From an optimization exercise on the open Yosys and OpenROAD flow, aimed at small area; shortcuts taken in it are not production practice.
At most, simulation tests tie the RTL to the original design; equivalence was not proved.
Some runs may be left out. An edit can pass the tests and still lose a function that they never use.
Function not checked in runs 3 to 6: the RTL went through the layout flow alone. The clock port is modelled as an ideal driver; clocking choices that lean on that would not hold on a real chip.

==> design/flow/design.v <==
module sel2
(
  input  a,
  input  s,
  input  b,
  input  sn,
  output y
);
assign y = (a & s) | (b & sn);
endmodule
module aoi222
(
  input  a1, b1, a2, b2, a3, b3,
  output y
);
assign y = !((a1 & b1) | (a2 & b2) | (a3 & b3));
endmodule
module aoi22
(
  input  a1, b1, a2, b2,
  output y
);
assign y = !((a1 & b1) | (a2 & b2));
endmodule
module nand3g
(
  input  a, b, c,
  output y
);
assign y = !(a & b & c);
endmodule
module or2g
(
  input  a, b,
  output y
);
assign y = a | b;
endmodule
module draw_regctrl
(
  input       	CLK,
  input       	RST_X,
  input       	INIT,
  input [11:0]	ERROR,
  input       	CIF_DRWSEL,
  input [3:0]	CIF_REGWRITE,
  input       	CIF_REGREAD,
  input [3:0]	CIF_REGADR,
  input [31:0]	CIF_REGWDATA,
  input       	BUSY_PIXEL,
  input       	BUSY_ADD,
  input       	BUSY_INTERR,
  input       	WORKINGDRW,
  output [31:0]	DRW_REGRDATA,
  output       	REG_EODL,
  output [22:0]	REG_SETFRAME_VRAMADR,
  output [9:0]	REG_SETFRAME_WIDTH,
  output [9:0]	REG_SETFRAME_HEIGHT,
  output [9:0]	REG_SETDRAWAREA_POSX,
  output [9:0]	REG_SETDRAWAREA_POSY,
  output [9:0]	REG_SETDRAWAREA_SIZX,
  output [9:0]	REG_SETDRAWAREA_SIZY,
  output       	REG_SETTEXTURE_FMT,
  output [22:0]	REG_SETTEXTURE_VRAMADR,
  output [9:0]	REG_SETTEXTURE_WIDTH,
  output [9:0]	REG_SETTEXTURE_HEIGHT,
  output [31:0]	REG_SETFCOLOR,
  output       	REG_SETSTMODE,
  output [3:0]	REG_SETSCOLOR_MASK,
  output [31:0]	REG_SETSCOLOR_L,
  output [31:0]	REG_SETSCOLOR_H,
  output       	REG_SETBLENDOFF,
  output [2:0]	REG_SETBLENDALPHA_A,
  output [2:0]	REG_SETBLENDALPHA_B,
  output [2:0]	REG_SETBLENDALPHA_C,
  output [2:0]	REG_SETBLENDALPHA_D,
  output [2:0]	REG_SETBLENDALPHA_E,
  output [7:0]	REG_SETBLENDALPHA_SRCCA,
  output [31:0]	REG_SETBLENDALPHA_COEF0,
  output [31:0]	REG_SETBLENDALPHA_COEF1,
  output [10:0]	REG_PATBLT_DPOSX,
  output [10:0]	REG_PATBLT_DPOSY,
  output [9:0]	REG_PATBLT_DSIZX,
  output [9:0]	REG_PATBLT_DSIZY,
  output [10:0]	REG_BITBLT_DPOSX,
  output [10:0]	REG_BITBLT_DPOSY,
  output [9:0]	REG_BITBLT_DSIZX,
  output [9:0]	REG_BITBLT_DSIZY,
  output [9:0]	REG_BITBLT_SPOSX,
  output [9:0]	REG_BITBLT_SPOSY,
  output       	READYPAT_ADD,
  output       	READYBIT_ADD,
  output       	STARTBLT_ADD,
  output       	READYPAT_PIXEL,
  output       	READYBIT_PIXEL,
  output       	STARTBLT_PIXEL,
  output [3:0]	ERROR_REGCTRL,
  output       	INIT_REGCTRL,
  output [9:0]	REQ_ON_COUNT,
  output [9:0]	REQ_OFF_COUNT
);
wire acc       = CIF_DRWSEL;
wire a_ctrl    = (CIF_REGADR == 4'd0);
wire a_cmd     = (CIF_REGADR == 4'd3);
wire rd_acc    = acc & CIF_REGREAD;
reg ex_wr, ex_val;
always @ (posedge CLK or negedge RST_X) begin
        if( !RST_X ) begin
                ex_wr  <= 1'b0;
                ex_val <= 1'b0;
        end else if(INIT) begin
                ex_wr  <= 1'b0;
                ex_val <= 1'b0;
        end else if(acc & CIF_REGWRITE[0] & a_ctrl) begin
                ex_wr  <= 1'b1;
                ex_val <= CIF_REGWDATA[0];
        end
end
wire exe_is0 = ex_wr & !ex_val;
wire exe_is1 = ex_wr &  ex_val;
reg init_q, exe_q;
always @ (posedge CLK or negedge RST_X) begin
        if( !RST_X ) begin
                init_q <= 1'b0;
                exe_q  <= 1'b0;
        end else begin
                init_q <= exe_is0;
                exe_q  <= exe_is1;
        end
end
assign INIT_REGCTRL = exe_is0 & !init_q;
wire   exe_pls      = exe_is1 & !exe_q;
reg  [31:0] r_CMD;
wire [31:0] cmd_d;
wire [3:0]  cmd_we = {4{acc & a_cmd}} & CIF_REGWRITE;
genvar gb;
generate for(gb = 0; gb < 32; gb = gb + 1) begin : CMDB
        sel2 m(.a(CIF_REGWDATA[gb]), .s(cmd_we[gb/8]), .b(r_CMD[gb]), .sn(!cmd_we[gb/8]), .y(cmd_d[gb]));
end endgenerate
always @ (posedge CLK)
        r_CMD <= cmd_d;
reg  [3:0] rWrSave;
wire       push = &rWrSave;
always @ (posedge CLK or negedge RST_X) begin
        if( !RST_X )
                rWrSave <= 4'd0;
        else if(INIT | !(acc & a_cmd))
                rWrSave <= 4'd0;
        else
                rWrSave <= CIF_REGWRITE | (rWrSave & {4{!push}});
end
reg [9:0] r_REQ_ON_COUNT, r_REQ_OFF_COUNT;
always @ (posedge CLK or negedge RST_X) begin
        if( !RST_X )
                r_REQ_ON_COUNT <= 10'd0;
        else if(INIT)
                r_REQ_ON_COUNT <= 10'd0;
        else if(acc & (CIF_REGADR == 4'd4))
                r_REQ_ON_COUNT <= CIF_REGWDATA[9:0];
end
always @ (posedge CLK or negedge RST_X) begin
        if( !RST_X )
                r_REQ_OFF_COUNT <= 10'd0;
        else if(INIT)
                r_REQ_OFF_COUNT <= 10'd0;
        else if(acc & (CIF_REGADR == 4'd5))
                r_REQ_OFF_COUNT <= CIF_REGWDATA[9:0];
end
assign REQ_ON_COUNT  = r_REQ_ON_COUNT;
assign REQ_OFF_COUNT = r_REQ_OFF_COUNT;
reg dbg;
always @ (posedge CLK or negedge RST_X) begin
        if( !RST_X )
                dbg <= 1'b0;
        else
                dbg <= 1'b1;
end
reg [11:0] rErrSave;
always @ (posedge CLK or negedge RST_X) begin
        if( !RST_X )
                rErrSave <= 12'd0;
        else if(INIT)
                rErrSave <= 12'd0;
        else if(|ERROR)
                rErrSave <= ERROR;
end
reg r_ERR;
always @ (posedge CLK or negedge RST_X) begin
        if( !RST_X )
                r_ERR <= 1'b0;
        else if(INIT)
                r_ERR <= 1'b0;
        else if(acc & (CIF_REGADR > 4'd6))
                r_ERR <= 1'b1;
end
reg [3:0]  rptr;
reg [4:0]  count;
reg [31:0] r_dout;
reg        r_over;
wire       full  = count[4];
wire       empty = (count == 5'd0);
wire       executable;
wire       do_wr = push & !full;
wire       do_rd = executable & !empty;
wire [3:0] wptr  = rptr + count[3:0];
wire [15:0] wsel = {16{do_wr}} & (16'd1 << wptr);
wire [15:0] rsel = {16{do_rd}} & (16'd1 << rptr);
wire [31:0] word [0:15];
genvar gw;
generate for(gw = 0; gw < 16; gw = gw + 1) begin : MEM
        reg  [31:0] w;
        wire [31:0] d;
        for(gb = 0; gb < 32; gb = gb + 1) begin : B
                sel2 m(.a(r_CMD[gb]), .s(wsel[gw]), .b(w[gb]), .sn(!wsel[gw]), .y(d[gb]));
        end
        always @ (posedge CLK)
                w <= d;
        assign word[gw] = w;
end endgenerate
wire [31:0] dout_d;
generate for(gb = 0; gb < 32; gb = gb + 1) begin : RD
        wire [5:0] t;
        wire [1:0] v;
        aoi222 a0(.a1(word[0][gb]),  .b1(rsel[0]),  .a2(word[1][gb]),  .b2(rsel[1]),  .a3(word[2][gb]),  .b3(rsel[2]),  .y(t[0]));
        aoi222 a1(.a1(word[3][gb]),  .b1(rsel[3]),  .a2(word[4][gb]),  .b2(rsel[4]),  .a3(word[5][gb]),  .b3(rsel[5]),  .y(t[1]));
        aoi222 a2(.a1(word[6][gb]),  .b1(rsel[6]),  .a2(word[7][gb]),  .b2(rsel[7]),  .a3(word[8][gb]),  .b3(rsel[8]),  .y(t[2]));
        aoi222 a3(.a1(word[9][gb]),  .b1(rsel[9]),  .a2(word[10][gb]), .b2(rsel[10]), .a3(word[11][gb]), .b3(rsel[11]), .y(t[3]));
        aoi222 a4(.a1(word[12][gb]), .b1(rsel[12]), .a2(word[13][gb]), .b2(rsel[13]), .a3(word[14][gb]), .b3(rsel[14]), .y(t[4]));
        aoi22  a5(.a1(word[15][gb]), .b1(rsel[15]), .a2(r_dout[gb]),   .b2(!do_rd),   .y(t[5]));
        nand3g n0(.a(t[0]), .b(t[1]), .c(t[2]), .y(v[0]));
        nand3g n1(.a(t[3]), .b(t[4]), .c(t[5]), .y(v[1]));
        or2g   o(.a(v[0]), .b(v[1]), .y(dout_d[gb]));
end endgenerate
always @ (posedge CLK or negedge RST_X) begin
        if( !RST_X )
                r_dout <= 32'd0;
        else
                r_dout <= dout_d;
end
always @ (posedge CLK or negedge RST_X) begin
        if( !RST_X ) begin
                rptr   <= 4'd0;
                count  <= 5'd0;
                r_over <= 1'b0;
        end else begin
                if(do_rd)
                        rptr <= rptr + 1'b1;
                if(do_wr & !do_rd)
                        count <= count + 1'b1;
                else if(do_rd & !do_wr)
                        count <= count - 1'b1;
                r_over <= push & full;
        end
end
reg [31:0] r_REGDATA;
always @ (posedge CLK or negedge RST_X) begin
        if( !RST_X )
                r_REGDATA <= 32'd0;
        else if(INIT)
                r_REGDATA <= 32'd0;
        else if(rd_acc) begin
                case(CIF_REGADR)
                        4'd0: r_REGDATA <= {31'd0, ex_val};
                        4'd1: r_REGDATA <= {4'd0, rErrSave, 15'd0, WORKINGDRW};
                        4'd2: r_REGDATA <= {14'd0, full, empty, 11'd0, count};
                        4'd4: r_REGDATA <= {22'd0, r_REQ_ON_COUNT};
                        4'd5: r_REGDATA <= {22'd0, r_REQ_OFF_COUNT};
                        4'd6: r_REGDATA <= {28'd0, dbg, 3'd0};
                        default: r_REGDATA <= r_REGDATA;
                endcase
        end
end
assign DRW_REGRDATA = r_REGDATA;
localparam P_IDLE0 = 3'd0, P_IDLE1 = 3'd1, P_CMD1 = 3'd2, P_CMD1S = 3'd3,
           P_CMD2  = 3'd4, P_CMD2S = 3'd5, P_CMD3 = 3'd6, P_CMD4  = 3'd7;
localparam C_FRAME = 3'd0, C_DRAWAREA = 3'd1, C_TEXTURE = 3'd2, C_FCOLOR = 3'd3,
           C_SCOLOR = 3'd4, C_BLENDALPHA = 3'd5, C_PATBLT = 3'd6, C_BITBLT = 3'd7;
reg exe_valid;
always @ (posedge CLK or negedge RST_X) begin
        if( !RST_X )
                exe_valid <= 1'b0;
        else if(INIT)
                exe_valid <= 1'b0;
        else if(exe_pls)
                exe_valid <= 1'b1;
end
assign executable = exe_valid & !(BUSY_PIXEL | BUSY_ADD | BUSY_INTERR);
reg  [31:0] r_stkdata;
wire [31:0] stk_d;
generate for(gb = 0; gb < 32; gb = gb + 1) begin : STK
        sel2 m(.a(r_dout[gb]), .s(executable), .b(r_stkdata[gb]), .sn(!executable), .y(stk_d[gb]));
end endgenerate
always @ (posedge CLK)
        r_stkdata <= stk_d;
wire [7:0] op = r_stkdata[31:24];
reg        op_multi;
reg  [2:0] op_cls;
always @* begin
        op_multi = 1'b1;
        op_cls   = C_FRAME;
        case(op)
                8'h20: op_cls = C_FRAME;
                8'h21: op_cls = C_DRAWAREA;
                8'h22: op_cls = C_TEXTURE;
                8'h23: op_cls = C_FCOLOR;
                8'h31: op_cls = C_SCOLOR;
                8'h33: op_cls = C_BLENDALPHA;
                8'h81: op_cls = C_PATBLT;
                8'h82: op_cls = C_BITBLT;
                default: op_multi = 1'b0;
        endcase
end
reg [2:0] ph;
reg [2:0] cls;   
always @ (posedge CLK or negedge RST_X) begin
        if( !RST_X )
                ph <= P_IDLE0;
        else if(INIT)
                ph <= P_IDLE0;
        else case(ph)
                P_IDLE0: if(executable) ph <= P_IDLE1;
                P_IDLE1: ph <= executable ? P_CMD1 : P_CMD1S;
                P_CMD1:  if(executable & op_multi) ph <= P_CMD2;
                P_CMD1S: if(executable) ph <= op_multi ? P_CMD2S : P_CMD1;
                P_CMD2:  if(executable) ph <= (cls == C_FCOLOR) ? P_CMD1 : P_CMD3;
                P_CMD2S: if(executable) ph <= P_CMD1;
                P_CMD3:  if(executable) ph <= (cls == C_BITBLT) ? P_CMD4 : P_CMD1;
                P_CMD4:  if(executable) ph <= P_CMD1;
        endcase
end
always @ (posedge CLK) begin
        if(ph == P_CMD1 && executable)
                cls <= op_cls;
end
wire in1 = ((ph == P_CMD1) | (ph == P_CMD1S)) & executable;
wire in2 = (ph == P_CMD2) & executable;
wire in3 = (ph == P_CMD3) & executable;
wire in4 = (ph == P_CMD4) & executable;
wire ld1_eodl   = in1 & (op == 8'h0F);
wire ld1_tex    = in1 & (op == 8'h22);
wire ld1_stmode = in1 & (op == 8'h30);
wire ld1_scolor = in1 & (op == 8'h31);
wire ld1_boff   = in1 & (op == 8'h32);
wire ld1_balpha = in1 & (op == 8'h33);
wire ld2_frame  = in2 & (cls == C_FRAME);
wire ld2_area   = in2 & (cls == C_DRAWAREA);
wire ld2_tex    = in2 & (cls == C_TEXTURE);
wire ld2_fcolor = in2 & (cls == C_FCOLOR);
wire ld2_scolor = in2 & (cls == C_SCOLOR);
wire ld2_balpha = in2 & (cls == C_BLENDALPHA);
wire ld2_pat    = in2 & (cls == C_PATBLT);
wire ld2_bit    = in2 & (cls == C_BITBLT);
wire ld3_frame  = in3 & (cls == C_FRAME);
wire ld3_area   = in3 & (cls == C_DRAWAREA);
wire ld3_tex    = in3 & (cls == C_TEXTURE);
wire ld3_scolor = in3 & (cls == C_SCOLOR);
wire ld3_balpha = in3 & (cls == C_BLENDALPHA);
wire ld3_pat    = in3 & (cls == C_PATBLT);
wire ld3_bit    = in3 & (cls == C_BITBLT);
wire ld4_bit    = in4;
reg         r_eodl;
reg [22:0]  r_setframe_vramadr;
reg [9:0]   r_setframe_width, r_setframe_height;
reg [9:0]   r_setdrawarea_posx, r_setdrawarea_posy, r_setdrawarea_sizx, r_setdrawarea_sizy;
reg         r_settexture_fmt;
reg [22:0]  r_settexture_vramadr;
reg [9:0]   r_settexture_width, r_settexture_height;
reg [31:0]  r_setfcolor;
reg         r_setstmode;
reg [3:0]   r_setscolor_mask;
reg [31:0]  r_setscolor_l, r_setscolor_h;
reg         r_setblendoff;
reg [14:0]  r_setblendalpha_abcde;
reg [7:0]   r_setblendalpha_srcca;
reg [31:0]  r_setblendalpha_coef0, r_setblendalpha_coef1;
reg [10:0]  r_patblt_dposx, r_patblt_dposy;
reg [9:0]   r_patblt_dsizx, r_patblt_dsizy;
reg [10:0]  r_bitblt_dposx, r_bitblt_dposy;
reg [9:0]   r_bitblt_dsizx, r_bitblt_dsizy, r_bitblt_sposx, r_bitblt_sposy;
reg         r_readyBit, r_readyPat, r_start;
wire [31:0] sd = r_stkdata;
always @ (posedge CLK or negedge RST_X) begin
        if( !RST_X ) begin
                r_eodl                <= 1'b0;
                r_setframe_vramadr    <= 23'd0;
                r_setframe_width      <= 10'd0;
                r_setframe_height     <= 10'd0;
                r_setdrawarea_posx    <= 10'd0;
                r_setdrawarea_posy    <= 10'd0;
                r_setdrawarea_sizx    <= 10'd0;
                r_setdrawarea_sizy    <= 10'd0;
                r_settexture_fmt      <= 1'b0;
                r_settexture_vramadr  <= 23'd0;
                r_settexture_width    <= 10'd0;
                r_settexture_height   <= 10'd0;
                r_setfcolor           <= 32'd0;
                r_setstmode           <= 1'b0;
                r_setscolor_mask      <= 4'd0;
                r_setscolor_l         <= 32'd0;
                r_setscolor_h         <= 32'd0;
                r_setblendoff         <= 1'b0;
                r_setblendalpha_abcde <= 15'd0;
                r_setblendalpha_srcca <= 8'd0;
                r_setblendalpha_coef0 <= 32'd0;
                r_setblendalpha_coef1 <= 32'd0;
                r_patblt_dposx        <= 11'd0;
                r_patblt_dposy        <= 11'd0;
                r_patblt_dsizx        <= 10'd0;
                r_patblt_dsizy        <= 10'd0;
                r_bitblt_dposx        <= 11'd0;
                r_bitblt_dposy        <= 11'd0;
                r_bitblt_dsizx        <= 10'd0;
                r_bitblt_dsizy        <= 10'd0;
                r_bitblt_sposx        <= 10'd0;
                r_bitblt_sposy        <= 10'd0;
                r_readyBit            <= 1'b0;
                r_readyPat            <= 1'b0;
                r_start               <= 1'b0;
        end else if(INIT) begin
                r_eodl                <= 1'b0;
                r_setframe_vramadr    <= 23'd0;
                r_setframe_width      <= 10'd0;
                r_setframe_height     <= 10'd0;
                r_setdrawarea_posx    <= 10'd0;
                r_setdrawarea_posy    <= 10'd0;
                r_setdrawarea_sizx    <= 10'd0;
                r_setdrawarea_sizy    <= 10'd0;
                r_settexture_fmt      <= 1'b0;
                r_settexture_vramadr  <= 23'd0;
                r_settexture_width    <= 10'd0;
                r_settexture_height   <= 10'd0;
                r_setfcolor           <= 32'd0;
                r_setstmode           <= 1'b0;
                r_setscolor_mask      <= 4'd0;
                r_setscolor_l         <= 32'd0;
                r_setscolor_h         <= 32'd0;
                r_setblendoff         <= 1'b0;
                r_setblendalpha_abcde <= 15'd0;
                r_setblendalpha_srcca <= 8'd0;
                r_setblendalpha_coef0 <= 32'd0;
                r_setblendalpha_coef1 <= 32'd0;
                r_patblt_dposx        <= 11'd0;
                r_patblt_dposy        <= 11'd0;
                r_patblt_dsizx        <= 10'd0;
                r_patblt_dsizy        <= 10'd0;
                r_bitblt_dposx        <= 11'd0;
                r_bitblt_dposy        <= 11'd0;
                r_bitblt_dsizx        <= 10'd0;
                r_bitblt_dsizy        <= 10'd0;
                r_bitblt_sposx        <= 10'd0;
                r_bitblt_sposy        <= 10'd0;
                r_readyBit            <= 1'b0;
                r_readyPat            <= 1'b0;
                r_start               <= 1'b0;
        end else begin
                r_eodl <= ld1_eodl;
                if(ld2_frame) r_setframe_vramadr <= sd[22:0];
                if(ld3_frame) begin
                        r_setframe_width  <= sd[25:16];
                        r_setframe_height <= sd[9:0];
                end
                if(ld2_area) begin
                        r_setdrawarea_posx <= sd[25:16];
                        r_setdrawarea_posy <= sd[9:0];
                end
                if(ld3_area) begin
                        r_setdrawarea_sizx <= sd[25:16];
                        r_setdrawarea_sizy <= sd[9:0];
                end
                if(ld1_tex) r_settexture_fmt <= sd[0];
                if(ld2_tex) r_settexture_vramadr <= sd[22:0];
                if(ld3_tex) begin
                        r_settexture_width  <= sd[25:16];
                        r_settexture_height <= sd[9:0];
                end
                if(ld2_fcolor) r_setfcolor <= sd;
                if(ld1_stmode) r_setstmode <= sd[0];
                if(ld1_scolor) r_setscolor_mask <= sd[3:0];
                if(ld2_scolor) r_setscolor_l <= sd;
                if(ld3_scolor) r_setscolor_h <= sd;
                if(ld1_boff) begin
                        r_setblendoff         <= 1'b1;
                        r_setblendalpha_abcde <= 15'd0;
                        r_setblendalpha_srcca <= 8'd0;
                        r_setblendalpha_coef0 <= 32'd0;
                end
                if(ld1_balpha) begin
                        r_setblendoff         <= 1'b0;
                        r_setblendalpha_abcde <= sd[22:8];
                        r_setblendalpha_srcca <= sd[7:0];
                end
                if(ld2_balpha) r_setblendalpha_coef0 <= sd;
                if(ld3_balpha) r_setblendalpha_coef1 <= sd;
                if(ld2_pat) begin
                        r_patblt_dposx <= sd[26:16];
                        r_patblt_dposy <= sd[10:0];
                end
                if(ld3_pat) begin
                        r_patblt_dsizx <= sd[25:16];
                        r_patblt_dsizy <= sd[9:0];
                end
                if(ld2_bit) begin
                        r_bitblt_dposx <= sd[26:16];
                        r_bitblt_dposy <= sd[10:0];
                end
                if(ld3_bit) begin
                        r_bitblt_dsizx <= sd[25:16];
                        r_bitblt_dsizy <= sd[9:0];
                end
                if(ld4_bit) begin
                        r_bitblt_sposx <= sd[25:16];
                        r_bitblt_sposy <= sd[9:0];
                end
                if(ph == P_CMD4) begin
                        r_readyBit <= 1'b1;
                        r_readyPat <= 1'b0;
                end else if(ph == P_CMD3 && cls == C_PATBLT) begin
                        r_readyBit <= 1'b0;
                        r_readyPat <= 1'b1;
                end
                r_start <= (ph == P_CMD4) | (ph == P_CMD3 && cls == C_PATBLT);
        end
end
assign REG_EODL                = r_eodl;
assign REG_SETFRAME_VRAMADR    = r_setframe_vramadr;
assign REG_SETFRAME_WIDTH      = r_setframe_width;
assign REG_SETFRAME_HEIGHT     = r_setframe_height;
assign REG_SETDRAWAREA_POSX    = r_setdrawarea_posx;
assign REG_SETDRAWAREA_POSY    = r_setdrawarea_posy;
assign REG_SETDRAWAREA_SIZX    = r_setdrawarea_sizx;
assign REG_SETDRAWAREA_SIZY    = r_setdrawarea_sizy;
assign REG_SETTEXTURE_FMT      = r_settexture_fmt;
assign REG_SETTEXTURE_VRAMADR  = r_settexture_vramadr;
assign REG_SETTEXTURE_WIDTH    = r_settexture_width;
assign REG_SETTEXTURE_HEIGHT   = r_settexture_height;
assign REG_SETFCOLOR           = r_setfcolor;
assign REG_SETSTMODE           = r_setstmode;
assign REG_SETSCOLOR_MASK      = r_setscolor_mask;
assign REG_SETSCOLOR_L         = r_setscolor_l;
assign REG_SETSCOLOR_H         = r_setscolor_h;
assign REG_SETBLENDOFF         = r_setblendoff;
assign REG_SETBLENDALPHA_A     = r_setblendalpha_abcde[14:12];
assign REG_SETBLENDALPHA_B     = r_setblendalpha_abcde[11:9];
assign REG_SETBLENDALPHA_C     = r_setblendalpha_abcde[8:6];
assign REG_SETBLENDALPHA_D     = r_setblendalpha_abcde[5:3];
assign REG_SETBLENDALPHA_E     = r_setblendalpha_abcde[2:0];
assign REG_SETBLENDALPHA_SRCCA = r_setblendalpha_srcca;
assign REG_SETBLENDALPHA_COEF0 = r_setblendalpha_coef0;
assign REG_SETBLENDALPHA_COEF1 = r_setblendalpha_coef1;
assign REG_PATBLT_DPOSX        = r_patblt_dposx;
assign REG_PATBLT_DPOSY        = r_patblt_dposy;
assign REG_PATBLT_DSIZX        = r_patblt_dsizx;
assign REG_PATBLT_DSIZY        = r_patblt_dsizy;
assign REG_BITBLT_DPOSX        = r_bitblt_dposx;
assign REG_BITBLT_DPOSY        = r_bitblt_dposy;
assign REG_BITBLT_DSIZX        = r_bitblt_dsizx;
assign REG_BITBLT_DSIZY        = r_bitblt_dsizy;
assign REG_BITBLT_SPOSX        = r_bitblt_sposx;
assign REG_BITBLT_SPOSY        = r_bitblt_sposy;
assign READYPAT_ADD            = r_readyPat;
assign READYBIT_ADD            = r_readyBit;
assign STARTBLT_ADD            = r_start;
assign READYPAT_PIXEL          = r_readyPat;
assign READYBIT_PIXEL          = r_readyBit;
assign STARTBLT_PIXEL          = r_start;
assign ERROR_REGCTRL           = {1'b0, r_over, 1'b0, r_ERR};
endmodule
==> design/flow/flow/run.sh <==
#!/bin/bash
# ORFS layout (standard.sh) with these changes:
#  - synthesis is synth_recipe.tcl unchanged, except that ABC maps the
#    combinational logic with an area script (flow/area.abc);
#  - port buffers use the smallest buffer cell;
#  - the clock tree uses explicit buffer type and clustering.
set -euo pipefail
HERE=$(pwd)
export MY_ABC_SCRIPT=$HERE/flow/area.abc
export BUFFER_PORTS_ARGS="-buffer_cell sky130_fd_sc_hd__buf_1"
export CTS_ARGS="-sink_clustering_enable -repair_clock_nets -buf_list sky130_fd_sc_hd__clkbuf_16 -sink_clustering_size 30 -sink_clustering_max_diameter 80 -dont_use_dummy_load"
cat flow/abc_override.tcl synth_recipe.tcl > my_synth.tcl
sed "s#SYNTH_SCRIPT=[^ ]*#SYNTH_SCRIPT=$HERE/my_synth.tcl#" standard.sh > my_standard.sh
grep -q "SYNTH_SCRIPT=$HERE/my_synth.tcl" my_standard.sh
bash my_standard.sh > standard.log 2>&1
==> design/flow/flow/abc_override.tcl <==
# Run ABC with an area-oriented mapping script (amap) instead of ORFS's
# delay-oriented one. Registers are mapped before ABC and are untouched.
proc abc {args} {
  set i [lsearch $args -script]
  if {$i >= 0} { lset args [expr {$i+1}] $::env(MY_ABC_SCRIPT) }
  yosys abc {*}$args
}
==> design/flow/flow/area.abc <==
strash; dch -f; amap; topo
==> design/flow/standard.sh <==
#!/bin/bash
# synth_recipe.tcl (not shown) runs the flow's synth.tcl, then flattens the netlist and writes it again
# the make line also repeats each setting of config.mk as NAME=value (left out here)
make -C /OpenROAD-flow-scripts/flow DESIGN_CONFIG=/design/flow/config.mk WORK_HOME=/design/flow/orfs CLKGATE_MAP_FILE= SYNTH_SCRIPT=/design/flow/synth_recipe.tcl "${@:-finish}"
==> design/flow/config.mk <==
export PLATFORM = sky130hd
export DESIGN_NAME = draw_regctrl
export DESIGN_NICKNAME = draw_regctrl
export VERILOG_FILES = /design/flow/design.v
export SDC_FILE = /design/flow/constraint.sdc
export NUM_CORES = 4
export LEC_CHECK = 0
export ABC_AREA = 1
export CAP_MARGIN = 20
export CORE_MARGIN = 2
export CORE_UTILIZATION = 40
export SLEW_MARGIN = 20
export SYNTH_HIERARCHICAL = 1
export SYNTH_MINIMUM_KEEP_SIZE = 0
==> design/flow/constraint.sdc <==
create_clock -name core_clock -period 3.3 [get_ports {CLK}]
set_input_delay 0.6600 -clock core_clock [delete_from_list [all_inputs] [get_ports {CLK}]]
set_output_delay 0.6600 -clock core_clock [all_outputs]
set_load 0.01 [all_outputs]
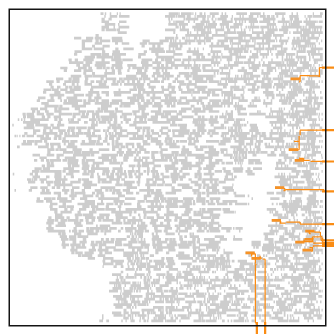
run_1/io_fan.png
Drawn at 1 px/um.
| color | port | direction | edge | end cells | buffers | wire |
|---|---|---|---|---|---|---|
| orange | REG_PATBLT_DPOSY | output | 9 right, 2 bottom | 11 | 11 | 455 um |

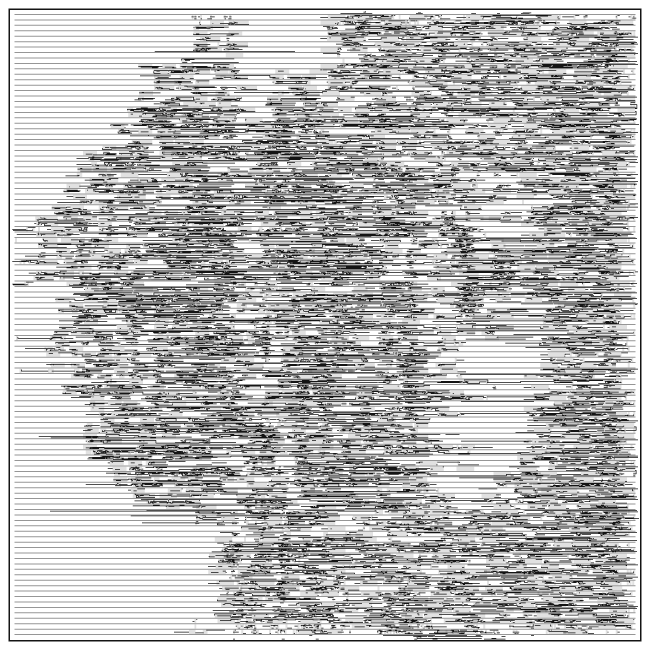
run_1/layer_met1.png
Drawn at 2 px/um. Supply wires on this layer in gray. Cells faint in the background.
nets with wire on the layer: 3868
wire length on this layer: 55.7 mm

==> impl_metrics.json, run 1 <==
{
  "drc": 0,
  "post-route-period-util_pct": 90.9,
  "rsz0062_at_grt": "false",
  "antenna_found_initial": 0,
  "synth-compound-area-share_pct": 25.1,
  "fin_skew_ns": 0.0536,
  "synth_top_family_by_area": "compound AO/OA/AOI/OAI gates",
  "die-area_um2": 99200,
  "cpMaxStageDelayCell": "nor2_2",
  "yosys.area_share.simple_pct": 8.13,
  "use_met3_pct": 3.68,
  "cts_tree": "done",
  "slew_headroom_pct": 18.2,
  "grtUsageTotal_pct": 25.2,
  "finalNetCount": 4129,
  "synth.top_cell.area_share_pct": 34.5,
  "clock_path_buffers": 3,
  "synth_area_um2": 38700,
  "grtUsageMet2_pct": 42.2,
  "status": "finished clean",
  "crit_end": "r_dout[8]",
  "overflow": 0,
  "synth_xor_area_share_pct": 0,
  "rows": 114,
  "synth_edf_count": 3,
  "clk_pin_slew_ns": 0.10,
  "synth_common_cells": "a22o_1, dfxtp_1, dfrtp_1",
  "mostFrequentLayoutCells": "a22o_1, dfxtp_1, dfrtp_1, buf_1, nand2_1",
  "use_met1_pct": 33.8,
  "syn_area_per_cell_um2": 11.6,
  "worst-setup-path-type": "flip-flop to flip-flop",
  "synth_seq_cells": 1113,
  "synthMuxAreaShare_pct": 0,
  "via_per_inst": 5.77,
  "post_cts_resized": 0,
  "grt_max_degree": 124,
  "final_hold_viol_count": 0,
  "cts_setup_buffers": 0,
  "htreeDepth": 2,
  "drt_iter0_markers": 3367,
  "ys_warn_count": 7,
  "yosysTopAreaCell": "dfrtp_1",
  "hold_path_depth": 2,
  "drv_slew": 0,
  "postRouteAntennaNets": 0,
  "io_buffers": 532,
  "reg2reg_to": "r_dout[8]",
  "crit_arrival_ns": 3.56,
  "async_flop_share_pct": 48.0,
  "finalSetupViolations": 0,
  "drt_wl_total_mm": 130,
  "met1_length_mm": 55.7,
  "grt_pass1_vias": 29500,
  "cts_sinks": 1113,
  "seq_area_frac_synth_pct": 64.6,
  "place_area_um2": 43900,
  "ys_top_cells_by_area": "dfrtp_1, dfxtp_1, a22o_1, o21ai_0, a222oi_1",
  "dr.pass1.iters": 11,
  "critPathTopFamily": "simple AND/OR/NAND/NOR gates",
  "worst_setup_path_start_kind": "flip-flop",
  "vias": 30700,
  "r2r_cells": 10,
  "fp.coreArea_um2": 96300,
  "ios": 545,
  "cp_num_buf_inv": 3,
  "syn-instance-count": 3343,
  "root_buffer": "clkbuf_16",
  "drive_above_1_share_pct": 6.29,
  "wire_per_inst_um": 24.3,
  "post-synth-top-count-cell": "a22o_1",
  "die_h_um": 315,
  "clk_latency_ns": 0.67
}
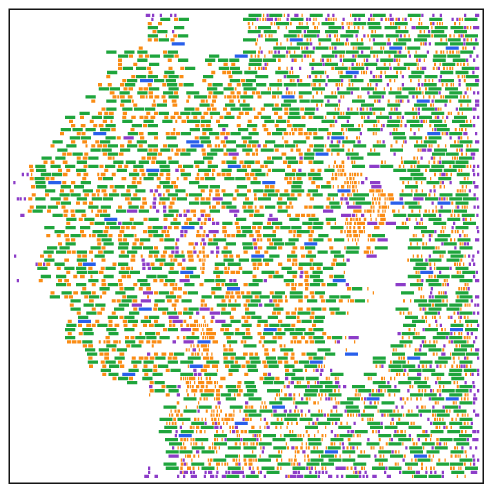
run_1/placement_by_type.png
Drawn at 1.5 px/um.
| color | class | cells | share of their area |
|---|---|---|---|
| orange | combinational and other logic | 2224 | 32% |
| purple | other buffers and delay cells | 666 | 7.9% |
| green | flops | 1113 | 57% |
| blue | clock drivers | 48 | 2.8% |

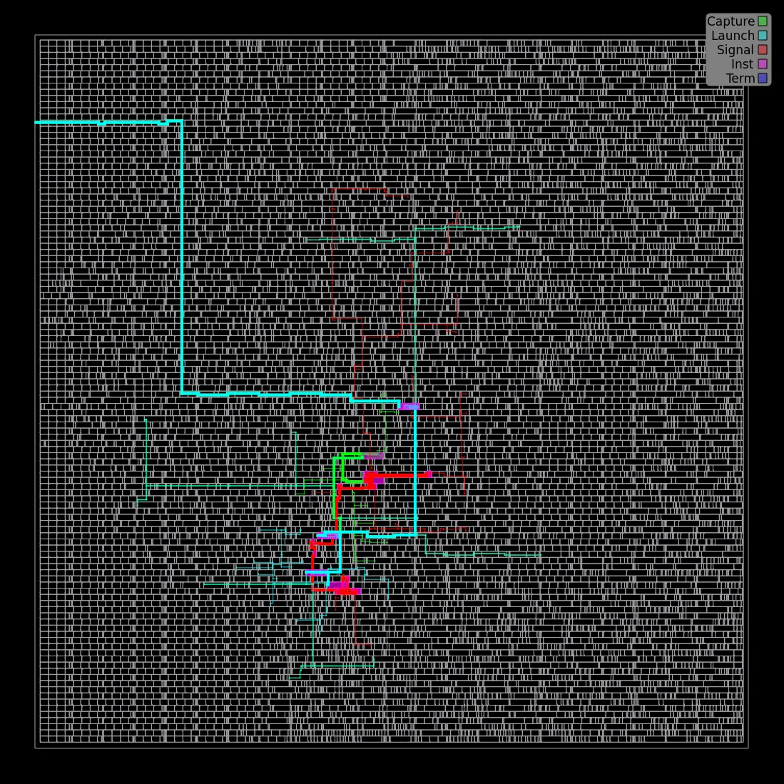
run_1/worst_path.png
final non-filler cell total: 5327
Tmin final: 3.00 ns
final core occ: 46.9%
Fin Setup TNS: 0 ns

==> run 1: per-stage QoR <==
| stage | utilization [%] | cells |
|---|---|---|
| floorplan | - | 3354 |
| global placement | 45.6 | 5277 |
| detailed placement | 45.6 | 5277 |
| CTS | 46.8 | 5326 |
| global route | 46.9 | 5327 |
| finish | 46.9 | 5327 |
==> run 1: cell type report <==
cell class,count,area [um2]
Tap cell,1276,1600
Multi-Input combinational cell,2090,13400
Clock buffer,48,1200
Inverter,134,526
Sequential cell,1113,25000
Fill cell,9069,51100
Timing Repair Buffer,666,3430
==> run 1: sequential cells by signal (all words and copies together) (netlist names), 32 cells and up <==
signal,count
r_setscolor_h,32
r_setscolor_l,32
r_CMD,32
r_dout,32
r_setblendalpha_coef0,32
r_setfcolor,32
r_stkdata,32
r_setblendalpha_coef1,32
MEM.w,512
==> run 1: modules after synthesis (local to each module, per instance) <==
| module | area, um2 | cells inside | flops+latches |
|---|---|---|---|
| aoi222 | 10.0 | 1 | 0 |
| or2g | 6.26 | 1 | 0 |
| draw_regctrl | 31300 | 2479 | 1113 |
| sel2 | 8.76 | 1 | 0 |
| aoi22 | 7.51 | 1 | 0 |
| nand3g | 5.00 | 1 | 0 |
run_1/metal_density.png
Drawn at 1 px/um. The die is cut into 32 by 32 equal tiles; white is low, dark blue is high, scaled to the fullest tile. Values are wire area over tile area, all layers added.
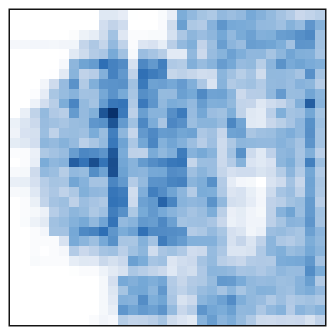

--- run 2 (diff from run 1) ---
--- a/design/flow/config.mk
+++ b/design/flow/config.mk
@@ -8,7 +8,7 @@
 export ABC_AREA = 1
 export CAP_MARGIN = 20
 export CORE_MARGIN = 2
-export CORE_UTILIZATION = 40
+export CORE_UTILIZATION = 60
 export SLEW_MARGIN = 20
 export SYNTH_HIERARCHICAL = 1
 export SYNTH_MINIMUM_KEEP_SIZE = 0
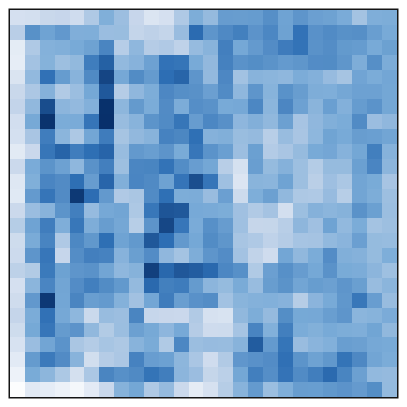
run_2/metal_density.png
Drawn at 1.5 px/um. The die is cut into 26 by 26 equal tiles; white is low, dark blue is high, scaled to the fullest tile. Values are wire area over tile area, all layers added.
tiles over half the peak: 49%
mean over tiles: 0.33
nearly empty tiles: 0.10%
fullest tile: 0.67

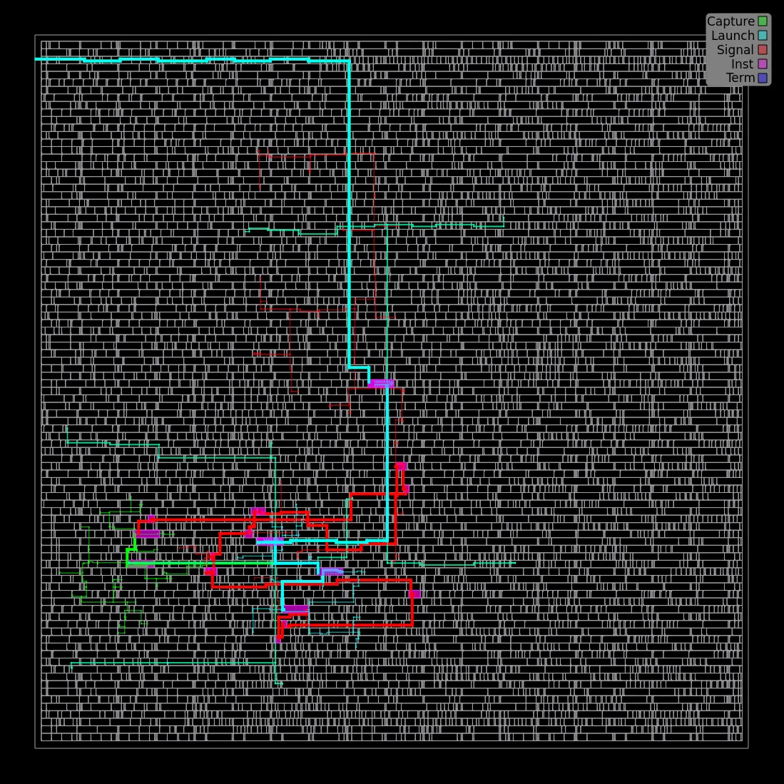
run_2/worst_path.png
final non-filler cell total: 4882
Tmin final: 3.10 ns
final worst slack: 0.199 ns
final core occ: 69.1%

==> run 2 against run 1 <==
Compared with the run above:
- hold slack gained 0.016 ns
- highest routed layer unchanged
- still clean on timing, DRC and antenna
- critical endpoint is now r_dout[3]
- sequential share of layout area grew 1.0 points
==> impl_metrics.json, run 2 <==
{
  "status": "finished clean",
  "maxCapViolCount": 0,
  "final_hold_viol_count": 0,
  "post-synth-top-count-cell": "a22o_1",
  "root_buffer": "clkbuf_16",
  "rows": 93,
  "largest_register_ffs": 512,
  "met1_length_mm": 50.9,
  "finalSetupViolations": 0,
  "io_buffers": 532,
  "synth_edf_count": 3,
  "use_met1_pct": 51.8,
  "synth_seq_cells": 1113,
  "cts_tree": "done",
  "grtUsageTotal_pct": 38.5,
  "synth.top_cell.area_share_pct": 34.5,
  "drv_slew": 0,
  "place_area_um2": 43200,
  "synth_common_cells": "a22o_1, dfxtp_1, dfrtp_1",
  "finalNetCount": 4104,
  "mostFrequentLayoutCells": "a22o_1, dfxtp_1, dfrtp_1, buf_1, nand2_1",
  "cts_setup_buffers": 0,
  "drt_iter0_markers": 4593,
  "cpMaxStageDelayCell": "dfrtp_1",
  "htreeDepth": 2,
  "vias": 32300,
  "critPathTopFamily": "simple AND/OR/NAND/NOR gates",
  "yosysTopAreaCell": "dfrtp_1",
  "top_register": "MEM.w",
  "reg2reg_to": "r_dout[3]",
  "antenna_found_initial": 0,
  "synth_area_um2": 38700,
  "via_per_inst": 6.62,
  "slew_headroom_pct": 25.9,
  "seq_area_frac_synth_pct": 64.6,
  "cts_buffers": 44,
  "fin_skew_ns": 0.0274,
  "syn-instance-count": 3343,
  "die_h_um": 258,
  "pre_cts_ws_ns": 0.110,
  "cp_num_buf_inv": 4,
  "dp_cells": 4835,
  "post_cts_resized": 0,
  "async_flop_share_pct": 48.0,
  "cts_sinks": 1113,
  "ios": 545,
  "grt_pass1_vias": 31600,
  "syn_area_per_cell_um2": 11.6,
  "hold_path_depth": 2,
  "rsz0062_at_grt": "false",
  "drc": 0,
  "crit_arrival_ns": 3.62,
  "fp.coreArea_um2": 64100,
  "clk_latency_ns": 0.64,
  "grt_max_degree": 85,
  "overflow": 0,
  "drt_wl_total_mm": 130,
  "cts_hold_buffers": 1,
  "required_ns": 3.82,
  "highest_layer": "met4",
  "post-route-period-util_pct": 94.0,
  "worst-setup-path-type": "flip-flop to flip-flop",
  "ys_top_cells_by_area": "dfrtp_1, dfxtp_1, a22o_1, o21ai_0, a222oi_1",
  "postRouteAntennaNets": 0,
  "wire_per_inst_um": 26.7,
  "ys_warn_count": 7,
  "worst_setup_path_start_kind": "flip-flop",
  "tns_ns": 0,
  "drive_above_1_share_pct": 5.69,
  "grtUsageMet2_pct": 61.7,
  "use_met3_pct": 5.89,
  "r2r_cells": 12,
  "die-area_um2": 66500,
  "dr.pass1.iters": 12,
  "clk_pin_slew_ns": 0.12,
  "clock_path_buffers": 3
}
==> run 2: cell counts after synthesis <==
Identical to the previous run, type by type.
==> run 2: area by class of cell <==
cell class / instances / area, um2
multi-input cells: 2090 / 13400
inverters: 134 / 526
fillers: 4845 / 19800
well taps: 855 / 1070
clock buffers: 44 / 1100
flip-flops and latches: 1113 / 25000
repair buffers: 645 / 3250
diodes: 1 / 2.50
==> run 2: cells by family (layout without fill, tap and decap cells) <==
kind of cell,Yosys count,in the layout,synth area share (%)
flops,1113,1113,64.6
buf+inv,151,823,1.63
other cells,2,14,0.0194
compound gates,1304,1304,25.1
simple gates,758,758,8.13
fa+ha+maj,15,15,0.524
==> run 2: how the worst max path moves through the flow <==
stage / start / end / slack (ns) / cells after the start
finish: count[0] / r_dout[3] / 0.20 / 12
global route: count[0] / r_dout[3] / 0.03 / 12
CTS: count[0] / r_dout[3] / 0.29 / 12
detailed placement: BUSY_ADD / r_dout[5] / 0.11 / 14
global placement: BUSY_ADD / r_dout[7] / 0.08 / 14
floorplan: BUSY_ADD / count[4] / -0.18 / 13
run_2/io_fan.png
Drawn at 1.5 px/um.
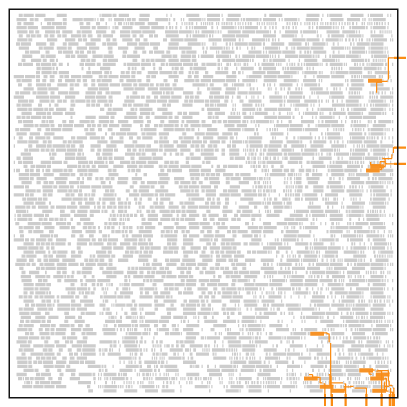

--- run 3 (diff from run 2) ---
--- a/design/flow/design.v
+++ b/design/flow/design.v
@@ -1,41 +1,3 @@
-module sel2
-(
-  input  a,
-  input  s,
-  input  b,
-  input  sn,
-  output y
-);
-assign y = (a & s) | (b & sn);
-endmodule
-module aoi222
-(
-  input  a1, b1, a2, b2, a3, b3,
-  output y
-);
-assign y = !((a1 & b1) | (a2 & b2) | (a3 & b3));
-endmodule
-module aoi22
-(
-  input  a1, b1, a2, b2,
-  output y
-);
-assign y = !((a1 & b1) | (a2 & b2));
-endmodule
-module nand3g
-(
-  input  a, b, c,
-  output y
-);
-assign y = !(a & b & c);
-endmodule
-module or2g
-(
-  input  a, b,
-  output y
-);
-assign y = a | b;
-endmodule
 module draw_regctrl
 (
   input       	CLK,
@@ -130,15 +92,15 @@
 end
 assign INIT_REGCTRL = exe_is0 & !init_q;
 wire   exe_pls      = exe_is1 & !exe_q;
-reg  [31:0] r_CMD;
-wire [31:0] cmd_d;
-wire [3:0]  cmd_we = {4{acc & a_cmd}} & CIF_REGWRITE;
-genvar gb;
-generate for(gb = 0; gb < 32; gb = gb + 1) begin : CMDB
-        sel2 m(.a(CIF_REGWDATA[gb]), .s(cmd_we[gb/8]), .b(r_CMD[gb]), .sn(!cmd_we[gb/8]), .y(cmd_d[gb]));
-end endgenerate
-always @ (posedge CLK)
-        r_CMD <= cmd_d;
+reg [31:0] r_CMD;
+always @ (posedge CLK) begin
+        if(acc & a_cmd) begin
+                if(CIF_REGWRITE[3]) r_CMD[31:24] <= CIF_REGWDATA[31:24];
+                if(CIF_REGWRITE[2]) r_CMD[23:16] <= CIF_REGWDATA[23:16];
+                if(CIF_REGWRITE[1]) r_CMD[15:8]  <= CIF_REGWDATA[15:8];
+                if(CIF_REGWRITE[0]) r_CMD[7:0]   <= CIF_REGWDATA[7:0];
+        end
+end
 reg  [3:0] rWrSave;
 wire       push = &rWrSave;
 always @ (posedge CLK or negedge RST_X) begin
@@ -193,7 +155,8 @@
         else if(acc & (CIF_REGADR > 4'd6))
                 r_ERR <= 1'b1;
 end
-reg [3:0]  rptr;
+reg [31:0] mem [0:15];
+reg [3:0]  wptr, rptr;
 reg [4:0]  count;
 reg [31:0] r_dout;
 reg        r_over;
@@ -202,49 +165,27 @@
 wire       executable;
 wire       do_wr = push & !full;
 wire       do_rd = executable & !empty;
-wire [3:0] wptr  = rptr + count[3:0];
-wire [15:0] wsel = {16{do_wr}} & (16'd1 << wptr);
-wire [15:0] rsel = {16{do_rd}} & (16'd1 << rptr);
-wire [31:0] word [0:15];
-genvar gw;
-generate for(gw = 0; gw < 16; gw = gw + 1) begin : MEM
-        reg  [31:0] w;
-        wire [31:0] d;
-        for(gb = 0; gb < 32; gb = gb + 1) begin : B
-                sel2 m(.a(r_CMD[gb]), .s(wsel[gw]), .b(w[gb]), .sn(!wsel[gw]), .y(d[gb]));
-        end
-        always @ (posedge CLK)
-                w <= d;
-        assign word[gw] = w;
-end endgenerate
-wire [31:0] dout_d;
-generate for(gb = 0; gb < 32; gb = gb + 1) begin : RD
-        wire [5:0] t;
-        wire [1:0] v;
-        aoi222 a0(.a1(word[0][gb]),  .b1(rsel[0]),  .a2(word[1][gb]),  .b2(rsel[1]),  .a3(word[2][gb]),  .b3(rsel[2]),  .y(t[0]));
-        aoi222 a1(.a1(word[3][gb]),  .b1(rsel[3]),  .a2(word[4][gb]),  .b2(rsel[4]),  .a3(word[5][gb]),  .b3(rsel[5]),  .y(t[1]));
-        aoi222 a2(.a1(word[6][gb]),  .b1(rsel[6]),  .a2(word[7][gb]),  .b2(rsel[7]),  .a3(word[8][gb]),  .b3(rsel[8]),  .y(t[2]));
-        aoi222 a3(.a1(word[9][gb]),  .b1(rsel[9]),  .a2(word[10][gb]), .b2(rsel[10]), .a3(word[11][gb]), .b3(rsel[11]), .y(t[3]));
-        aoi222 a4(.a1(word[12][gb]), .b1(rsel[12]), .a2(word[13][gb]), .b2(rsel[13]), .a3(word[14][gb]), .b3(rsel[14]), .y(t[4]));
-        aoi22  a5(.a1(word[15][gb]), .b1(rsel[15]), .a2(r_dout[gb]),   .b2(!do_rd),   .y(t[5]));
-        nand3g n0(.a(t[0]), .b(t[1]), .c(t[2]), .y(v[0]));
-        nand3g n1(.a(t[3]), .b(t[4]), .c(t[5]), .y(v[1]));
-        or2g   o(.a(v[0]), .b(v[1]), .y(dout_d[gb]));
-end endgenerate
-always @ (posedge CLK or negedge RST_X) begin
-        if( !RST_X )
-                r_dout <= 32'd0;
-        else
-                r_dout <= dout_d;
+integer i;
+always @ (posedge CLK) begin
+        for(i = 0; i < 16; i = i + 1)
+                if(do_wr && wptr == i)
+                        mem[i] <= r_CMD;
 end
+wire [31:0] rdata = mem[rptr];
 always @ (posedge CLK or negedge RST_X) begin
         if( !RST_X ) begin
+                wptr   <= 4'd0;
                 rptr   <= 4'd0;
                 count  <= 5'd0;
+                r_dout <= 32'd0;
                 r_over <= 1'b0;
         end else begin
-                if(do_rd)
-                        rptr <= rptr + 1'b1;
+                if(do_wr)
+                        wptr <= wptr + 1'b1;
+                if(do_rd) begin
+                        rptr   <= rptr + 1'b1;
+                        r_dout <= rdata;
+                end
                 if(do_wr & !do_rd)
                         count <= count + 1'b1;
                 else if(do_rd & !do_wr)
@@ -285,13 +226,11 @@
                 exe_valid <= 1'b1;
 end
 assign executable = exe_valid & !(BUSY_PIXEL | BUSY_ADD | BUSY_INTERR);
-reg  [31:0] r_stkdata;
-wire [31:0] stk_d;
-generate for(gb = 0; gb < 32; gb = gb + 1) begin : STK
-        sel2 m(.a(r_dout[gb]), .s(executable), .b(r_stkdata[gb]), .sn(!executable), .y(stk_d[gb]));
-end endgenerate
-always @ (posedge CLK)
-        r_stkdata <= stk_d;
+reg [31:0] r_stkdata;
+always @ (posedge CLK) begin
+        if(executable)
+                r_stkdata <= r_dout;
+end
 wire [7:0] op = r_stkdata[31:24];
 reg        op_multi;
 reg  [2:0] op_cls;
--- a/design/flow/config.mk
+++ b/design/flow/config.mk
@@ -8,7 +8,5 @@
 export ABC_AREA = 1
 export CAP_MARGIN = 20
 export CORE_MARGIN = 2
-export CORE_UTILIZATION = 60
+export CORE_UTILIZATION = 40
 export SLEW_MARGIN = 20
-export SYNTH_HIERARCHICAL = 1
-export SYNTH_MINIMUM_KEEP_SIZE = 0
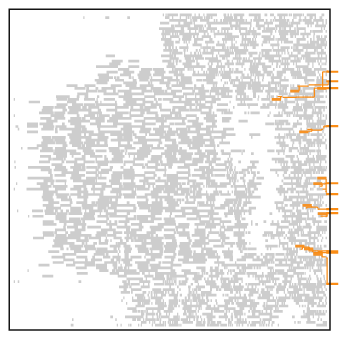
run_3/io_fan.png
Drawn at 1 px/um.
| color | port | direction | edge | end cells | buffers | wire |
|---|---|---|---|---|---|---|
| orange | REG_PATBLT_DPOSY | output | right | 11 | 11 | 318 um |

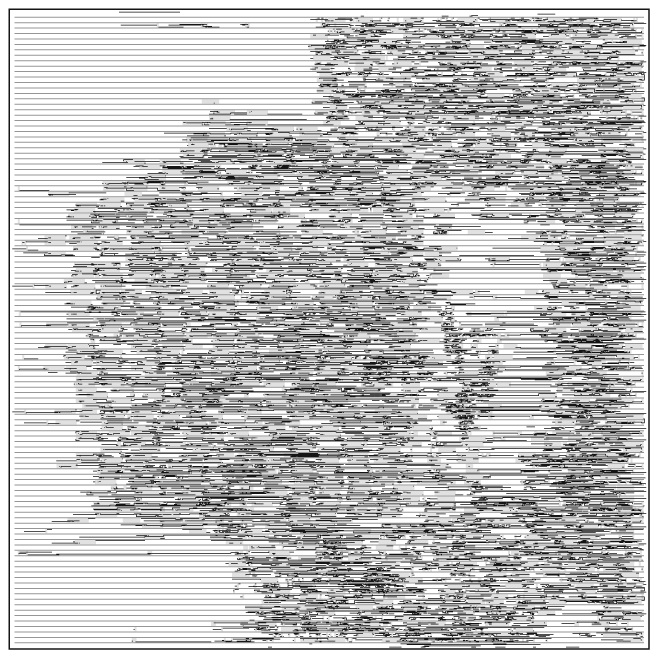
run_3/layer_met1.png
Drawn at 2 px/um. Supply wires on this layer in gray. Cells faint in the background.
wire length on this layer: 49.9 mm
longest straight run: 86.5 um
nets with wire on the layer: 3339
share of all routed wire: 43%

==> run 3 against run 2 <==
Compared with the run above:
- critical path depth fell by 4
- area after synthesis rose by 2.7%
- non-clock buffer count did not move
- hold slack got worse by 0.17 ns
- die area rose by 53%
- first-iteration DRC count fell by 45%
- highest routed layer unchanged
- cell count fell by 0.80%
- via count fell by 19%
- sequential share of layout area rose by 11 points
- routed wire length fell by 11%
- synthesized cell count fell by 14%
==> impl_metrics.json, run 3 <==
{
  "synth_seq_cells": 1117,
  "clk_pin_slew_ns": 0.11,
  "htreeDepth": 2,
  "via_per_inst": 5.41,
  "vias": 26200,
  "dp_cells": 4793,
  "setup_slack_ns": 0.512,
  "multi_input_area_um2": 8670,
  "die-area_um2": 102000,
  "min_period_ns": 2.79,
  "num_antenna_cells": 0,
  "fill_cells": 8952,
  "syn-instance-count": 2869,
  "maxCapViolCount": 0,
  "cts_tree": "done",
  "grt_pass1_vias": 25000,
  "cts_hold_buffers": 0,
  "io_buffers": 532,
  "final_hold_viol_count": 0,
  "fin_skew_ns": 0.0773,
  "fin_cells": 4843,
  "status": "finished clean",
  "finalSetupViolations": 0,
  "fp.coreArea_um2": 98400,
  "fin_util_pct": 46.6,
  "drt_wl_total_mm": 116,
  "required_ns": 3.83,
  "synth_area_um2": 39700,
  "drc": 0,
  "crit_end": "r_dout[10]",
  "largest_register_ffs": 512,
  "mostFrequentLayoutCells": "edfxtp_1, dfrtp_1, buf_1, nand2_1, o21ai_0",
  "cts_setup_buffers": 0,
  "die_h_um": 319,
  "seq_area_frac_synth_pct": 77.7,
  "root_buffer": "clkbuf_16",
  "drt_iter0_markers": 2526,
  "async_flop_share_pct": 48.2,
  "drive_above_1_share_pct": 6.07,
  "post-route-period-util_pct": 84.5,
  "use_met3_pct": 3.30,
  "met1_length_mm": 49.9,
  "slew_headroom_pct": 24.2,
  "top_register": "mem"
}
-- run 3: cell count changes in the layout (fill, tap and decap cells not counted), sizes merged, moves of 11 or more --
cell    change
dfxtp     -576
edfxtp    +576
a22o      -563
a222oi    -112
a22oi      +92
nand2      +57
nor2       +47
or2        -32
nand3      -27
a31oi      +23
clkinv     -22
a221oi     +18
a21oi      +11
-- run 3: kinds of logic after synthesis --
logic type / Yosys count / synth area share, %
and+or+nand+nor: 823 / 8.38
DFF: 1117 / 77.7
AOI/OAI and AO/OA: 784 / 12.1
buffers and inverters: 130 / 1.39
adders and majority gates: 13 / 0.428
other: 2 / 0.0189
-- run 3: worst max-delay path, cell delays in order, from the launching register on --
cell,delay [ns]
dfrtp_1,0.43
ha_1,0.19
clkinv_1,0.18
nor2_2,0.07
buf_4,0.32
a222oi_1,0.48
nand3_1,0.21
a211oi_1,0.60
a31oi_1,0.15
-- run 3: area by class of cell --
cell class / count / share of cell area [%]
Sequential cell: 1117 / 67.2
Tap cell: 1287 / 3.51
Clock buffer: 48 / 2.62
Timing Repair Buffer: 645 / 6.82
Inverter: 113 / 0.927
Multi-Input combinational cell: 1633 / 18.9
run_3/worst_path.png
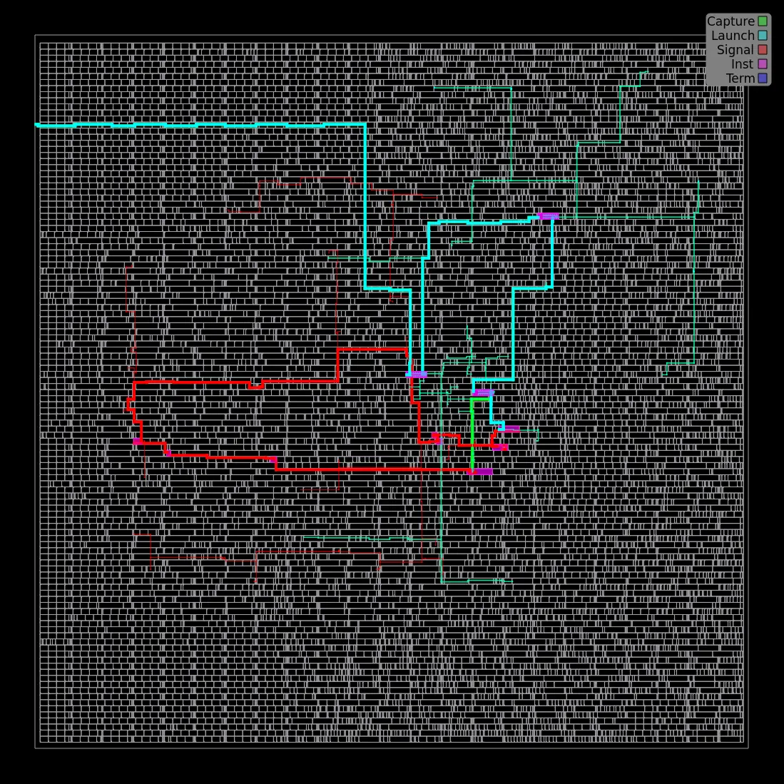

--- run 4 (diff from run 3) ---
--- a/design/flow/config.mk
+++ b/design/flow/config.mk
@@ -8,5 +8,5 @@
 export ABC_AREA = 1
 export CAP_MARGIN = 20
 export CORE_MARGIN = 2
-export CORE_UTILIZATION = 40
+export CORE_UTILIZATION = 65
 export SLEW_MARGIN = 20
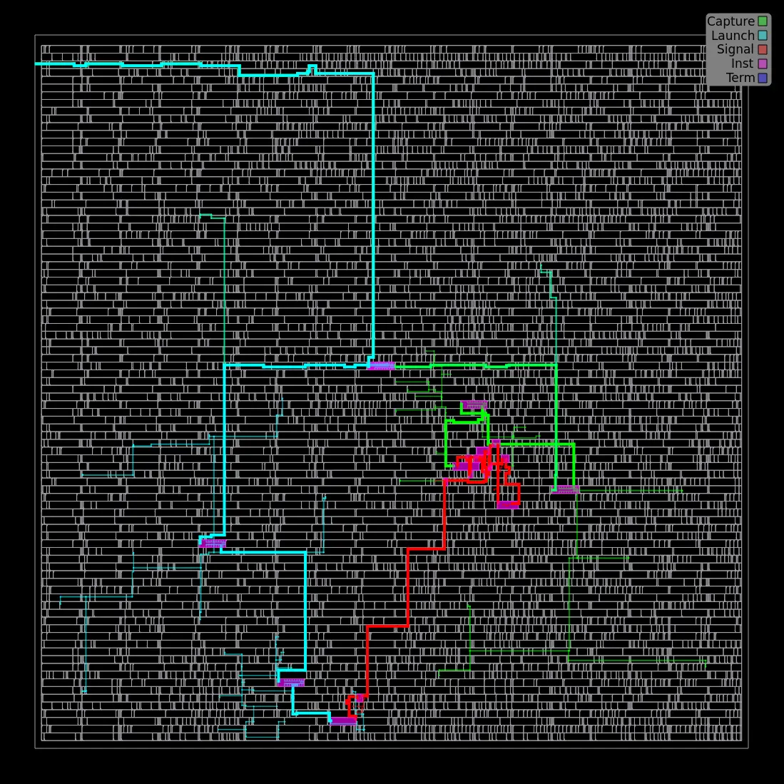
run_4/worst_path.png
Tmin final: 2.85 ns
final core occ: 74.8%
final worst slack: 0.447 ns

==> run 4 against run 3 <==
Compared with the run above:
- clock-buffer cell count down 3
- register-to-register slack worse by 0.07 ns
- still clean on timing, DRC and antenna
- via count up 5.1%
- critical path depth up 4
- first-iteration DRC count up 32%
- largest cell class unchanged
- synthesized cell count unchanged
- maximum frequency down 2.3%
- area after synthesis unchanged
==> impl_metrics.json, run 4 <==
{
  "clk_pin_slew_ns": 0.11,
  "mostFrequentLayoutCells": "edfxtp_1, dfrtp_1, buf_1, nand2_1, o21ai_0",
  "via_per_inst": 6.35,
  "yosys.area_share.simple_pct": 8.38,
  "cpMostUsedCell": "nor2_1",
  "n_clock_buffer": 45,
  "io_buffers": 532,
  "yosys.area_share.adder_pct": 0.428,
  "cp_num_buf_inv": 2,
  "max_slew.worst_pin.slew_ns": 1.06,
  "cts_tree": "done",
  "drive_above_1_share_pct": 5.96,
  "layout_commonest_cell": "edfxtp_1",
  "finalNetCount": 3631,
  "drc": 0,
  "cts_setup_buffers": 0,
  "largest_cell_class": "sequential cells",
  "seq_area_frac_synth_pct": 77.7,
  "syn-instance-count": 2869,
  "synth_top_family_by_area": "compound AO/OA/AOI/OAI gates",
  "met1_length_mm": 42.5,
  "ys_warn_count": 2,
  "drt_wl_total_mm": 116,
  "antenna_found_initial": 1,
  "signal_buffers": 647,
  "fin_skew_ns": 0.0540,
  "die_h_um": 251,
  "synth_area_um2": 39700,
  "status": "finished clean",
  "fp.coreArea_um2": 60400,
  "dp_hpwl_mm": 77.0,
  "grtUsageTotal_pct": 36.8,
  "wire_per_inst_um": 26.8,
  "htreeDepth": 2,
  "clk_share_pct": 2.49,
  "finalSetupViolations": 0,
  "route.met3.wl_mm": 9.95,
  "worstPathCellList": "nand4_1 > nor2_1 > ha_1 > clkinv_1 > buf_4 > fa_1 > a21o_1 > a21oi_1 > nor2_1 > a211oi_1 > nor2_1 > a21oi_1",
  "tns_ns": 0,
  "critPathTopFamily": "simple AND/OR/NAND/NOR gates",
  "nonClkBufAreaFrac_pct": 7.10,
  "grt_pass1_vias": 26400,
  "nMultiInputCombCells": 1633,
  "cpPeakStageDelay_ns": 0.41,
  "largest_register_ffs": 512,
  "reg2reg_from": "rWrSave[2]",
  "required_ns": 3.82,
  "final_hold_viol_count": 0,
  "syn_to_final_growth_pct": 13.7,
  "gp_congestion": 0.941,
  "taps": 782,
  "synthMuxAreaShare_pct": 0,
  "use_met3_pct": 5.93,
  "final-seq-area_um2": 30800,
  "maxCapViolCount": 0,
  "seq_cell_count": 1117,
  "cts_sinks": 1117,
  "seq_share_pct": 68.3,
  "synth_common_cells": "edfxtp_1, dfrtp_1, nand2_1",
  "synth_xor_area_share_pct": 0,
  "fill_cells": 3987,
  "multi_input_area_um2": 8580,
  "die-area_um2": 63100,
  "top_register": "mem",
  "drt_iter0_markers": 3322,
  "hold_path_depth": 1,
  "cpMaxStageDelayCell": "fa_1",
  "slew_headroom_pct": 28.9,
  "synth-compound-area-share_pct": 12.1,
  "vias": 27600,
  "inv_count": 113,
  "critPathCaptureType": "flip-flop",
  "num_antenna_cells": 3,
  "synth_seq_cells": 1117,
  "root_buffer": "clkbuf_16",
  "multi_input_area_share_pct": 19.0,
  "async_flop_share_pct": 48.2,
  "post-route-period-util_pct": 86.4
}
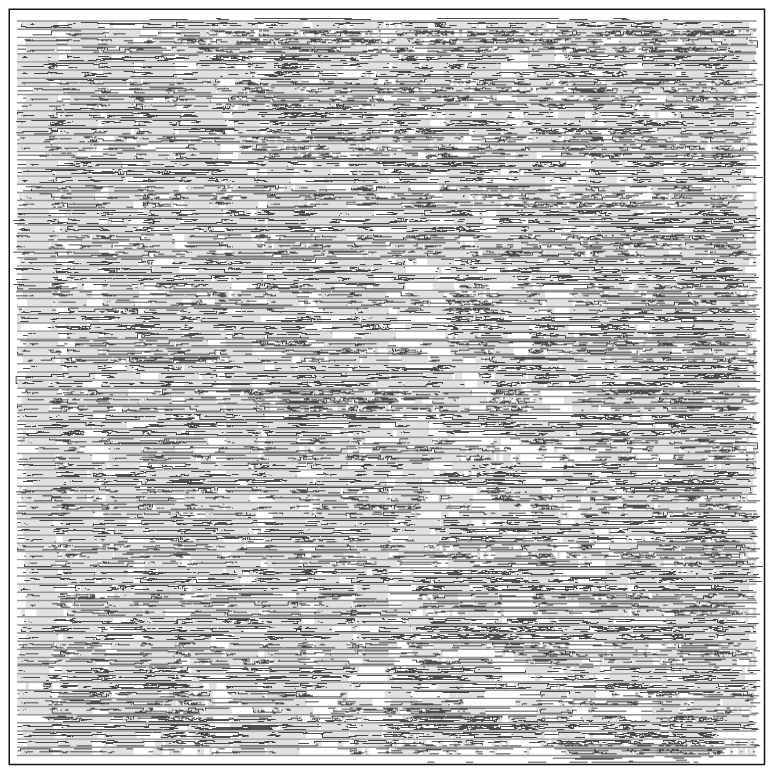
run_4/layer_met1.png
Drawn at 3 px/um. Supply wires on this layer in gray. Cells faint in the background.
wire length on this layer: 42.5 mm
share of all routed wire: 37%
main direction: horizontal
nets with wire on the layer: 3388
longest straight run: 87.4 um

==> run 4: cell counts after synthesis <==
No cell type changed its count.
==> run 4: worst max-delay path by stage <==
stage	cells after the start	to	slack, ns
after floorplan	6	r_bitblt_dsizx[0]	0.01
after global placement	16	count[4]	0.33
after detailed placement	13	ph[1]	0.30
after CTS	12	count[4]	0.44
after global routing	12	count[4]	0.26
final	12	count[4]	0.45
==> run 4: repair_timing <==
| item | in CTS | in global routing |
|---|---|---|
| hold buffers | 1 | 0 |
| gates resized for setup | 0 | 0 |
| hold endpoints to repair | 14 | 0 |
==> run 4: through the flow <==
step	cells	hold slack (ns)	area [um2]	worst slack, ns
finish	4340	0.179	45200	0.447
global route	4337	0.178	45200	0.263
CTS	4337	0.164	45200	0.437
detailed placement	4291	0.433	44000	0.304
global placement	4291	0.431	44000	0.328
floorplan	2880	0.364	39800	0.0143
run_4/placement_by_type.png
Drawn at 2 px/um.
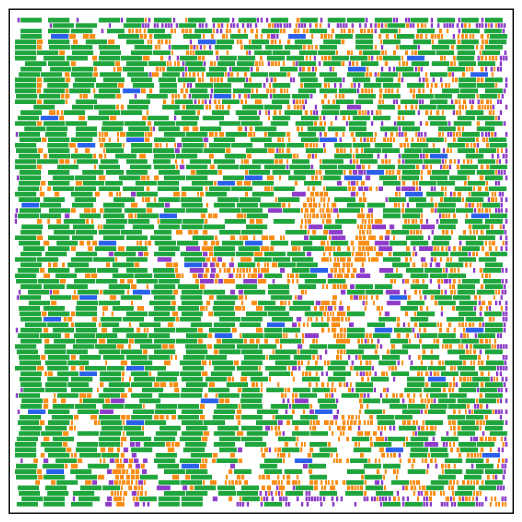

--- run 5 (diff from run 4) ---
--- a/design/flow/design.v
+++ b/design/flow/design.v
@@ -171,7 +171,12 @@
                 if(do_wr && wptr == i)
                         mem[i] <= r_CMD;
 end
-wire [31:0] rdata = mem[rptr];
+reg [31:0] rdata;
+always @* begin
+        rdata = 32'd0;
+        for(i = 0; i < 16; i = i + 1)
+                rdata = rdata | ({32{rptr == i}} & mem[i]);
+end
 always @ (posedge CLK or negedge RST_X) begin
         if( !RST_X ) begin
                 wptr   <= 4'd0;
==> design/flow/flow/run.sh (replaced) <==
#!/bin/bash
# Standard ORFS layout with two changes: port buffers use the smallest
# buffer cell, and the clock tree uses smaller buffers and clusters.
set -euo pipefail
export BUFFER_PORTS_ARGS="-buffer_cell sky130_fd_sc_hd__buf_1"
export CTS_ARGS="-sink_clustering_enable -repair_clock_nets -buf_list sky130_fd_sc_hd__clkbuf_16 -sink_clustering_size 30 -sink_clustering_max_diameter 80 -dont_use_dummy_load"
bash standard.sh > standard.log 2>&1
--- a/design/flow/config.mk
+++ b/design/flow/config.mk
@@ -8,5 +8,5 @@
 export ABC_AREA = 1
 export CAP_MARGIN = 20
 export CORE_MARGIN = 2
-export CORE_UTILIZATION = 65
+export CORE_UTILIZATION = 40
 export SLEW_MARGIN = 20
removed: design/flow/flow/abc_override.tcl
removed: design/flow/flow/area.abc
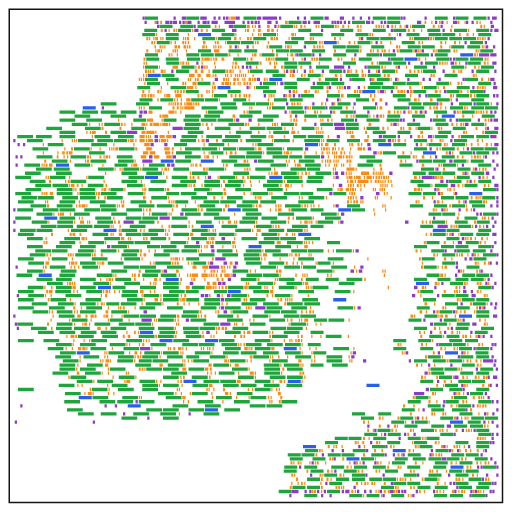
run_5/placement_by_type.png
Drawn at 1.5 px/um.
| color | class | cells | share of their area |
|---|---|---|---|
| orange | combinational and other logic | 2288 | 23% |
| blue | clock drivers | 51 | 2.8% |
| purple | other buffers and delay cells | 640 | 6.7% |
| green | flops | 1117 | 68% |

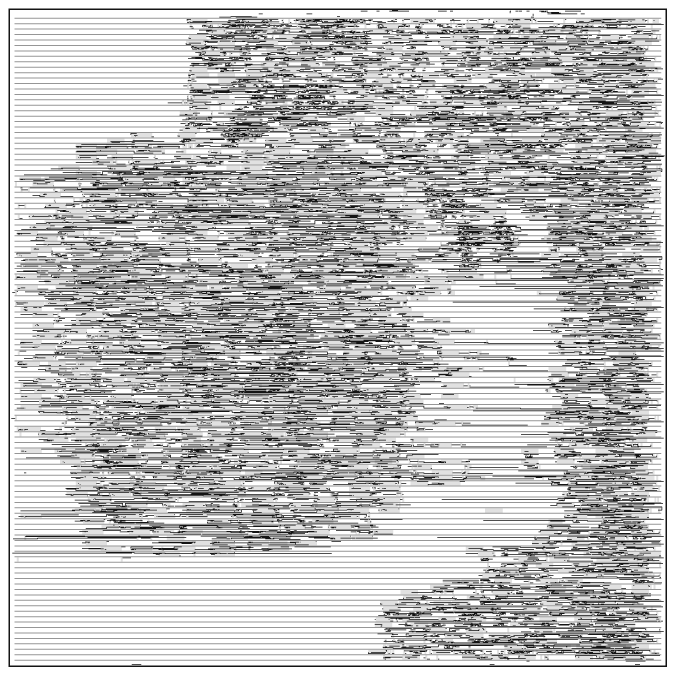
run_5/layer_met1.png
Drawn at 2 px/um. Supply wires on this layer in gray. Cells faint in the background.
nets with wire on the layer: 3832
share of all routed wire: 42%
longest straight run: 70.8 um
main direction: horizontal

==> run 5 against run 4 <==
Compared with the run above:
- routed wire length is 9.6% higher
- synthesized cell count is 25% higher
- sequential share of layout area is 3.1 points lower
- utilization is 29 points lower
- critical path type unchanged
- highest routed layer unchanged
==> impl_metrics.json, run 5 <==
{
  "grt_pass1_vias": 26600,
  "top_usage_layer": "met2",
  "multi_input_area_um2": 9210,
  "status": "finished clean",
  "synth-compound-area-share_pct": 8.56,
  "critPathCaptureType": "flip-flop",
  "cp_num_buf_inv": 1,
  "ios": 545,
  "maxCapViolCount": 0,
  "crit_end": "mem[12][12]",
  "fin_skew_ns": 0.0946,
  "post_cts_resized": 0,
  "synth_edf_count": 579,
  "initial_core_util_pct": 40.4,
  "antenna_found_initial": 5,
  "min_path_type": "input port to flip-flop",
  "syn-instance-count": 3582,
  "grtUsageMet2_pct": 39.1,
  "use_met1_pct": 31.5,
  "cpPeakStageDelay_ns": 0.58,
  "worst_setup_path_start_kind": "flip-flop",
  "synth_common_cells": "nand2_1, edfxtp_1, dfrtp_1",
  "route.met3.wl_mm": 8.47,
  "whs_endpoint": "r_CMD[30]",
  "htreeDepth": 2,
  "final-seq-area_um2": 30800,
  "drive_above_1_share_pct": 5.54,
  "rows": 118,
  "synth_seq_cells": 1117,
  "cpMaxStageDelayCell": "nor2_4",
  "finalSetupViolations": 0,
  "dieWidth_um": 328,
  "largest_register_ffs": 512,
  "grtUsageTotal_pct": 23.2,
  "yosys_most_used_dff": "edfxtp_1",
  "setup_slack_ns": 0.612,
  "top_register": "mem",
  "post-route-period-util_pct": 81.4,
  "required_ns": 3.61,
  "synth_area_um2": 41900,
  "slew_headroom_pct": 29.0,
  "worstPathCellList": "nand4_1 > nor2_1 > nand2_1 > nor2_4 > buf_12",
  "ys_warn_count": 2,
  "pre_cts_ws_ns": 0.538,
  "dp_hpwl_mm": 81.9,
  "seq_area_frac_synth_pct": 73.6,
  "grt_pass1_wl_mm": 184,
  "clock_path_buffers": 3,
  "critPathTopFamily": "simple AND/OR/NAND/NOR gates",
  "synth_top_family_by_area": "simple AND/OR/NAND/NOR gates",
  "synth_cell_types": 45,
  "grt_max_degree": 65,
  "post-synth-top-count-cell": "nand2_1",
  "fin_util_pct": 45.6,
  "drc": 0,
  "min_period_ns": 2.69,
  "cts_sinks": 1117,
  "synth_xor_area_share_pct": 0.167,
  "use_met3_pct": 3.32,
  "met1_length_mm": 53.5,
  "die_h_um": 328,
  "yosysTopAreaCell": "edfxtp_1",
  "die-area_um2": 107000,
  "async_flop_share_pct": 48.2,
  "postRouteAntennaNets": 0,
  "num_antenna_cells": 0,
  "hold_path_depth": 1,
  "mostFrequentLayoutCells": "nand2_1, edfxtp_1, dfrtp_1, buf_1, inv_1",
  "r2r_setup_slack_ns": 0.61,
  "tns_ns": 0,
  "highest_layer": "met5",
  "max_slew.worst_pin.slew_ns": 1.07,
  "vias": 28200,
  "io_buffers": 532,
  "worst-setup-path-type": "flip-flop to flip-flop",
  "drv_slew": 0,
  "final_hold_viol_count": 0,
  "cp_max_fo": 20,
  "cts_buffers": 51,
  "synthMuxAreaShare_pct": 0.107,
  "drt_wl_total_mm": 127,
  "wire_per_inst_um": 23.3,
  "fill_cells": 9748,
  "yosys.area_share.adder_pct": 0.406,
  "reg2reg_from": "rWrSave[2]",
  "synth.top_cell.area_share_pct": 41.5,
  "clk_pin_slew_ns": 0.11,
  "cp-startpoint": "rWrSave[2]",
  "crit_arrival_ns": 2.99,
  "layout_commonest_cell": "nand2_1",
  "yosys.area_share.simple_pct": 12.3,
  "via_per_inst": 5.15,
  "finalNetCount": 4172,
  "fp.coreArea_um2": 104000,
  "cts_setup_buffers": 0,
  "cp.depth": 5,
  "syn_area_per_cell_um2": 11.7,
  "gp_congestion": 0.846,
  "rsz0062_at_grt": "false",
  "fmax_ghz": 0.372,
  "root_buffer": "clkbuf_16",
  "syn_to_final_growth_pct": 12.8,
  "drt_iter0_markers": 2998,
  "cts_tree": "done",
  "dr.pass1.iters": 5
}
==> run 5: cell families (layout without fill, tap and decap cells) <==
group           Yosys count  in the layout
flops                  1117           1117
buf+inv                 508           1011
compound gates          653            653
fa+ha+maj                13             13
mux                       4              4
simple gates           1277           1277
other cells               2             13
xor+xnor                  8              8
==> run 5: timing repair <==
item                                    CTS  global route
hold buffers                              1             0
hold endpoints to repair                 21             0
endpoints found under the setup margin    0             0
==> run 5: through the flow <==
step	hold WS [ns]	std cells	area, um2
after detailed placement	0.433	5424	46000
final	0.150	5476	47300
after CTS	0.101	5476	47300
after global placement	0.431	5424	46000
after floorplan	0.364	3593	42000
after global routing	0.126	5476	47300
==> run 5: area by class of cell <==
class	instances	area share [%]
Sequential cell	1117	65.2
Multi-Input combinational cell	1968	19.5
Timing Repair Buffer	640	6.45
Tap cell	1380	3.65
Clock buffer	51	2.70
Inverter	320	2.54
run_5/worst_path.png
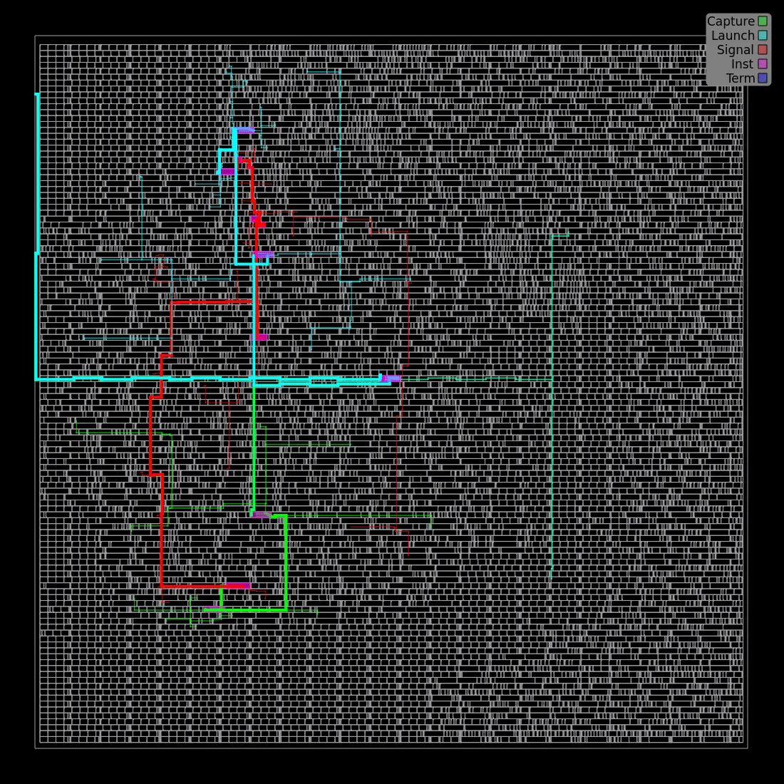

--- run 6 (diff from run 5) ---
==> design/flow/flow/run.sh (replaced) <==
#!/bin/bash
# Standard ORFS layout with two changes: port buffers use the smallest
# buffer cell, and the clock tree uses smaller buffers and clusters.
set -euo pipefail
export BUFFER_PORTS_ARGS="-buffer_cell sky130_fd_sc_hd__buf_1"
export CTS_ARGS="-sink_clustering_enable -repair_clock_nets -buf_list sky130_fd_sc_hd__clkbuf_4 -sink_clustering_size 10 -sink_clustering_max_diameter 40 -dont_use_dummy_load"
bash standard.sh > standard.log 2>&1
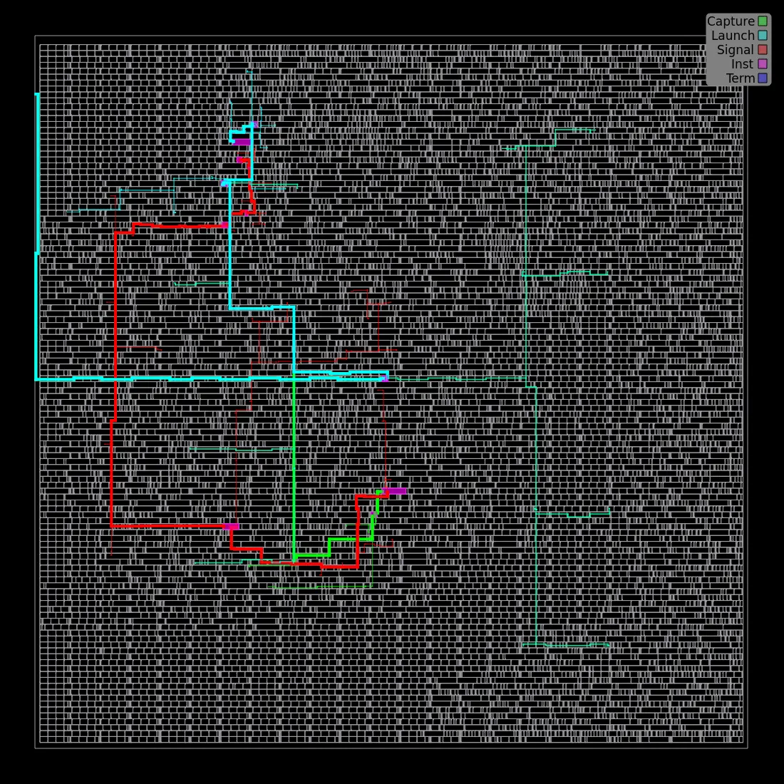
run_6/worst_path.png
final non-filler cell total: 5633
Tmin final: 2.72 ns
final worst slack: 0.579 ns
final core occ: 46.0%

==> run 6 against run 5 <==
Compared with the run above:
- routed wire length rose by 1.3%
- area after synthesis did not move
- critical path depth did not move
- sequential share of layout area fell by 0.55 points
- synthesized cell count did not move
- hold slack got worse by 0.0054 ns
- die area did not move
- register-to-register slack got worse by 0.03 ns
- global-route usage rose by 0.52 points
==> impl_metrics.json, run 6 <==
{
  "status": "finished clean",
  "worstPathCellList": "nand4_1 > nor2_1 > nand2_1 > nor2_4 > buf_12",
  "drv_slew": 0,
  "use_met3_pct": 4.36,
  "synth_area_um2": 41900,
  "fin_skew_ns": 0.123,
  "grt_pass1_wl_mm": 187,
  "critPathCaptureType": "flip-flop",
  "cpMaxStageDelayCell": "nor2_4",
  "met1_length_mm": 53.8,
  "cp-startpoint": "rWrSave[0]",
  "wire_per_inst_um": 22.9,
  "critPathTopFamily": "simple AND/OR/NAND/NOR gates",
  "worst_setup_path_start_kind": "flip-flop",
  "rsz0062_at_grt": "false",
  "cts_buffers": 154,
  "drive_above_1_share_pct": 7.76,
  "clk_pin_slew_ns": 0.10,
  "largest_register_ffs": 512,
  "use_met1_pct": 31.7,
  "syn_area_per_cell_um2": 11.7,
  "crit_arrival_ns": 3.38,
  "cts_sinks": 1117,
  "cts_tree": "done",
  "gp_congestion": 0.846,
  "clock_path_buffers": 3,
  "yosys.area_share.adder_pct": 0.406,
  "worst-setup-path-type": "flip-flop to flip-flop",
  "fmax_ghz": 0.368,
  "cp_num_buf_inv": 1,
  "slew_headroom_pct": 29.5,
  "fp.coreArea_um2": 104000,
  "top_usage_layer": "met2",
  "ios": 545,
  "tns_ns": 0,
  "overflow": 0,
  "top_register": "mem",
  "vias": 29000,
  "syn-instance-count": 3582,
  "async_flop_share_pct": 48.2,
  "mostFrequentLayoutCells": "nand2_1, edfxtp_1, dfrtp_1, buf_1, inv_1",
  "seq_area_frac_synth_pct": 73.6,
  "finalNetCount": 4327,
  "htreeDepth": 4,
  "yosys_most_used_dff": "edfxtp_1",
  "synthMuxAreaShare_pct": 0.107,
  "max_slew.worst_pin.slew_ns": 1.06,
  "ys_warn_count": 2,
  "initial_core_util_pct": 40.4,
  "die_h_um": 328,
  "r2r_setup_slack_ns": 0.58,
  "postRouteAntennaNets": 0,
  "cp_max_fo": 21,
  "required_ns": 3.96,
  "post_cts_resized": 0,
  "clk_latency_ns": 1.06,
  "highest_layer": "met5",
  "synth_edf_count": 579,
  "final_hold_viol_count": 0,
  "cpPeakStageDelay_ns": 0.55,
  "root_buffer": "clkbuf_4",
  "drc": 0,
  "die-area_um2": 107000,
  "pre_cts_ws_ns": 0.538,
  "via_per_inst": 5.15,
  "dr.pass1.iters": 6,
  "post-synth-top-count-cell": "nand2_1",
  "grt_pass1_vias": 27700,
  "grt_max_degree": 65,
  "antenna_found_initial": 7,
  "post-route-period-util_pct": 82.4,
  "min_path_type": "input port to asynchronous set/reset pin",
  "maxCapViolCount": 0,
  "drt_wl_total_mm": 129,
  "io_buffers": 532,
  "drt_iter0_markers": 2812,
  "layout_commonest_cell": "nand2_1",
  "synth_xor_area_share_pct": 0.167,
  "grtUsageTotal_pct": 23.7,
  "syn_to_final_growth_pct": 13.8,
  "synth_top_family_by_area": "simple AND/OR/NAND/NOR gates",
  "rows": 118,
  "synth-compound-area-share_pct": 8.56,
  "reg2reg_from": "rWrSave[0]",
  "synth_common_cells": "nand2_1, edfxtp_1, dfrtp_1",
  "synth.top_cell.area_share_pct": 41.5,
  "route.met3.wl_mm": 9.07,
  "finalSetupViolations": 0,
  "yosys.area_share.simple_pct": 12.3,
  "dieWidth_um": 328,
  "synth_seq_cells": 1117,
  "grtUsageMet2_pct": 39.1,
  "yosysTopAreaCell": "edfxtp_1",
  "fin_hold_ws_ns": 0.145,
  "dp_hpwl_mm": 81.9,
  "synth_cell_types": 45
}
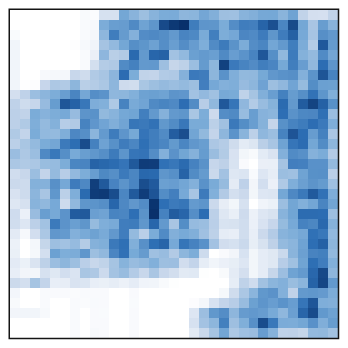
run_6/metal_density.png
Drawn at 1 px/um. The die is cut into 33 by 33 equal tiles; white is low, dark blue is high, scaled to the fullest tile. Values are wire area over tile area, all layers added.
nearly empty tiles: 11%
emptiest ninth of the die: bottom left
mean over tiles: 0.19

-- run 6: path summary, 6_finish.rpt --
kind,to,depth (start not counted)
max,mem[11][10],5
min,r_setfcolor[22],2
max reg2reg,mem[11][10],5
min reg2reg,r_stkdata[12],0
max in group asynchronous,r_setdrawarea_posy[2],4
min in group core_clock,r_ERR,5
-- run 6: cell type report --
cell class | count | area, um2
diodes | 2 | 5.00
fillers | 9808 | 56100
well taps | 1380 | 1730
repair buffers | 692 | 3570
clock buffers | 154 | 1160
flip-flops and latches | 1117 | 30800
inverters | 320 | 1200
multi-input cells | 1968 | 9210
-- run 6: metrics by stage --
step | std cells | utilization (%) | area (um2)
final | 5633 | 46.0 | 47700
after CTS | 5631 | 46.0 | 47700
after global placement | 5424 | 44.3 | 46000
after global routing | 5633 | 46.0 | 47700
after floorplan | 3593 | - | 42000
after detailed placement | 5424 | 44.3 | 46000
-- run 6: what timing repair did --
item                                    4_1_cts  5_1_grt
endpoints found under the setup margin        0        0
hold endpoints to repair                    284        0
hold buffers                                 53        0
setup buffers                                 0        0
run_6/layer_met1.png
Drawn at 2 px/um. Supply wires on this layer in gray. Cells faint in the background.
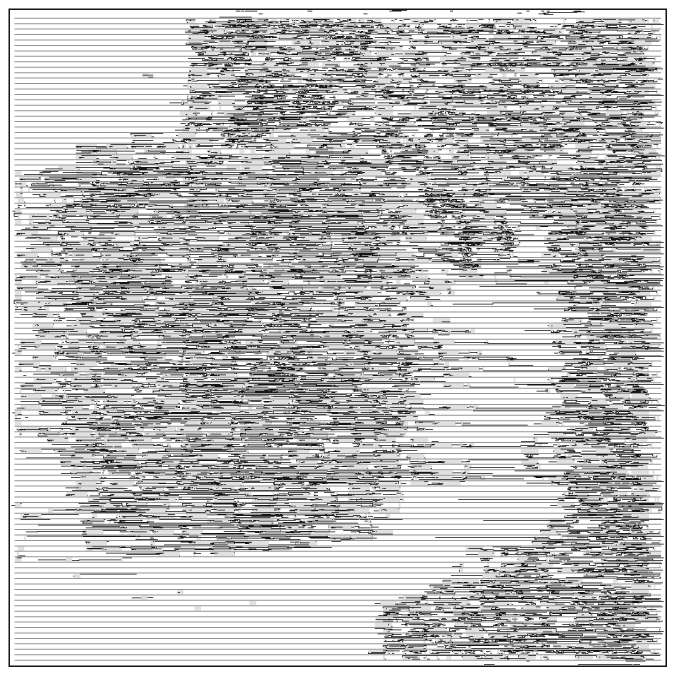

## Run 7: large edit since run 6, in outline
design/flow/design.v: 511 -> 603 lines; modules unchanged: 0
  sel2: new, 10 lines
  aoi222: new, 7 lines
  aoi22: new, 7 lines
  nand3g: new, 7 lines
  or2g: new, 7 lines
  selw: new, 13 lines
  draw_regctrl: edited, 511 -> 552 lines
==> module or2g as of run 7 <==
module or2g
(
  input  a, b,
  output y
);
assign y = a | b;
endmodule
==> module nand3g as of run 7 <==
module nand3g
(
  input  a, b, c,
  output y
);
assign y = !(a & b & c);
endmodule
==> module aoi222 as of run 7 <==
module aoi222
(
  input  a1, b1, a2, b2, a3, b3,
  output y
);
assign y = !((a1 & b1) | (a2 & b2) | (a3 & b3));
endmodule
==> module selw as of run 7 <==
module selw #(parameter W = 1)
(
  input  [W-1:0] a,
  input          s,
  input  [W-1:0] b,
  input          sn,
  output [W-1:0] y
);
genvar k;
generate for(k = 0; k < W; k = k + 1) begin : B
        sel2 m(.a(a[k]), .s(s), .b(b[k]), .sn(sn), .y(y[k]));
end endgenerate
endmodule
==> module sel2 as of run 7 <==
module sel2
(
  input  a,
  input  s,
  input  b,
  input  sn,
  output y
);
assign y = (a & s) | (b & sn);
endmodule
==> module aoi22 as of run 7 <==
module aoi22
(
  input  a1, b1, a2, b2,
  output y
);
assign y = !((a1 & b1) | (a2 & b2));
endmodule
==> design/flow/flow/run.sh (replaced) <==
#!/bin/bash
# ORFS layout (standard.sh) with these changes:
#  - synthesis is synth_recipe.tcl unchanged, except that ABC maps the
#    combinational logic with an area script (flow/area.abc);
#  - port buffers use the smallest buffer cell;
#  - the clock tree uses explicit buffer type and clustering.
set -euo pipefail
HERE=$(pwd)
export MY_ABC_SCRIPT=$HERE/flow/area.abc
export BUFFER_PORTS_ARGS="-buffer_cell sky130_fd_sc_hd__buf_1"
export CTS_ARGS="-sink_clustering_enable -repair_clock_nets -buf_list sky130_fd_sc_hd__clkbuf_16 -sink_clustering_size 30 -sink_clustering_max_diameter 80 -dont_use_dummy_load"
cat flow/abc_override.tcl synth_recipe.tcl > my_synth.tcl
sed "s#SYNTH_SCRIPT=[^ ]*#SYNTH_SCRIPT=$HERE/my_synth.tcl#" standard.sh > my_standard.sh
grep -q "SYNTH_SCRIPT=$HERE/my_synth.tcl" my_standard.sh
bash my_standard.sh > standard.log 2>&1
==> design/flow/flow/abc_override.tcl (new file) <==
# Run ABC with an area-oriented mapping script (amap) instead of ORFS's
# delay-oriented one. Registers are mapped before ABC and are untouched.
proc abc {args} {
  set i [lsearch $args -script]
  if {$i >= 0} { lset args [expr {$i+1}] $::env(MY_ABC_SCRIPT) }
  yosys abc {*}$args
}
==> design/flow/flow/area.abc (new file) <==
strash; dch -f; amap; topo
--- a/design/flow/config.mk
+++ b/design/flow/config.mk
@@ -7,6 +7,8 @@
 export LEC_CHECK = 0
 export ABC_AREA = 1
-export CAP_MARGIN = 20
+export CAP_MARGIN = 0
 export CORE_MARGIN = 2
-export CORE_UTILIZATION = 40
-export SLEW_MARGIN = 20
+export CORE_UTILIZATION = 50
+export SLEW_MARGIN = 0
+export SYNTH_HIERARCHICAL = 1
+export SYNTH_MINIMUM_KEEP_SIZE = 0
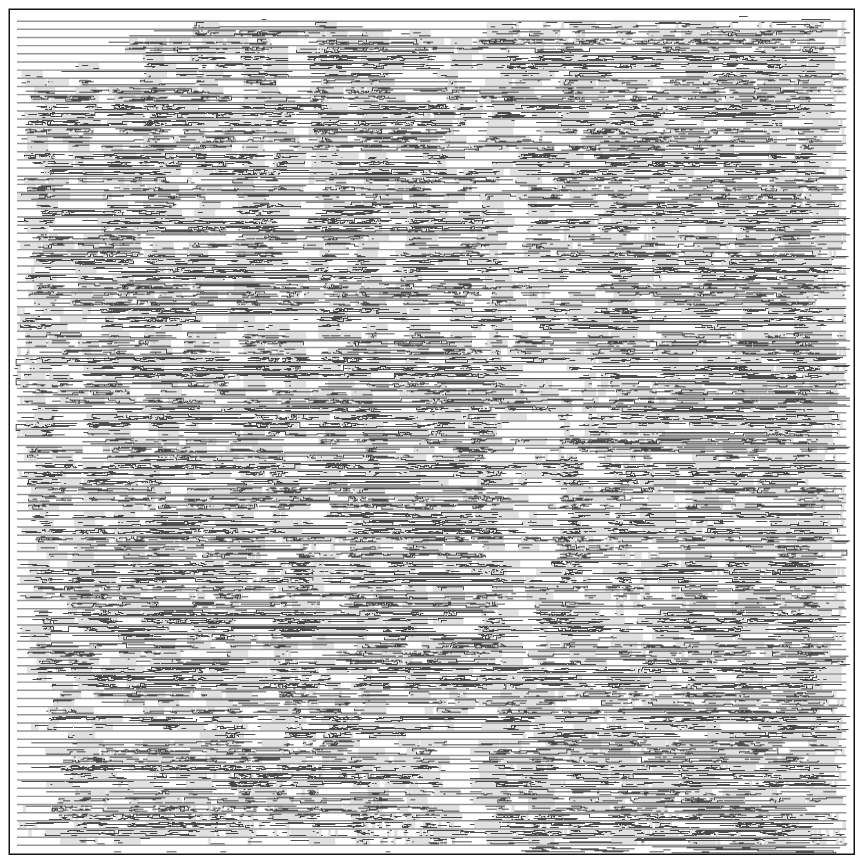
run_7/layer_met1.png
Drawn at 3 px/um. Supply wires on this layer in gray. Cells faint in the background.
share of all routed wire: 41%
main direction: horizontal
nets with wire on the layer: 3462
wire length on this layer: 56.6 mm
longest straight run: 102 um

==> run 7 against run 6 <==
Compared with the run above:
- synthesized cell count is 19% lower
- flip-flop and latch count fell by 4
- non-clock buffer count decreased by 14
- routed wire length rose by 6.8%
- setup slack got worse by 0.32 ns
- global-route usage rose by 10 points
- critical path depth up 5
- register-to-register slack worse by 0.32 ns
- sequential share of layout area shrank 8.9 points
- critical endpoint is now MEM[6].w[25]
==> impl_metrics.json, run 7 <==
{
  "status": "finished clean",
  "critPathCaptureType": "flip-flop",
  "cts_tree": "done",
  "grtUsageMet2_pct": 54.8,
  "dr.pass1.iters": 10,
  "top_register": "MEM.w",
  "htreeDepth": 2,
  "place_area_um2": 43200,
  "drc": 0,
  "use_met1_pct": 46.5,
  "die_h_um": 281,
  "yosysTopAreaCell": "dfxtp_1",
  "critPathTopFamily": "buffers and inverters",
  "multi_input_area_um2": 13500,
  "overflow": 0,
  "setup_slack_ns": 0.255,
  "async_flop_share_pct": 44.0,
  "fin_skew_ns": 0.0637,
  "slew_headroom_pct": 12.5,
  "met1_length_mm": 56.6,
  "synth_xor_area_share_pct": 0,
  "yosys_most_used_dff": "dfxtp_1",
  "required_ns": 3.80,
  "grtUsageTotal_pct": 33.8,
  "seq_area_frac_synth_pct": 64.5,
  "clk_share_pct": 2.65,
  "signal_buffers": 678,
  "min_path_type": "input port to asynchronous set/reset pin",
  "highest_layer": "met4",
  "fp.coreArea_um2": 75900,
  "final_hold_viol_count": 0,
  "seq_cell_count": 1113,
  "rsz0062_at_grt": "false",
  "cp_num_buf_inv": 3,
  "cpPeakStageDelay_ns": 0.61,
  "cp_max_fo": 32,
  "taps": 1030,
  "final-seq-area_um2": 24800,
  "worst-setup-path-type": "flip-flop to flip-flop",
  "dp_hpwl_mm": 91.8,
  "grt_max_degree": 85,
  "synth_seq_cells": 1113,
  "min_period_ns": 3.05,
  "fin_area_um2": 44400,
  "synth_edf_count": 3,
  "cts_setup_buffers": 0,
  "synth-compound-area-share_pct": 29.4,
  "tns_ns": 0,
  "io_buffers": 532,
  "worstPathCellList": "ha_1 > clkinv_1 > fa_1 > nor2_1 > a21oi_1 > clkinv_1 > nand4_1 > nor2_2 > clkinv_2 > a22o_1",
  "drt_wl_total_mm": 138,
  "mostFrequentLayoutCells": "a22o_1, dfxtp_1, buf_1, dfrtp_1, a222oi_1",
  "synthMuxAreaShare_pct": 0,
  "post-route-period-util_pct": 92.3,
  "layout_commonest_cell": "a22o_1",
  "nonClkBufAreaFrac_pct": 7.46,
  "yosys.area_share.adder_pct": 0.528,
  "cpMaxStageDelayCell": "clkinv_2",
  "fmax_ghz": 0.328,
  "ios": 545,
  "syn_to_final_growth_pct": 15.6,
  "max_slew.worst_pin.slew_ns": 1.31,
  "post_cts_resized": 0,
  "drt_iter0_markers": 3549,
  "gp_congestion": 0.924,
  "inv_count": 88,
  "synth_cell_types": 35,
  "num_antenna_cells": 0,
  "finalNetCount": 3687,
  "synth_top_family_by_area": "compound AO/OA/AOI/OAI gates",
  "root_buffer": "clkbuf_16",
  "seq_share_pct": 55.8,
  "worst_setup_path_start_kind": "flip-flop",
  "clk_latency_ns": 0.62,
  "pre_cts_ws_ns": 0.0402,
  "via_per_inst": 6.68,
  "nMultiInputCombCells": 1683,
  "finalSetupViolations": 0,
  "antenna_found_initial": 0,
  "syn_area_per_cell_um2": 13.3,
  "rows": 101,
  "largest_register_ffs": 512,
  "cts_hold_buffers": 0,
  "clock_path_buffers": 3,
  "fin_hold_ws_ns": 0.0215
}
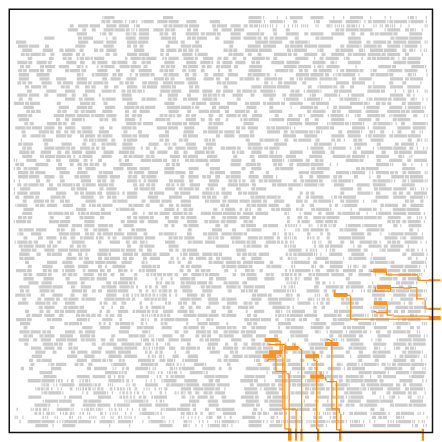
run_7/io_fan.png
Drawn at 1.5 px/um.
| color | port | direction | edge | end cells | buffers | wire |
|---|---|---|---|---|---|---|
| orange | REG_PATBLT_DPOSY | output | 7 bottom, 4 right | 11 | 11 | 735 um |

==> run 7: stage by stage <==
stage,std cells,utilization [%]
after global placement,4592,56.9
after global routing,4639,58.5
final,4639,58.5
after floorplan,2901,-
after detailed placement,4592,56.9
after CTS,4639,58.5
==> run 7: Yosys stat by module (local to each module, per instance), excerpt <==
| module | area, um2 | cells |
|---|---|---|
| draw_regctrl | 27200 | 1595 |
| aoi222 | 10.0 | 1 |
| sel2 | 8.76 | 1 |
| aoi22 | 7.51 | 1 |
| or2g | 6.26 | 1 |
| nand3g | 5.00 | 1 |
==> run 7: path summary, 6_finish.rpt <==
path	startpoint	end	slack (ns)	depth (start not counted)
setup / recovery	count[0]	MEM[6].w[25]	0.25	10
hold / removal	RST_X	r_setdrawarea_pos[10]	0.02	1
setup reg to reg	count[0]	MEM[6].w[25]	0.25	10
hold reg to reg	r_stkdata[4]	r_stkdata[4]	0.49	1
max in group asynchronous	RST_X	r_setscolor_l[6]	2.31	3
min in group core_clock	CIF_REGWDATA[12]	r_CMD[12]	0.22	2
run_7/worst_path.png
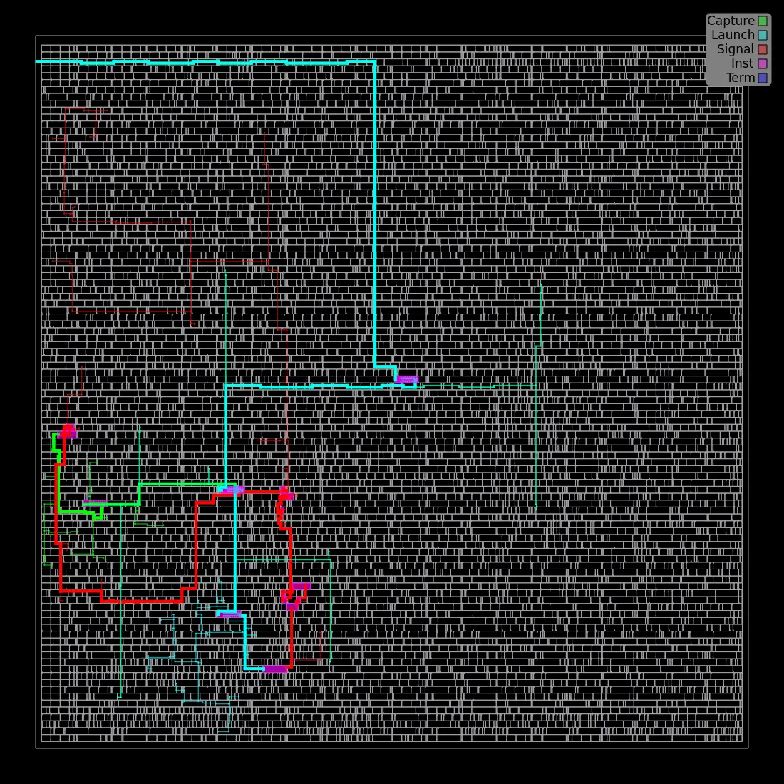

--- run 8 (diff from run 7) ---
--- a/design/flow/config.mk
+++ b/design/flow/config.mk
@@ -6,9 +6,9 @@
 export NUM_CORES = 4
 export LEC_CHECK = 0
 export ABC_AREA = 1
-export CAP_MARGIN = 0
+export CAP_MARGIN = 20
 export CORE_MARGIN = 2
-export CORE_UTILIZATION = 50
-export SLEW_MARGIN = 0
+export CORE_UTILIZATION = 60
+export SLEW_MARGIN = 20
 export SYNTH_HIERARCHICAL = 1
 export SYNTH_MINIMUM_KEEP_SIZE = 0
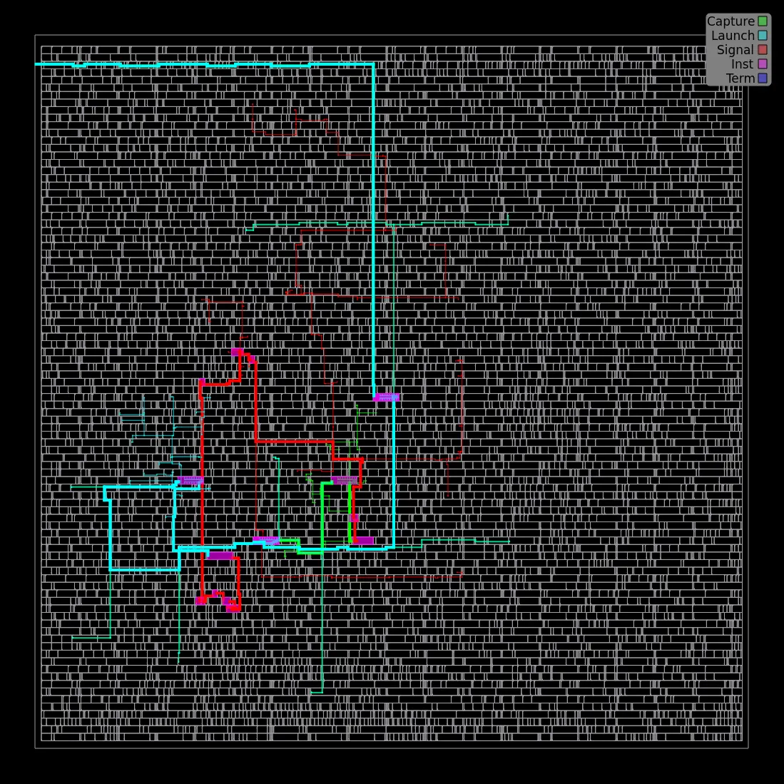
run_8/worst_path.png
final core occ: 69.8%
final worst slack: 0.125 ns

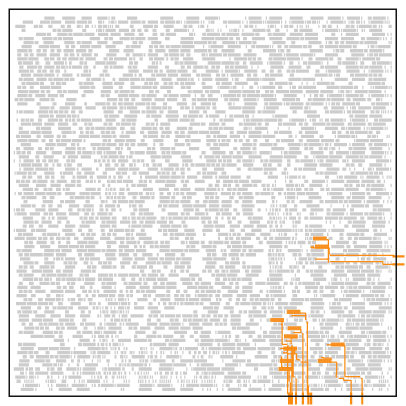
run_8/io_fan.png
Drawn at 1.5 px/um.
| color | port | direction | edge | end cells | buffers | wire |
|---|---|---|---|---|---|---|
| orange | REG_PATBLT_DPOSY | output | 9 bottom, 2 right | 11 | 11 | 568 um |

==> run 8 against run 7 <==
Compared with the run above:
- critical endpoint is now MEM[15].w[1]
- maximum frequency shrank 4.1%
- still clean on timing, DRC and antenna
- die area shrank 16%
- cell count down 4.1%
- area after synthesis did not move
- via count increased by 1.4%
- hold slack better by 0.078 ns
==> impl_metrics.json, run 8 <==
{
  "layout_commonest_cell": "a22o_1",
  "synth_edf_count": 3,
  "nonClkBufAreaFrac_pct": 7.48,
  "grtUsageMet2_pct": 62.4,
  "mostFrequentLayoutCells": "a22o_1, dfxtp_1, buf_1, dfrtp_1, a222oi_1",
  "antenna_found_initial": 3,
  "worstPathCellList": "ha_1 > a21o_1 > a21oi_1 > nand2_1 > o21ai_1 > clkinv_2 > nor2_4 > clkinv_2 > a22o_1",
  "dp_cells": 4403,
  "yosysTopAreaCell": "dfxtp_1",
  "signal_buffers": 673,
  "drt_iter0_markers": 4349,
  "cp_max_fo": 32,
  "crit_end": "MEM[15].w[1]",
  "synth-compound-area-share_pct": 29.4,
  "post-route-period-util_pct": 96.2,
  "status": "finished clean",
  "grt_max_degree": 80,
  "dr.pass1.iters": 12,
  "top_register": "MEM.w",
  "met1_length_mm": 51.0,
  "use_met1_pct": 51.8,
  "final_hold_viol_count": 0,
  "clock_path_buffers": 3,
  "drc": 0,
  "worst-setup-path-type": "flip-flop to flip-flop",
  "io_buffers": 532,
  "place_area_um2": 43000,
  "overflow": 0,
  "worst_setup_path_start_kind": "flip-flop",
  "min_path_type": "input port to asynchronous set/reset pin",
  "fin_skew_ns": 0.0416,
  "die_h_um": 257,
  "r2r_setup_slack_ns": 0.12,
  "synth_seq_cells": 1113,
  "cts_setup_buffers": 0,
  "ios": 545,
  "cts_tree": "done",
  "pre_cts_ws_ns": 0.0996,
  "fin_cells": 4450,
  "largest_register_ffs": 512,
  "syn_area_per_cell_um2": 13.3,
  "slew_headroom_pct": 19.9,
  "multi_input_area_um2": 13500,
  "finalSetupViolations": 0,
  "critPathTopFamily": "compound AO/OA/AOI/OAI gates",
  "taps": 846,
  "inv_count": 88,
  "yosys.area_share.adder_pct": 0.528,
  "drt_wl_total_mm": 132,
  "required_ns": 3.79
}
==> run 8: per-module statistics from Yosys, one instance, submodules excluded, a selection <==
module | cells inside | area (um2) | times used
nand3g | 1 | 5.00 | 64
or2g | 1 | 6.26 | 32
sel2 | 1 | 8.76 | 1007
aoi22 | 1 | 7.51 | 32
draw_regctrl | 1595 | 27200 | 1
aoi222 | 1 | 10.0 | 160
==> run 8: how the worst min path moves through the flow <==
stage / from / end / slack (ns) / depth (start not counted)
after floorplan: RST_X / count[0] / 0.36 / 0
after global placement: r_dout[19] / r_stkdata[19] / 0.46 / 1
after global routing: RST_X / r_settexture_vramadr[4] / 0.13 / 1
after detailed placement: r_dout[19] / r_stkdata[19] / 0.46 / 1
final: RST_X / r_settexture_vramadr[16] / 0.1 / 1
after CTS: RST_X / r_settexture_vramadr[16] / 0.11 / 1
==> run 8: kinds of logic after synthesis <==
group | Yosys count
other | 2
AO/OA/AOI/OAI | 1300
adder cells (fa/ha/maj) | 15
flip-flops | 1113
buffers and inverters | 105
AND/OR/NAND/NOR | 355
run_8/metal_density.png
Drawn at 1.5 px/um. The die is cut into 26 by 26 equal tiles; white is low, dark blue is high, scaled to the fullest tile. Values are wire area over tile area, all layers added.
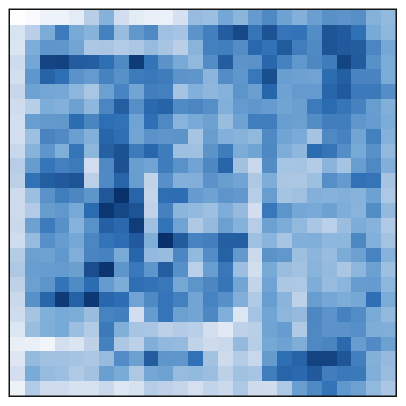

--- run 9 (diff from run 8) ---
--- a/design/flow/flow/run.sh
+++ b/design/flow/flow/run.sh
@@ -8,7 +8,7 @@
 HERE=$(pwd)
 export MY_ABC_SCRIPT=$HERE/flow/area.abc
 export BUFFER_PORTS_ARGS="-buffer_cell sky130_fd_sc_hd__buf_1"
-export CTS_ARGS="-sink_clustering_enable -repair_clock_nets -buf_list sky130_fd_sc_hd__clkbuf_16 -sink_clustering_size 30 -sink_clustering_max_diameter 80 -dont_use_dummy_load"
+export CTS_ARGS="-sink_clustering_enable -repair_clock_nets -buf_list sky130_fd_sc_hd__clkbuf_16 -sink_clustering_size 28 -sink_clustering_max_diameter 70 -dont_use_dummy_load"
 cat flow/abc_override.tcl synth_recipe.tcl > my_synth.tcl
 sed "s#SYNTH_SCRIPT=[^ ]*#SYNTH_SCRIPT=$HERE/my_synth.tcl#" standard.sh > my_standard.sh
 grep -q "SYNTH_SCRIPT=$HERE/my_synth.tcl" my_standard.sh
--- a/design/flow/config.mk
+++ b/design/flow/config.mk
@@ -8,7 +8,7 @@
 export ABC_AREA = 1
 export CAP_MARGIN = 20
 export CORE_MARGIN = 2
-export CORE_UTILIZATION = 60
+export CORE_UTILIZATION = 70
 export SLEW_MARGIN = 20
 export SYNTH_HIERARCHICAL = 1
 export SYNTH_MINIMUM_KEEP_SIZE = 0
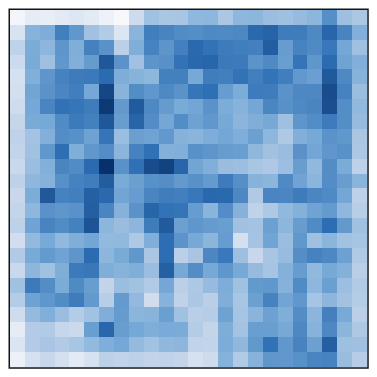
run_9/metal_density.png
Drawn at 1.5 px/um. The die is cut into 24 by 24 equal tiles; white is low, dark blue is high, scaled to the fullest tile. Values are wire area over tile area, all layers added.
mean over tiles: 0.41
tiles over half the peak: 53%
fullest tile: 0.80

==> run 9 against run 8 <==
Compared with the run above:
- synthesized cell count is the same
- global-route usage increased by 5.4 points
- utilization rose by 11 points
- sequential share of layout area increased by 0.28 points
- largest cell class unchanged
==> impl_metrics.json, run 9 <==
{
  "overflow": 0,
  "critPathTopFamily": "simple AND/OR/NAND/NOR gates",
  "cts_tree": "done",
  "status": "finished clean",
  "hold_path_depth": 2,
  "required_ns": 3.83,
  "synth_seq_cells": 1113,
  "ios": 545,
  "synth-compound-area-share_pct": 29.4,
  "crit_end": "MEM[13].w[24]",
  "grtUsageTotal_pct": 44.3,
  "slew_headroom_pct": 16.7,
  "place_area_um2": 42600,
  "layout_commonest_cell": "a22o_1",
  "setup_slack_ns": 0.160,
  "pre_cts_ws_ns": -0.236,
  "die_h_um": 238,
  "io_buffers": 532,
  "whs_endpoint": "r_CMD[27]",
  "yosysTopAreaCell": "dfxtp_1",
  "r2r_setup_slack_ns": 0.16,
  "fin_area_um2": 43900,
  "hold_start": "CIF_REGWDATA[27]",
  "mostFrequentLayoutCells": "a22o_1, dfxtp_1, buf_1, dfrtp_1, a222oi_1",
  "synth_edf_count": 3,
  "cts_setup_buffers": 0,
  "final-seq-area_um2": 24800,
  "fin_skew_ns": 0.0552,
  "dieWidth_um": 238,
  "worst-setup-path-type": "flip-flop to flip-flop",
  "clock_path_buffers": 3,
  "drt_iter0_markers": 4675,
  "drc": 0,
  "worst_setup_path_start_kind": "flip-flop",
  "finalSetupViolations": 0,
  "min_path_type": "input port to flip-flop",
  "post-route-period-util_pct": 95.2,
  "clk_latency_ns": 0.66,
  "yosys.area_share.adder_pct": 0.528,
  "fin_util_pct": 81.2,
  "fin_cells": 4294,
  "dp_cells": 4240,
  "antenna_found_initial": 3,
  "cp_max_fo": 33,
  "syn_area_per_cell_um2": 13.3,
  "ys_top_cells_by_area": "dfxtp_1, dfrtp_1, a22o_1, a222oi_1, nor2_1",
  "drt_wl_total_mm": 130,
  "largest_register_ffs": 512,
  "top_register": "MEM.w",
  "multi_input_area_um2": 13500,
  "worstPathCellList": "ha_1 > clkinv_1 > fa_2 > nor2_2 > a21oi_2 > inv_2 > nand4_1 > nor2_4 > clkinv_8 > a22o_1",
  "grt_max_degree": 128,
  "dr.pass1.iters": 12,
  "dp_hpwl_mm": 82.6,
  "final_hold_viol_count": 0
}
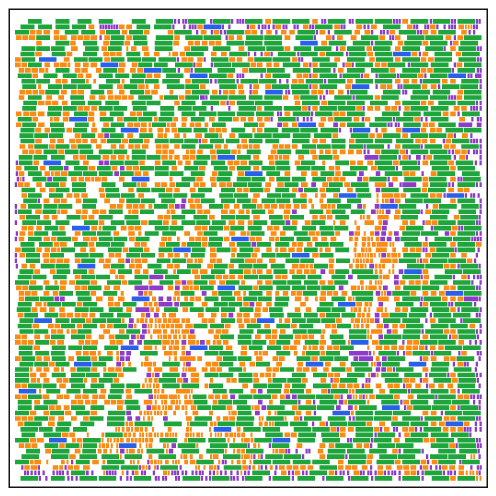
run_9/placement_by_type.png
Drawn at 2 px/um.
| color | class | cells | share of their area |
|---|---|---|---|
| green | flops | 1113 | 58% |
| blue | clock drivers | 48 | 2.8% |
| orange | combinational and other logic | 1772 | 32% |
| purple | other buffers and delay cells | 662 | 7.3% |

run 9: cell counts after synthesis:
No cell type changed its count.
run 9: repair_timing:
item / in CTS / in global routing
endpoints found under the setup margin: 96 / 96
gates resized for setup: 3 / 8
hold buffers: 1 / 0
cloned: 1 / 0
hold endpoints to repair: 11 / 0
pin swaps: 1 / 2
run 9: area by class of cell:
type	instances	area share [%]
clock buffers	48	2.74
inverters	88	0.858
flip-flops and latches	1113	56.4
repair buffers	662	7.12
diodes	3	0.0171
well taps	696	1.98
multi-input cells	1684	30.8
run 9: per-module statistics from Yosys (local to each module, per instance), a selection:
module	area (um2)	copies in the design
or2g	6.26	32
aoi222	10.0	160
sel2	8.76	1007
nand3g	5.00	64
draw_regctrl	27200	1
aoi22	7.51	32
run 9: routing by layer:
layer | track usage (%) | wire (um) | vias to the layer above
met5 | 0 | 80 | -
met4 | 25.6 | 8570 | 4
met3 | 10.4 | 15900 | 572
met2 | 69.2 | 59000 | 2460
met1 | 57.3 | 46200 | 16000
li1 | - | - | 13200
run_9/io_fan.png
Drawn at 1.5 px/um.
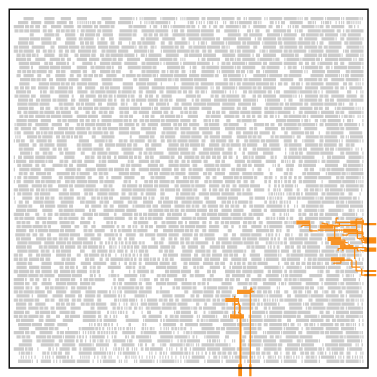

--- run 10 (diff from run 9) ---
--- a/design/flow/config.mk
+++ b/design/flow/config.mk
@@ -8,7 +8,7 @@
 export ABC_AREA = 1
 export CAP_MARGIN = 20
 export CORE_MARGIN = 2
-export CORE_UTILIZATION = 70
+export CORE_UTILIZATION = 50
 export SLEW_MARGIN = 20
 export SYNTH_HIERARCHICAL = 1
 export SYNTH_MINIMUM_KEEP_SIZE = 0
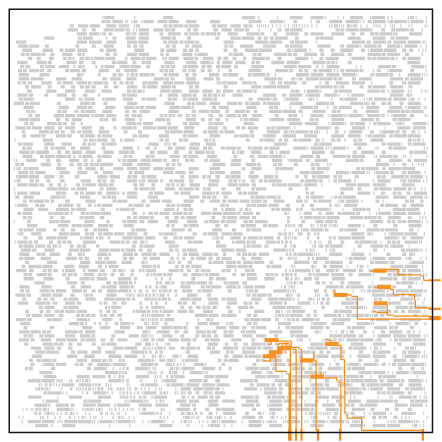
run_10/io_fan.png
Drawn at 1.5 px/um.
| color | port | direction | edge | end cells | buffers | wire |
|---|---|---|---|---|---|---|
| orange | REG_PATBLT_DPOSY | output | 7 bottom, 4 right | 11 | 11 | 735 um |

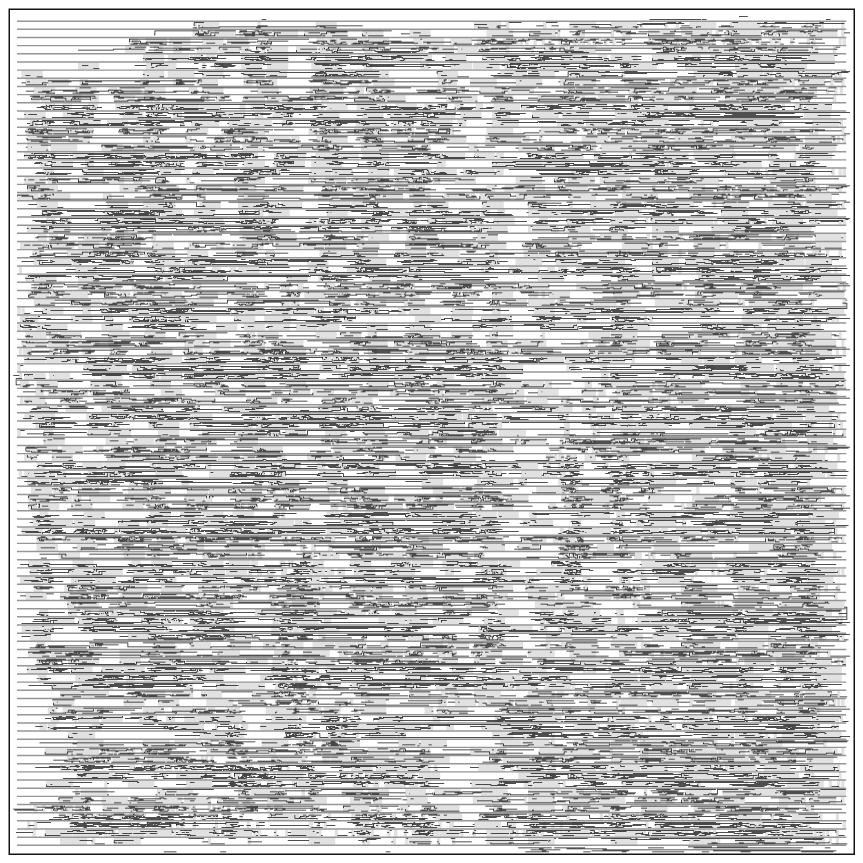
run_10/layer_met1.png
Drawn at 3 px/um. Supply wires on this layer in gray. Cells faint in the background.
longest straight run: 83.7 um
nets with wire on the layer: 3468
main direction: horizontal
share of all routed wire: 41%
wire length on this layer: 56.3 mm

==> run 10 against run 9 <==
Compared with the run above:
- still clean on timing, DRC and antenna
- routed wire length is 6.2% higher
- maximum frequency is 4.9% higher
- critical path depth stayed put
- sequential share of layout area is 0.86 points lower
- flip-flop and latch count stayed put
- clock-buffer cell count is 5 higher
- critical path type unchanged
==> impl_metrics.json, run 10 <==
{
  "yosysTopAreaCell": "dfxtp_1",
  "finalSetupViolations": 0,
  "multi_input_area_um2": 13500,
  "pre_cts_ws_ns": 0.0614,
  "taps": 1030,
  "critPathTopFamily": "buffers and inverters",
  "drt_iter0_markers": 3835,
  "inv_count": 88,
  "fin_skew_ns": 0.0776,
  "cts_tree": "done",
  "largest_cell_class": "sequential cells",
  "ys_warn_count": 7,
  "dp_cells": 4592,
  "io_buffers": 532,
  "synth_edf_count": 3,
  "mostFrequentLayoutCells": "a22o_1, dfxtp_1, buf_1, dfrtp_1, a222oi_1",
  "clk_share_pct": 2.98,
  "cp_max_fo": 32,
  "cp-startpoint": "count[0]",
  "post_cts_resized": 0,
  "place_area_um2": 43200,
  "drt_wl_total_mm": 138,
  "seq_share_pct": 55.6,
  "slew_headroom_pct": 25.8,
  "syn_area_per_cell_um2": 13.3,
  "final-seq-area_um2": 24800,
  "clk_pin_slew_ns": 0.11,
  "fin_area_um2": 44600,
  "cts_hold_buffers": 0,
  "nonClkBufAreaFrac_pct": 7.43,
  "die_h_um": 281,
  "worst-setup-path-type": "flip-flop to flip-flop",
  "yosys_most_used_dff": "dfxtp_1",
  "cp_num_buf_inv": 3,
  "top_register": "MEM.w",
  "clock_path_buffers": 3,
  "finalNetCount": 3693,
  "min_path_type": "input port to asynchronous set/reset pin",
  "wire_per_inst_um": 29.7,
  "clk_latency_ns": 0.67,
  "synth_seq_cells": 1113,
  "post-route-period-util_pct": 90.7,
  "dieWidth_um": 281,
  "fin_util_pct": 58.7,
  "cpMaxStageDelayCell": "clkinv_2",
  "fin_cells": 4645,
  "r2r_setup_slack_ns": 0.31,
  "drc": 0,
  "seq_cell_count": 1113,
  "layout_commonest_cell": "a22o_1",
  "multi_input_area_share_pct": 30.3,
  "antenna_found_initial": 1,
  "largest_register_ffs": 512,
  "status": "finished clean",
  "dp_hpwl_mm": 91.8,
  "grt_max_degree": 85,
  "ys_top_cells_by_area": "dfxtp_1, dfrtp_1, a22o_1, a222oi_1, nor2_1",
  "overflow": 0,
  "nMultiInputCombCells": 1683,
  "dr.pass1.iters": 10,
  "cts_sinks": 1113,
  "reg2reg_from": "count[0]",
  "tns_ns": 0,
  "syn-instance-count": 2890,
  "reg2reg_to": "MEM[6].w[25]",
  "worst_setup_path_start_kind": "flip-flop",
  "n_clock_buffer": 53,
  "final_hold_viol_count": 0,
  "grt_pass1_vias": 30000,
  "cts_buffers": 53,
  "setup_slack_ns": 0.307,
  "worstPathCellList": "ha_1 > clkinv_1 > fa_1 > nor2_1 > a21oi_1 > clkinv_1 > nand4_1 > nor2_2 > clkinv_2 > a22o_1",
  "num_antenna_cells": 0,
  "required_ns": 3.81,
  "grtUsageTotal_pct": 33.9,
  "cts_setup_buffers": 0,
  "signal_buffers": 678,
  "ios": 545
}
## run 10: logic make-up after synthesis
logic type               Yosys count  share of synthesized area [%]
other                              2                         0.0196
adder cells (fa/ha/maj)           15                          0.528
AND/OR/NAND/NOR                  355                           4.36
AO/OA/AOI/OAI                   1300                           29.4
buffers and inverters            105                           1.19
flip-flops                      1113                           64.5
## run 10: per-layer routing
layer | wire, um | share of wire (%) | GRT usage, %
met2 | 64400 | 47 | 54.5
met1 | 56300 | 41 | 45.8
met5 | 0 | 0 | 0
met4 | 5030 | 3.7 | 12.1
met3 | 12000 | 8.7 | 6.45
## run 10: worst max path at each step
stage / to / slack (ns) / depth (start not counted)
6_report: MEM[6].w[25] / 0.31 / 10
3_3_place_gp: r_dout[0] / 0.04 / 14
2_1_floorplan: r_setfcolor[0] / -0.18 / 7
5_1_grt: MEM[6].w[24] / 0.15 / 9
3_5_place_dp: r_dout[5] / 0.06 / 14
4_1_cts: MEM[6].w[2] / 0.32 / 9
run_10/placement_by_type.png
Drawn at 1.5 px/um.
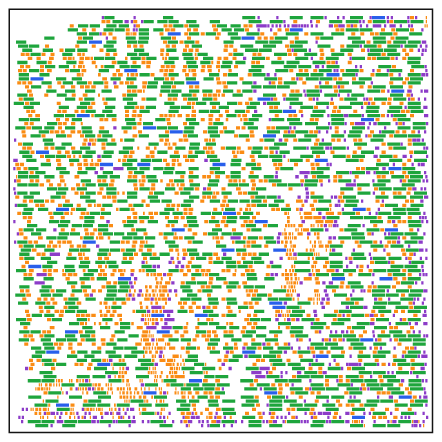

--- run 11 (diff from run 10) ---
--- a/design/flow/config.mk
+++ b/design/flow/config.mk
@@ -8,7 +8,7 @@
 export ABC_AREA = 1
 export CAP_MARGIN = 20
 export CORE_MARGIN = 2
-export CORE_UTILIZATION = 50
+export CORE_UTILIZATION = 60
 export SLEW_MARGIN = 20
 export SYNTH_HIERARCHICAL = 1
 export SYNTH_MINIMUM_KEEP_SIZE = 0
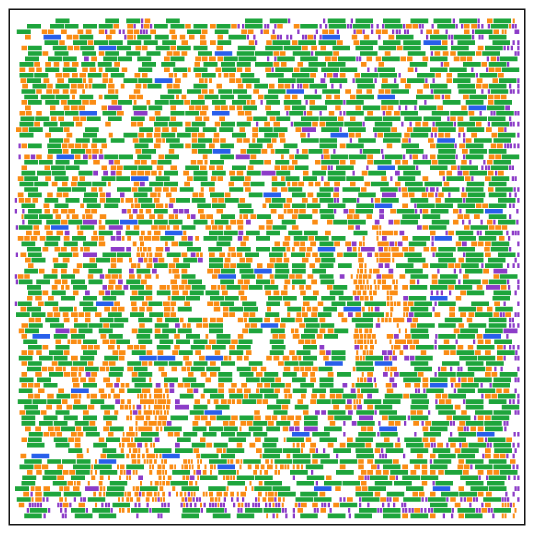
run_11/placement_by_type.png
Drawn at 2 px/um.
| color | class | cells | share of their area |
|---|---|---|---|
| blue | clock drivers | 50 | 2.9% |
| orange | combinational and other logic | 1771 | 32% |
| purple | other buffers and delay cells | 673 | 7.6% |
| green | flops | 1113 | 57% |

==> run 11 against run 10 <==
Compared with the run above:
- global-route usage up 5.1 points
- maximum frequency shrank 5.7%
- clock skew is 0.025 ns lower
- area after synthesis is the same
- flip-flop and latch count unchanged
- register-to-register slack got worse by 0.18 ns
- largest cell class unchanged
==> impl_metrics.json, run 11 <==
{
  "highest_layer": "met4",
  "cts_sinks": 1113,
  "cts_tree": "done",
  "grt_max_degree": 80,
  "use_met3_pct": 7.26,
  "dr.pass1.iters": 10,
  "seq_area_frac_synth_pct": 64.5,
  "required_ns": 3.82,
  "drc": 0,
  "top_register": "MEM.w",
  "worst-setup-path-type": "flip-flop to flip-flop",
  "tns_ns": 0,
  "cp-startpoint": "rptr[1]",
  "synth.top_cell.area_share_pct": 32.3,
  "yosysTopAreaCell": "dfxtp_1",
  "synth-compound-area-share_pct": 29.4,
  "finalSetupViolations": 0,
  "synth_top_family_by_area": "compound AO/OA/AOI/OAI gates",
  "worst_setup_path_start_kind": "flip-flop",
  "reg2reg_to": "MEM[15].w[12]",
  "crit_end": "MEM[15].w[12]",
  "cts_buffers": 50,
  "syn-instance-count": 2890,
  "synthMuxAreaShare_pct": 0,
  "cts_hold_buffers": 0,
  "ys_top_cells_by_area": "dfxtp_1, dfrtp_1, a22o_1, a222oi_1, nor2_1",
  "syn_area_per_cell_um2": 13.3,
  "post_cts_resized": 0,
  "ys_warn_count": 7,
  "yosys_most_used_dff": "dfxtp_1",
  "synth_xor_area_share_pct": 0,
  "synth_seq_cells": 1113,
  "worstPathCellList": "ha_1 > a21o_1 > a21oi_1 > nand2_1 > o21ai_1 > clkinv_2 > nor2_4 > clkinv_2 > a22o_1",
  "drt_wl_total_mm": 132,
  "ios": 545,
  "min_path_type": "input port to asynchronous set/reset pin",
  "io_buffers": 532,
  "routed-wl-met2_mm": 61.6,
  "antenna_found_initial": 1,
  "cts_setup_buffers": 0,
  "use_met1_pct": 52.1,
  "route.met3.wl_mm": 13.0,
  "dp_hpwl_mm": 88.9,
  "top_usage_layer": "met2",
  "cpMaxStageDelayCell": "clkinv_2",
  "fin_area_um2": 44200,
  "r2r_setup_slack_ns": 0.13,
  "status": "finished clean",
  "grtUsageMet2_pct": 62.2,
  "largest_register_ffs": 512,
  "finalNetCount": 3685,
  "grtUsageTotal_pct": 39.0,
  "cp_max_fo": 32,
  "place_area_um2": 43000,
  "die_h_um": 257,
  "clk_pin_slew_ns": 0.10,
  "clk_latency_ns": 0.65,
  "synth_edf_count": 3,
  "yosys.area_share.simple_pct": 4.36,
  "slew_headroom_pct": 19.7,
  "overflow": 0,
  "yosys.area_share.adder_pct": 0.528,
  "cpMostUsedCell": "clkinv_2",
  "mostFrequentLayoutCells": "a22o_1, dfxtp_1, buf_1, dfrtp_1, a222oi_1"
}
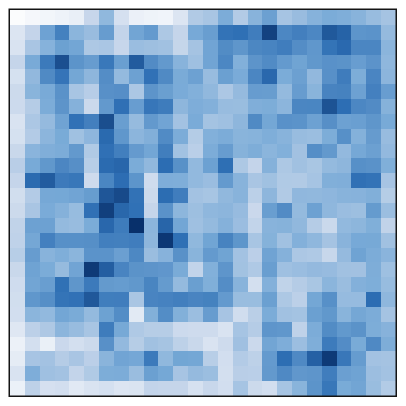
run_11/metal_density.png
Drawn at 1.5 px/um. The die is cut into 26 by 26 equal tiles; white is low, dark blue is high, scaled to the fullest tile. Values are wire area over tile area, all layers added.
fullest tile: 0.72
mean over tiles: 0.34
nearly empty tiles: 0.10%
tiles over half the peak: 41%

## run 11: cell counts after synthesis
Identical to the previous run, type by type.
## run 11: cell type report
cell class              instances  area, um2
inverters                      88        357
fillers                      4672      18900
well taps                     846       1060
multi-input cells            1683      13500
flip-flops and latches       1113      24800
repair buffers                673       3300
diodes                          1       2.50
clock buffers                  50       1250
## run 11: worst max-delay path: cells and delay by family (launching register included)
kind | cells | cell delay [ns]
flops | 1 | 0.44
simple gates | 2 | 0.26
buf+inv | 2 | 0.99
compound gates | 4 | 1.03
fa+ha+maj | 1 | 0.31
## run 11: metrics by stage
| step | util (%) | cells | hold WS, ns | worst slack, ns |
|---|---|---|---|---|
| final | 70.0 | 4454 | 0.0914 | 0.128 |
| after global routing | 70.0 | 4453 | 0.122 | 0.0499 |
| after CTS | 70.0 | 4453 | 0.102 | 0.253 |
| after detailed placement | 68.0 | 4403 | 0.461 | 0.0996 |
| after global placement | 68.0 | 4403 | 0.463 | 0.139 |
| after floorplan | - | 2901 | 0.364 | -0.178 |

==> port drivers added, routing unchanged <==
How much do the figures lean on ideal ports? The routed layouts below were timed once more, with nothing changed but the port constraints.
Step 1 assumes that a clkbuf_16 drives the clock port and a buf_2 every other input.
Step 2 moves the port delays by t, midway between the first and last clock arrival at a register: inputs arrive t later, outputs are due t later. That takes back most of the time a late clock gives input paths.
Slacks: ideal / step 1 / step 2; pairs: ideal / step 1.
| run | shift t [ns] | setup WS [ns] | hold slack, ns | cell pins on the clock port's net |
|---|---|---|---|---|
| run 1 | 0.706 | 0.300 / 0.300 / -0.271 | 0.200 / 0.155 / 0.469 | 1 |
| run 2 | 0.691 | 0.199 / 0.199 / 0.020 | 0.215 / 0.169 / 0.487 | 1 |
| run 3 | 0.690 | 0.512 / 0.512 / 0.327 | 0.046 / 0.005 / 0.434 | 1 |
| run 4 | 0.681 | 0.447 / 0.447 / 0.209 | 0.179 / 0.141 / 0.456 | 1 |
| run 5 | 0.698 | 0.612 / 0.612 / 0.244 | 0.150 / 0.107 / 0.444 | 1 |
| run 6 | 1.073 | 0.579 / 0.579 / 0.264 | 0.145 / 0.102 / 0.442 | 1 |
| run 7 | 0.673 | 0.255 / 0.255 / 0.003 | 0.021 / -0.017 / 0.486 | 1 |
| run 8 | 0.684 | 0.125 / 0.125 / -0.008 | 0.100 / 0.057 / 0.484 | 1 |
| run 9 | 0.692 | 0.160 / 0.160 / -0.111 | 0.204 / 0.163 / 0.471 | 1 |
| run 10 | 0.695 | 0.307 / 0.307 / -0.041 | 0.031 / -0.009 / 0.481 | 1 |
| run 11 | 0.692 | 0.128 / 0.128 / -0.024 | 0.091 / 0.050 / 0.474 | 1 |
With both steps, setup timing fails in 5 of these runs, where it was met with ideal ports. For run 1, which loses most, drivers alone change the setup slack by 0.000 ns; drivers and shift together by -0.571 ns.
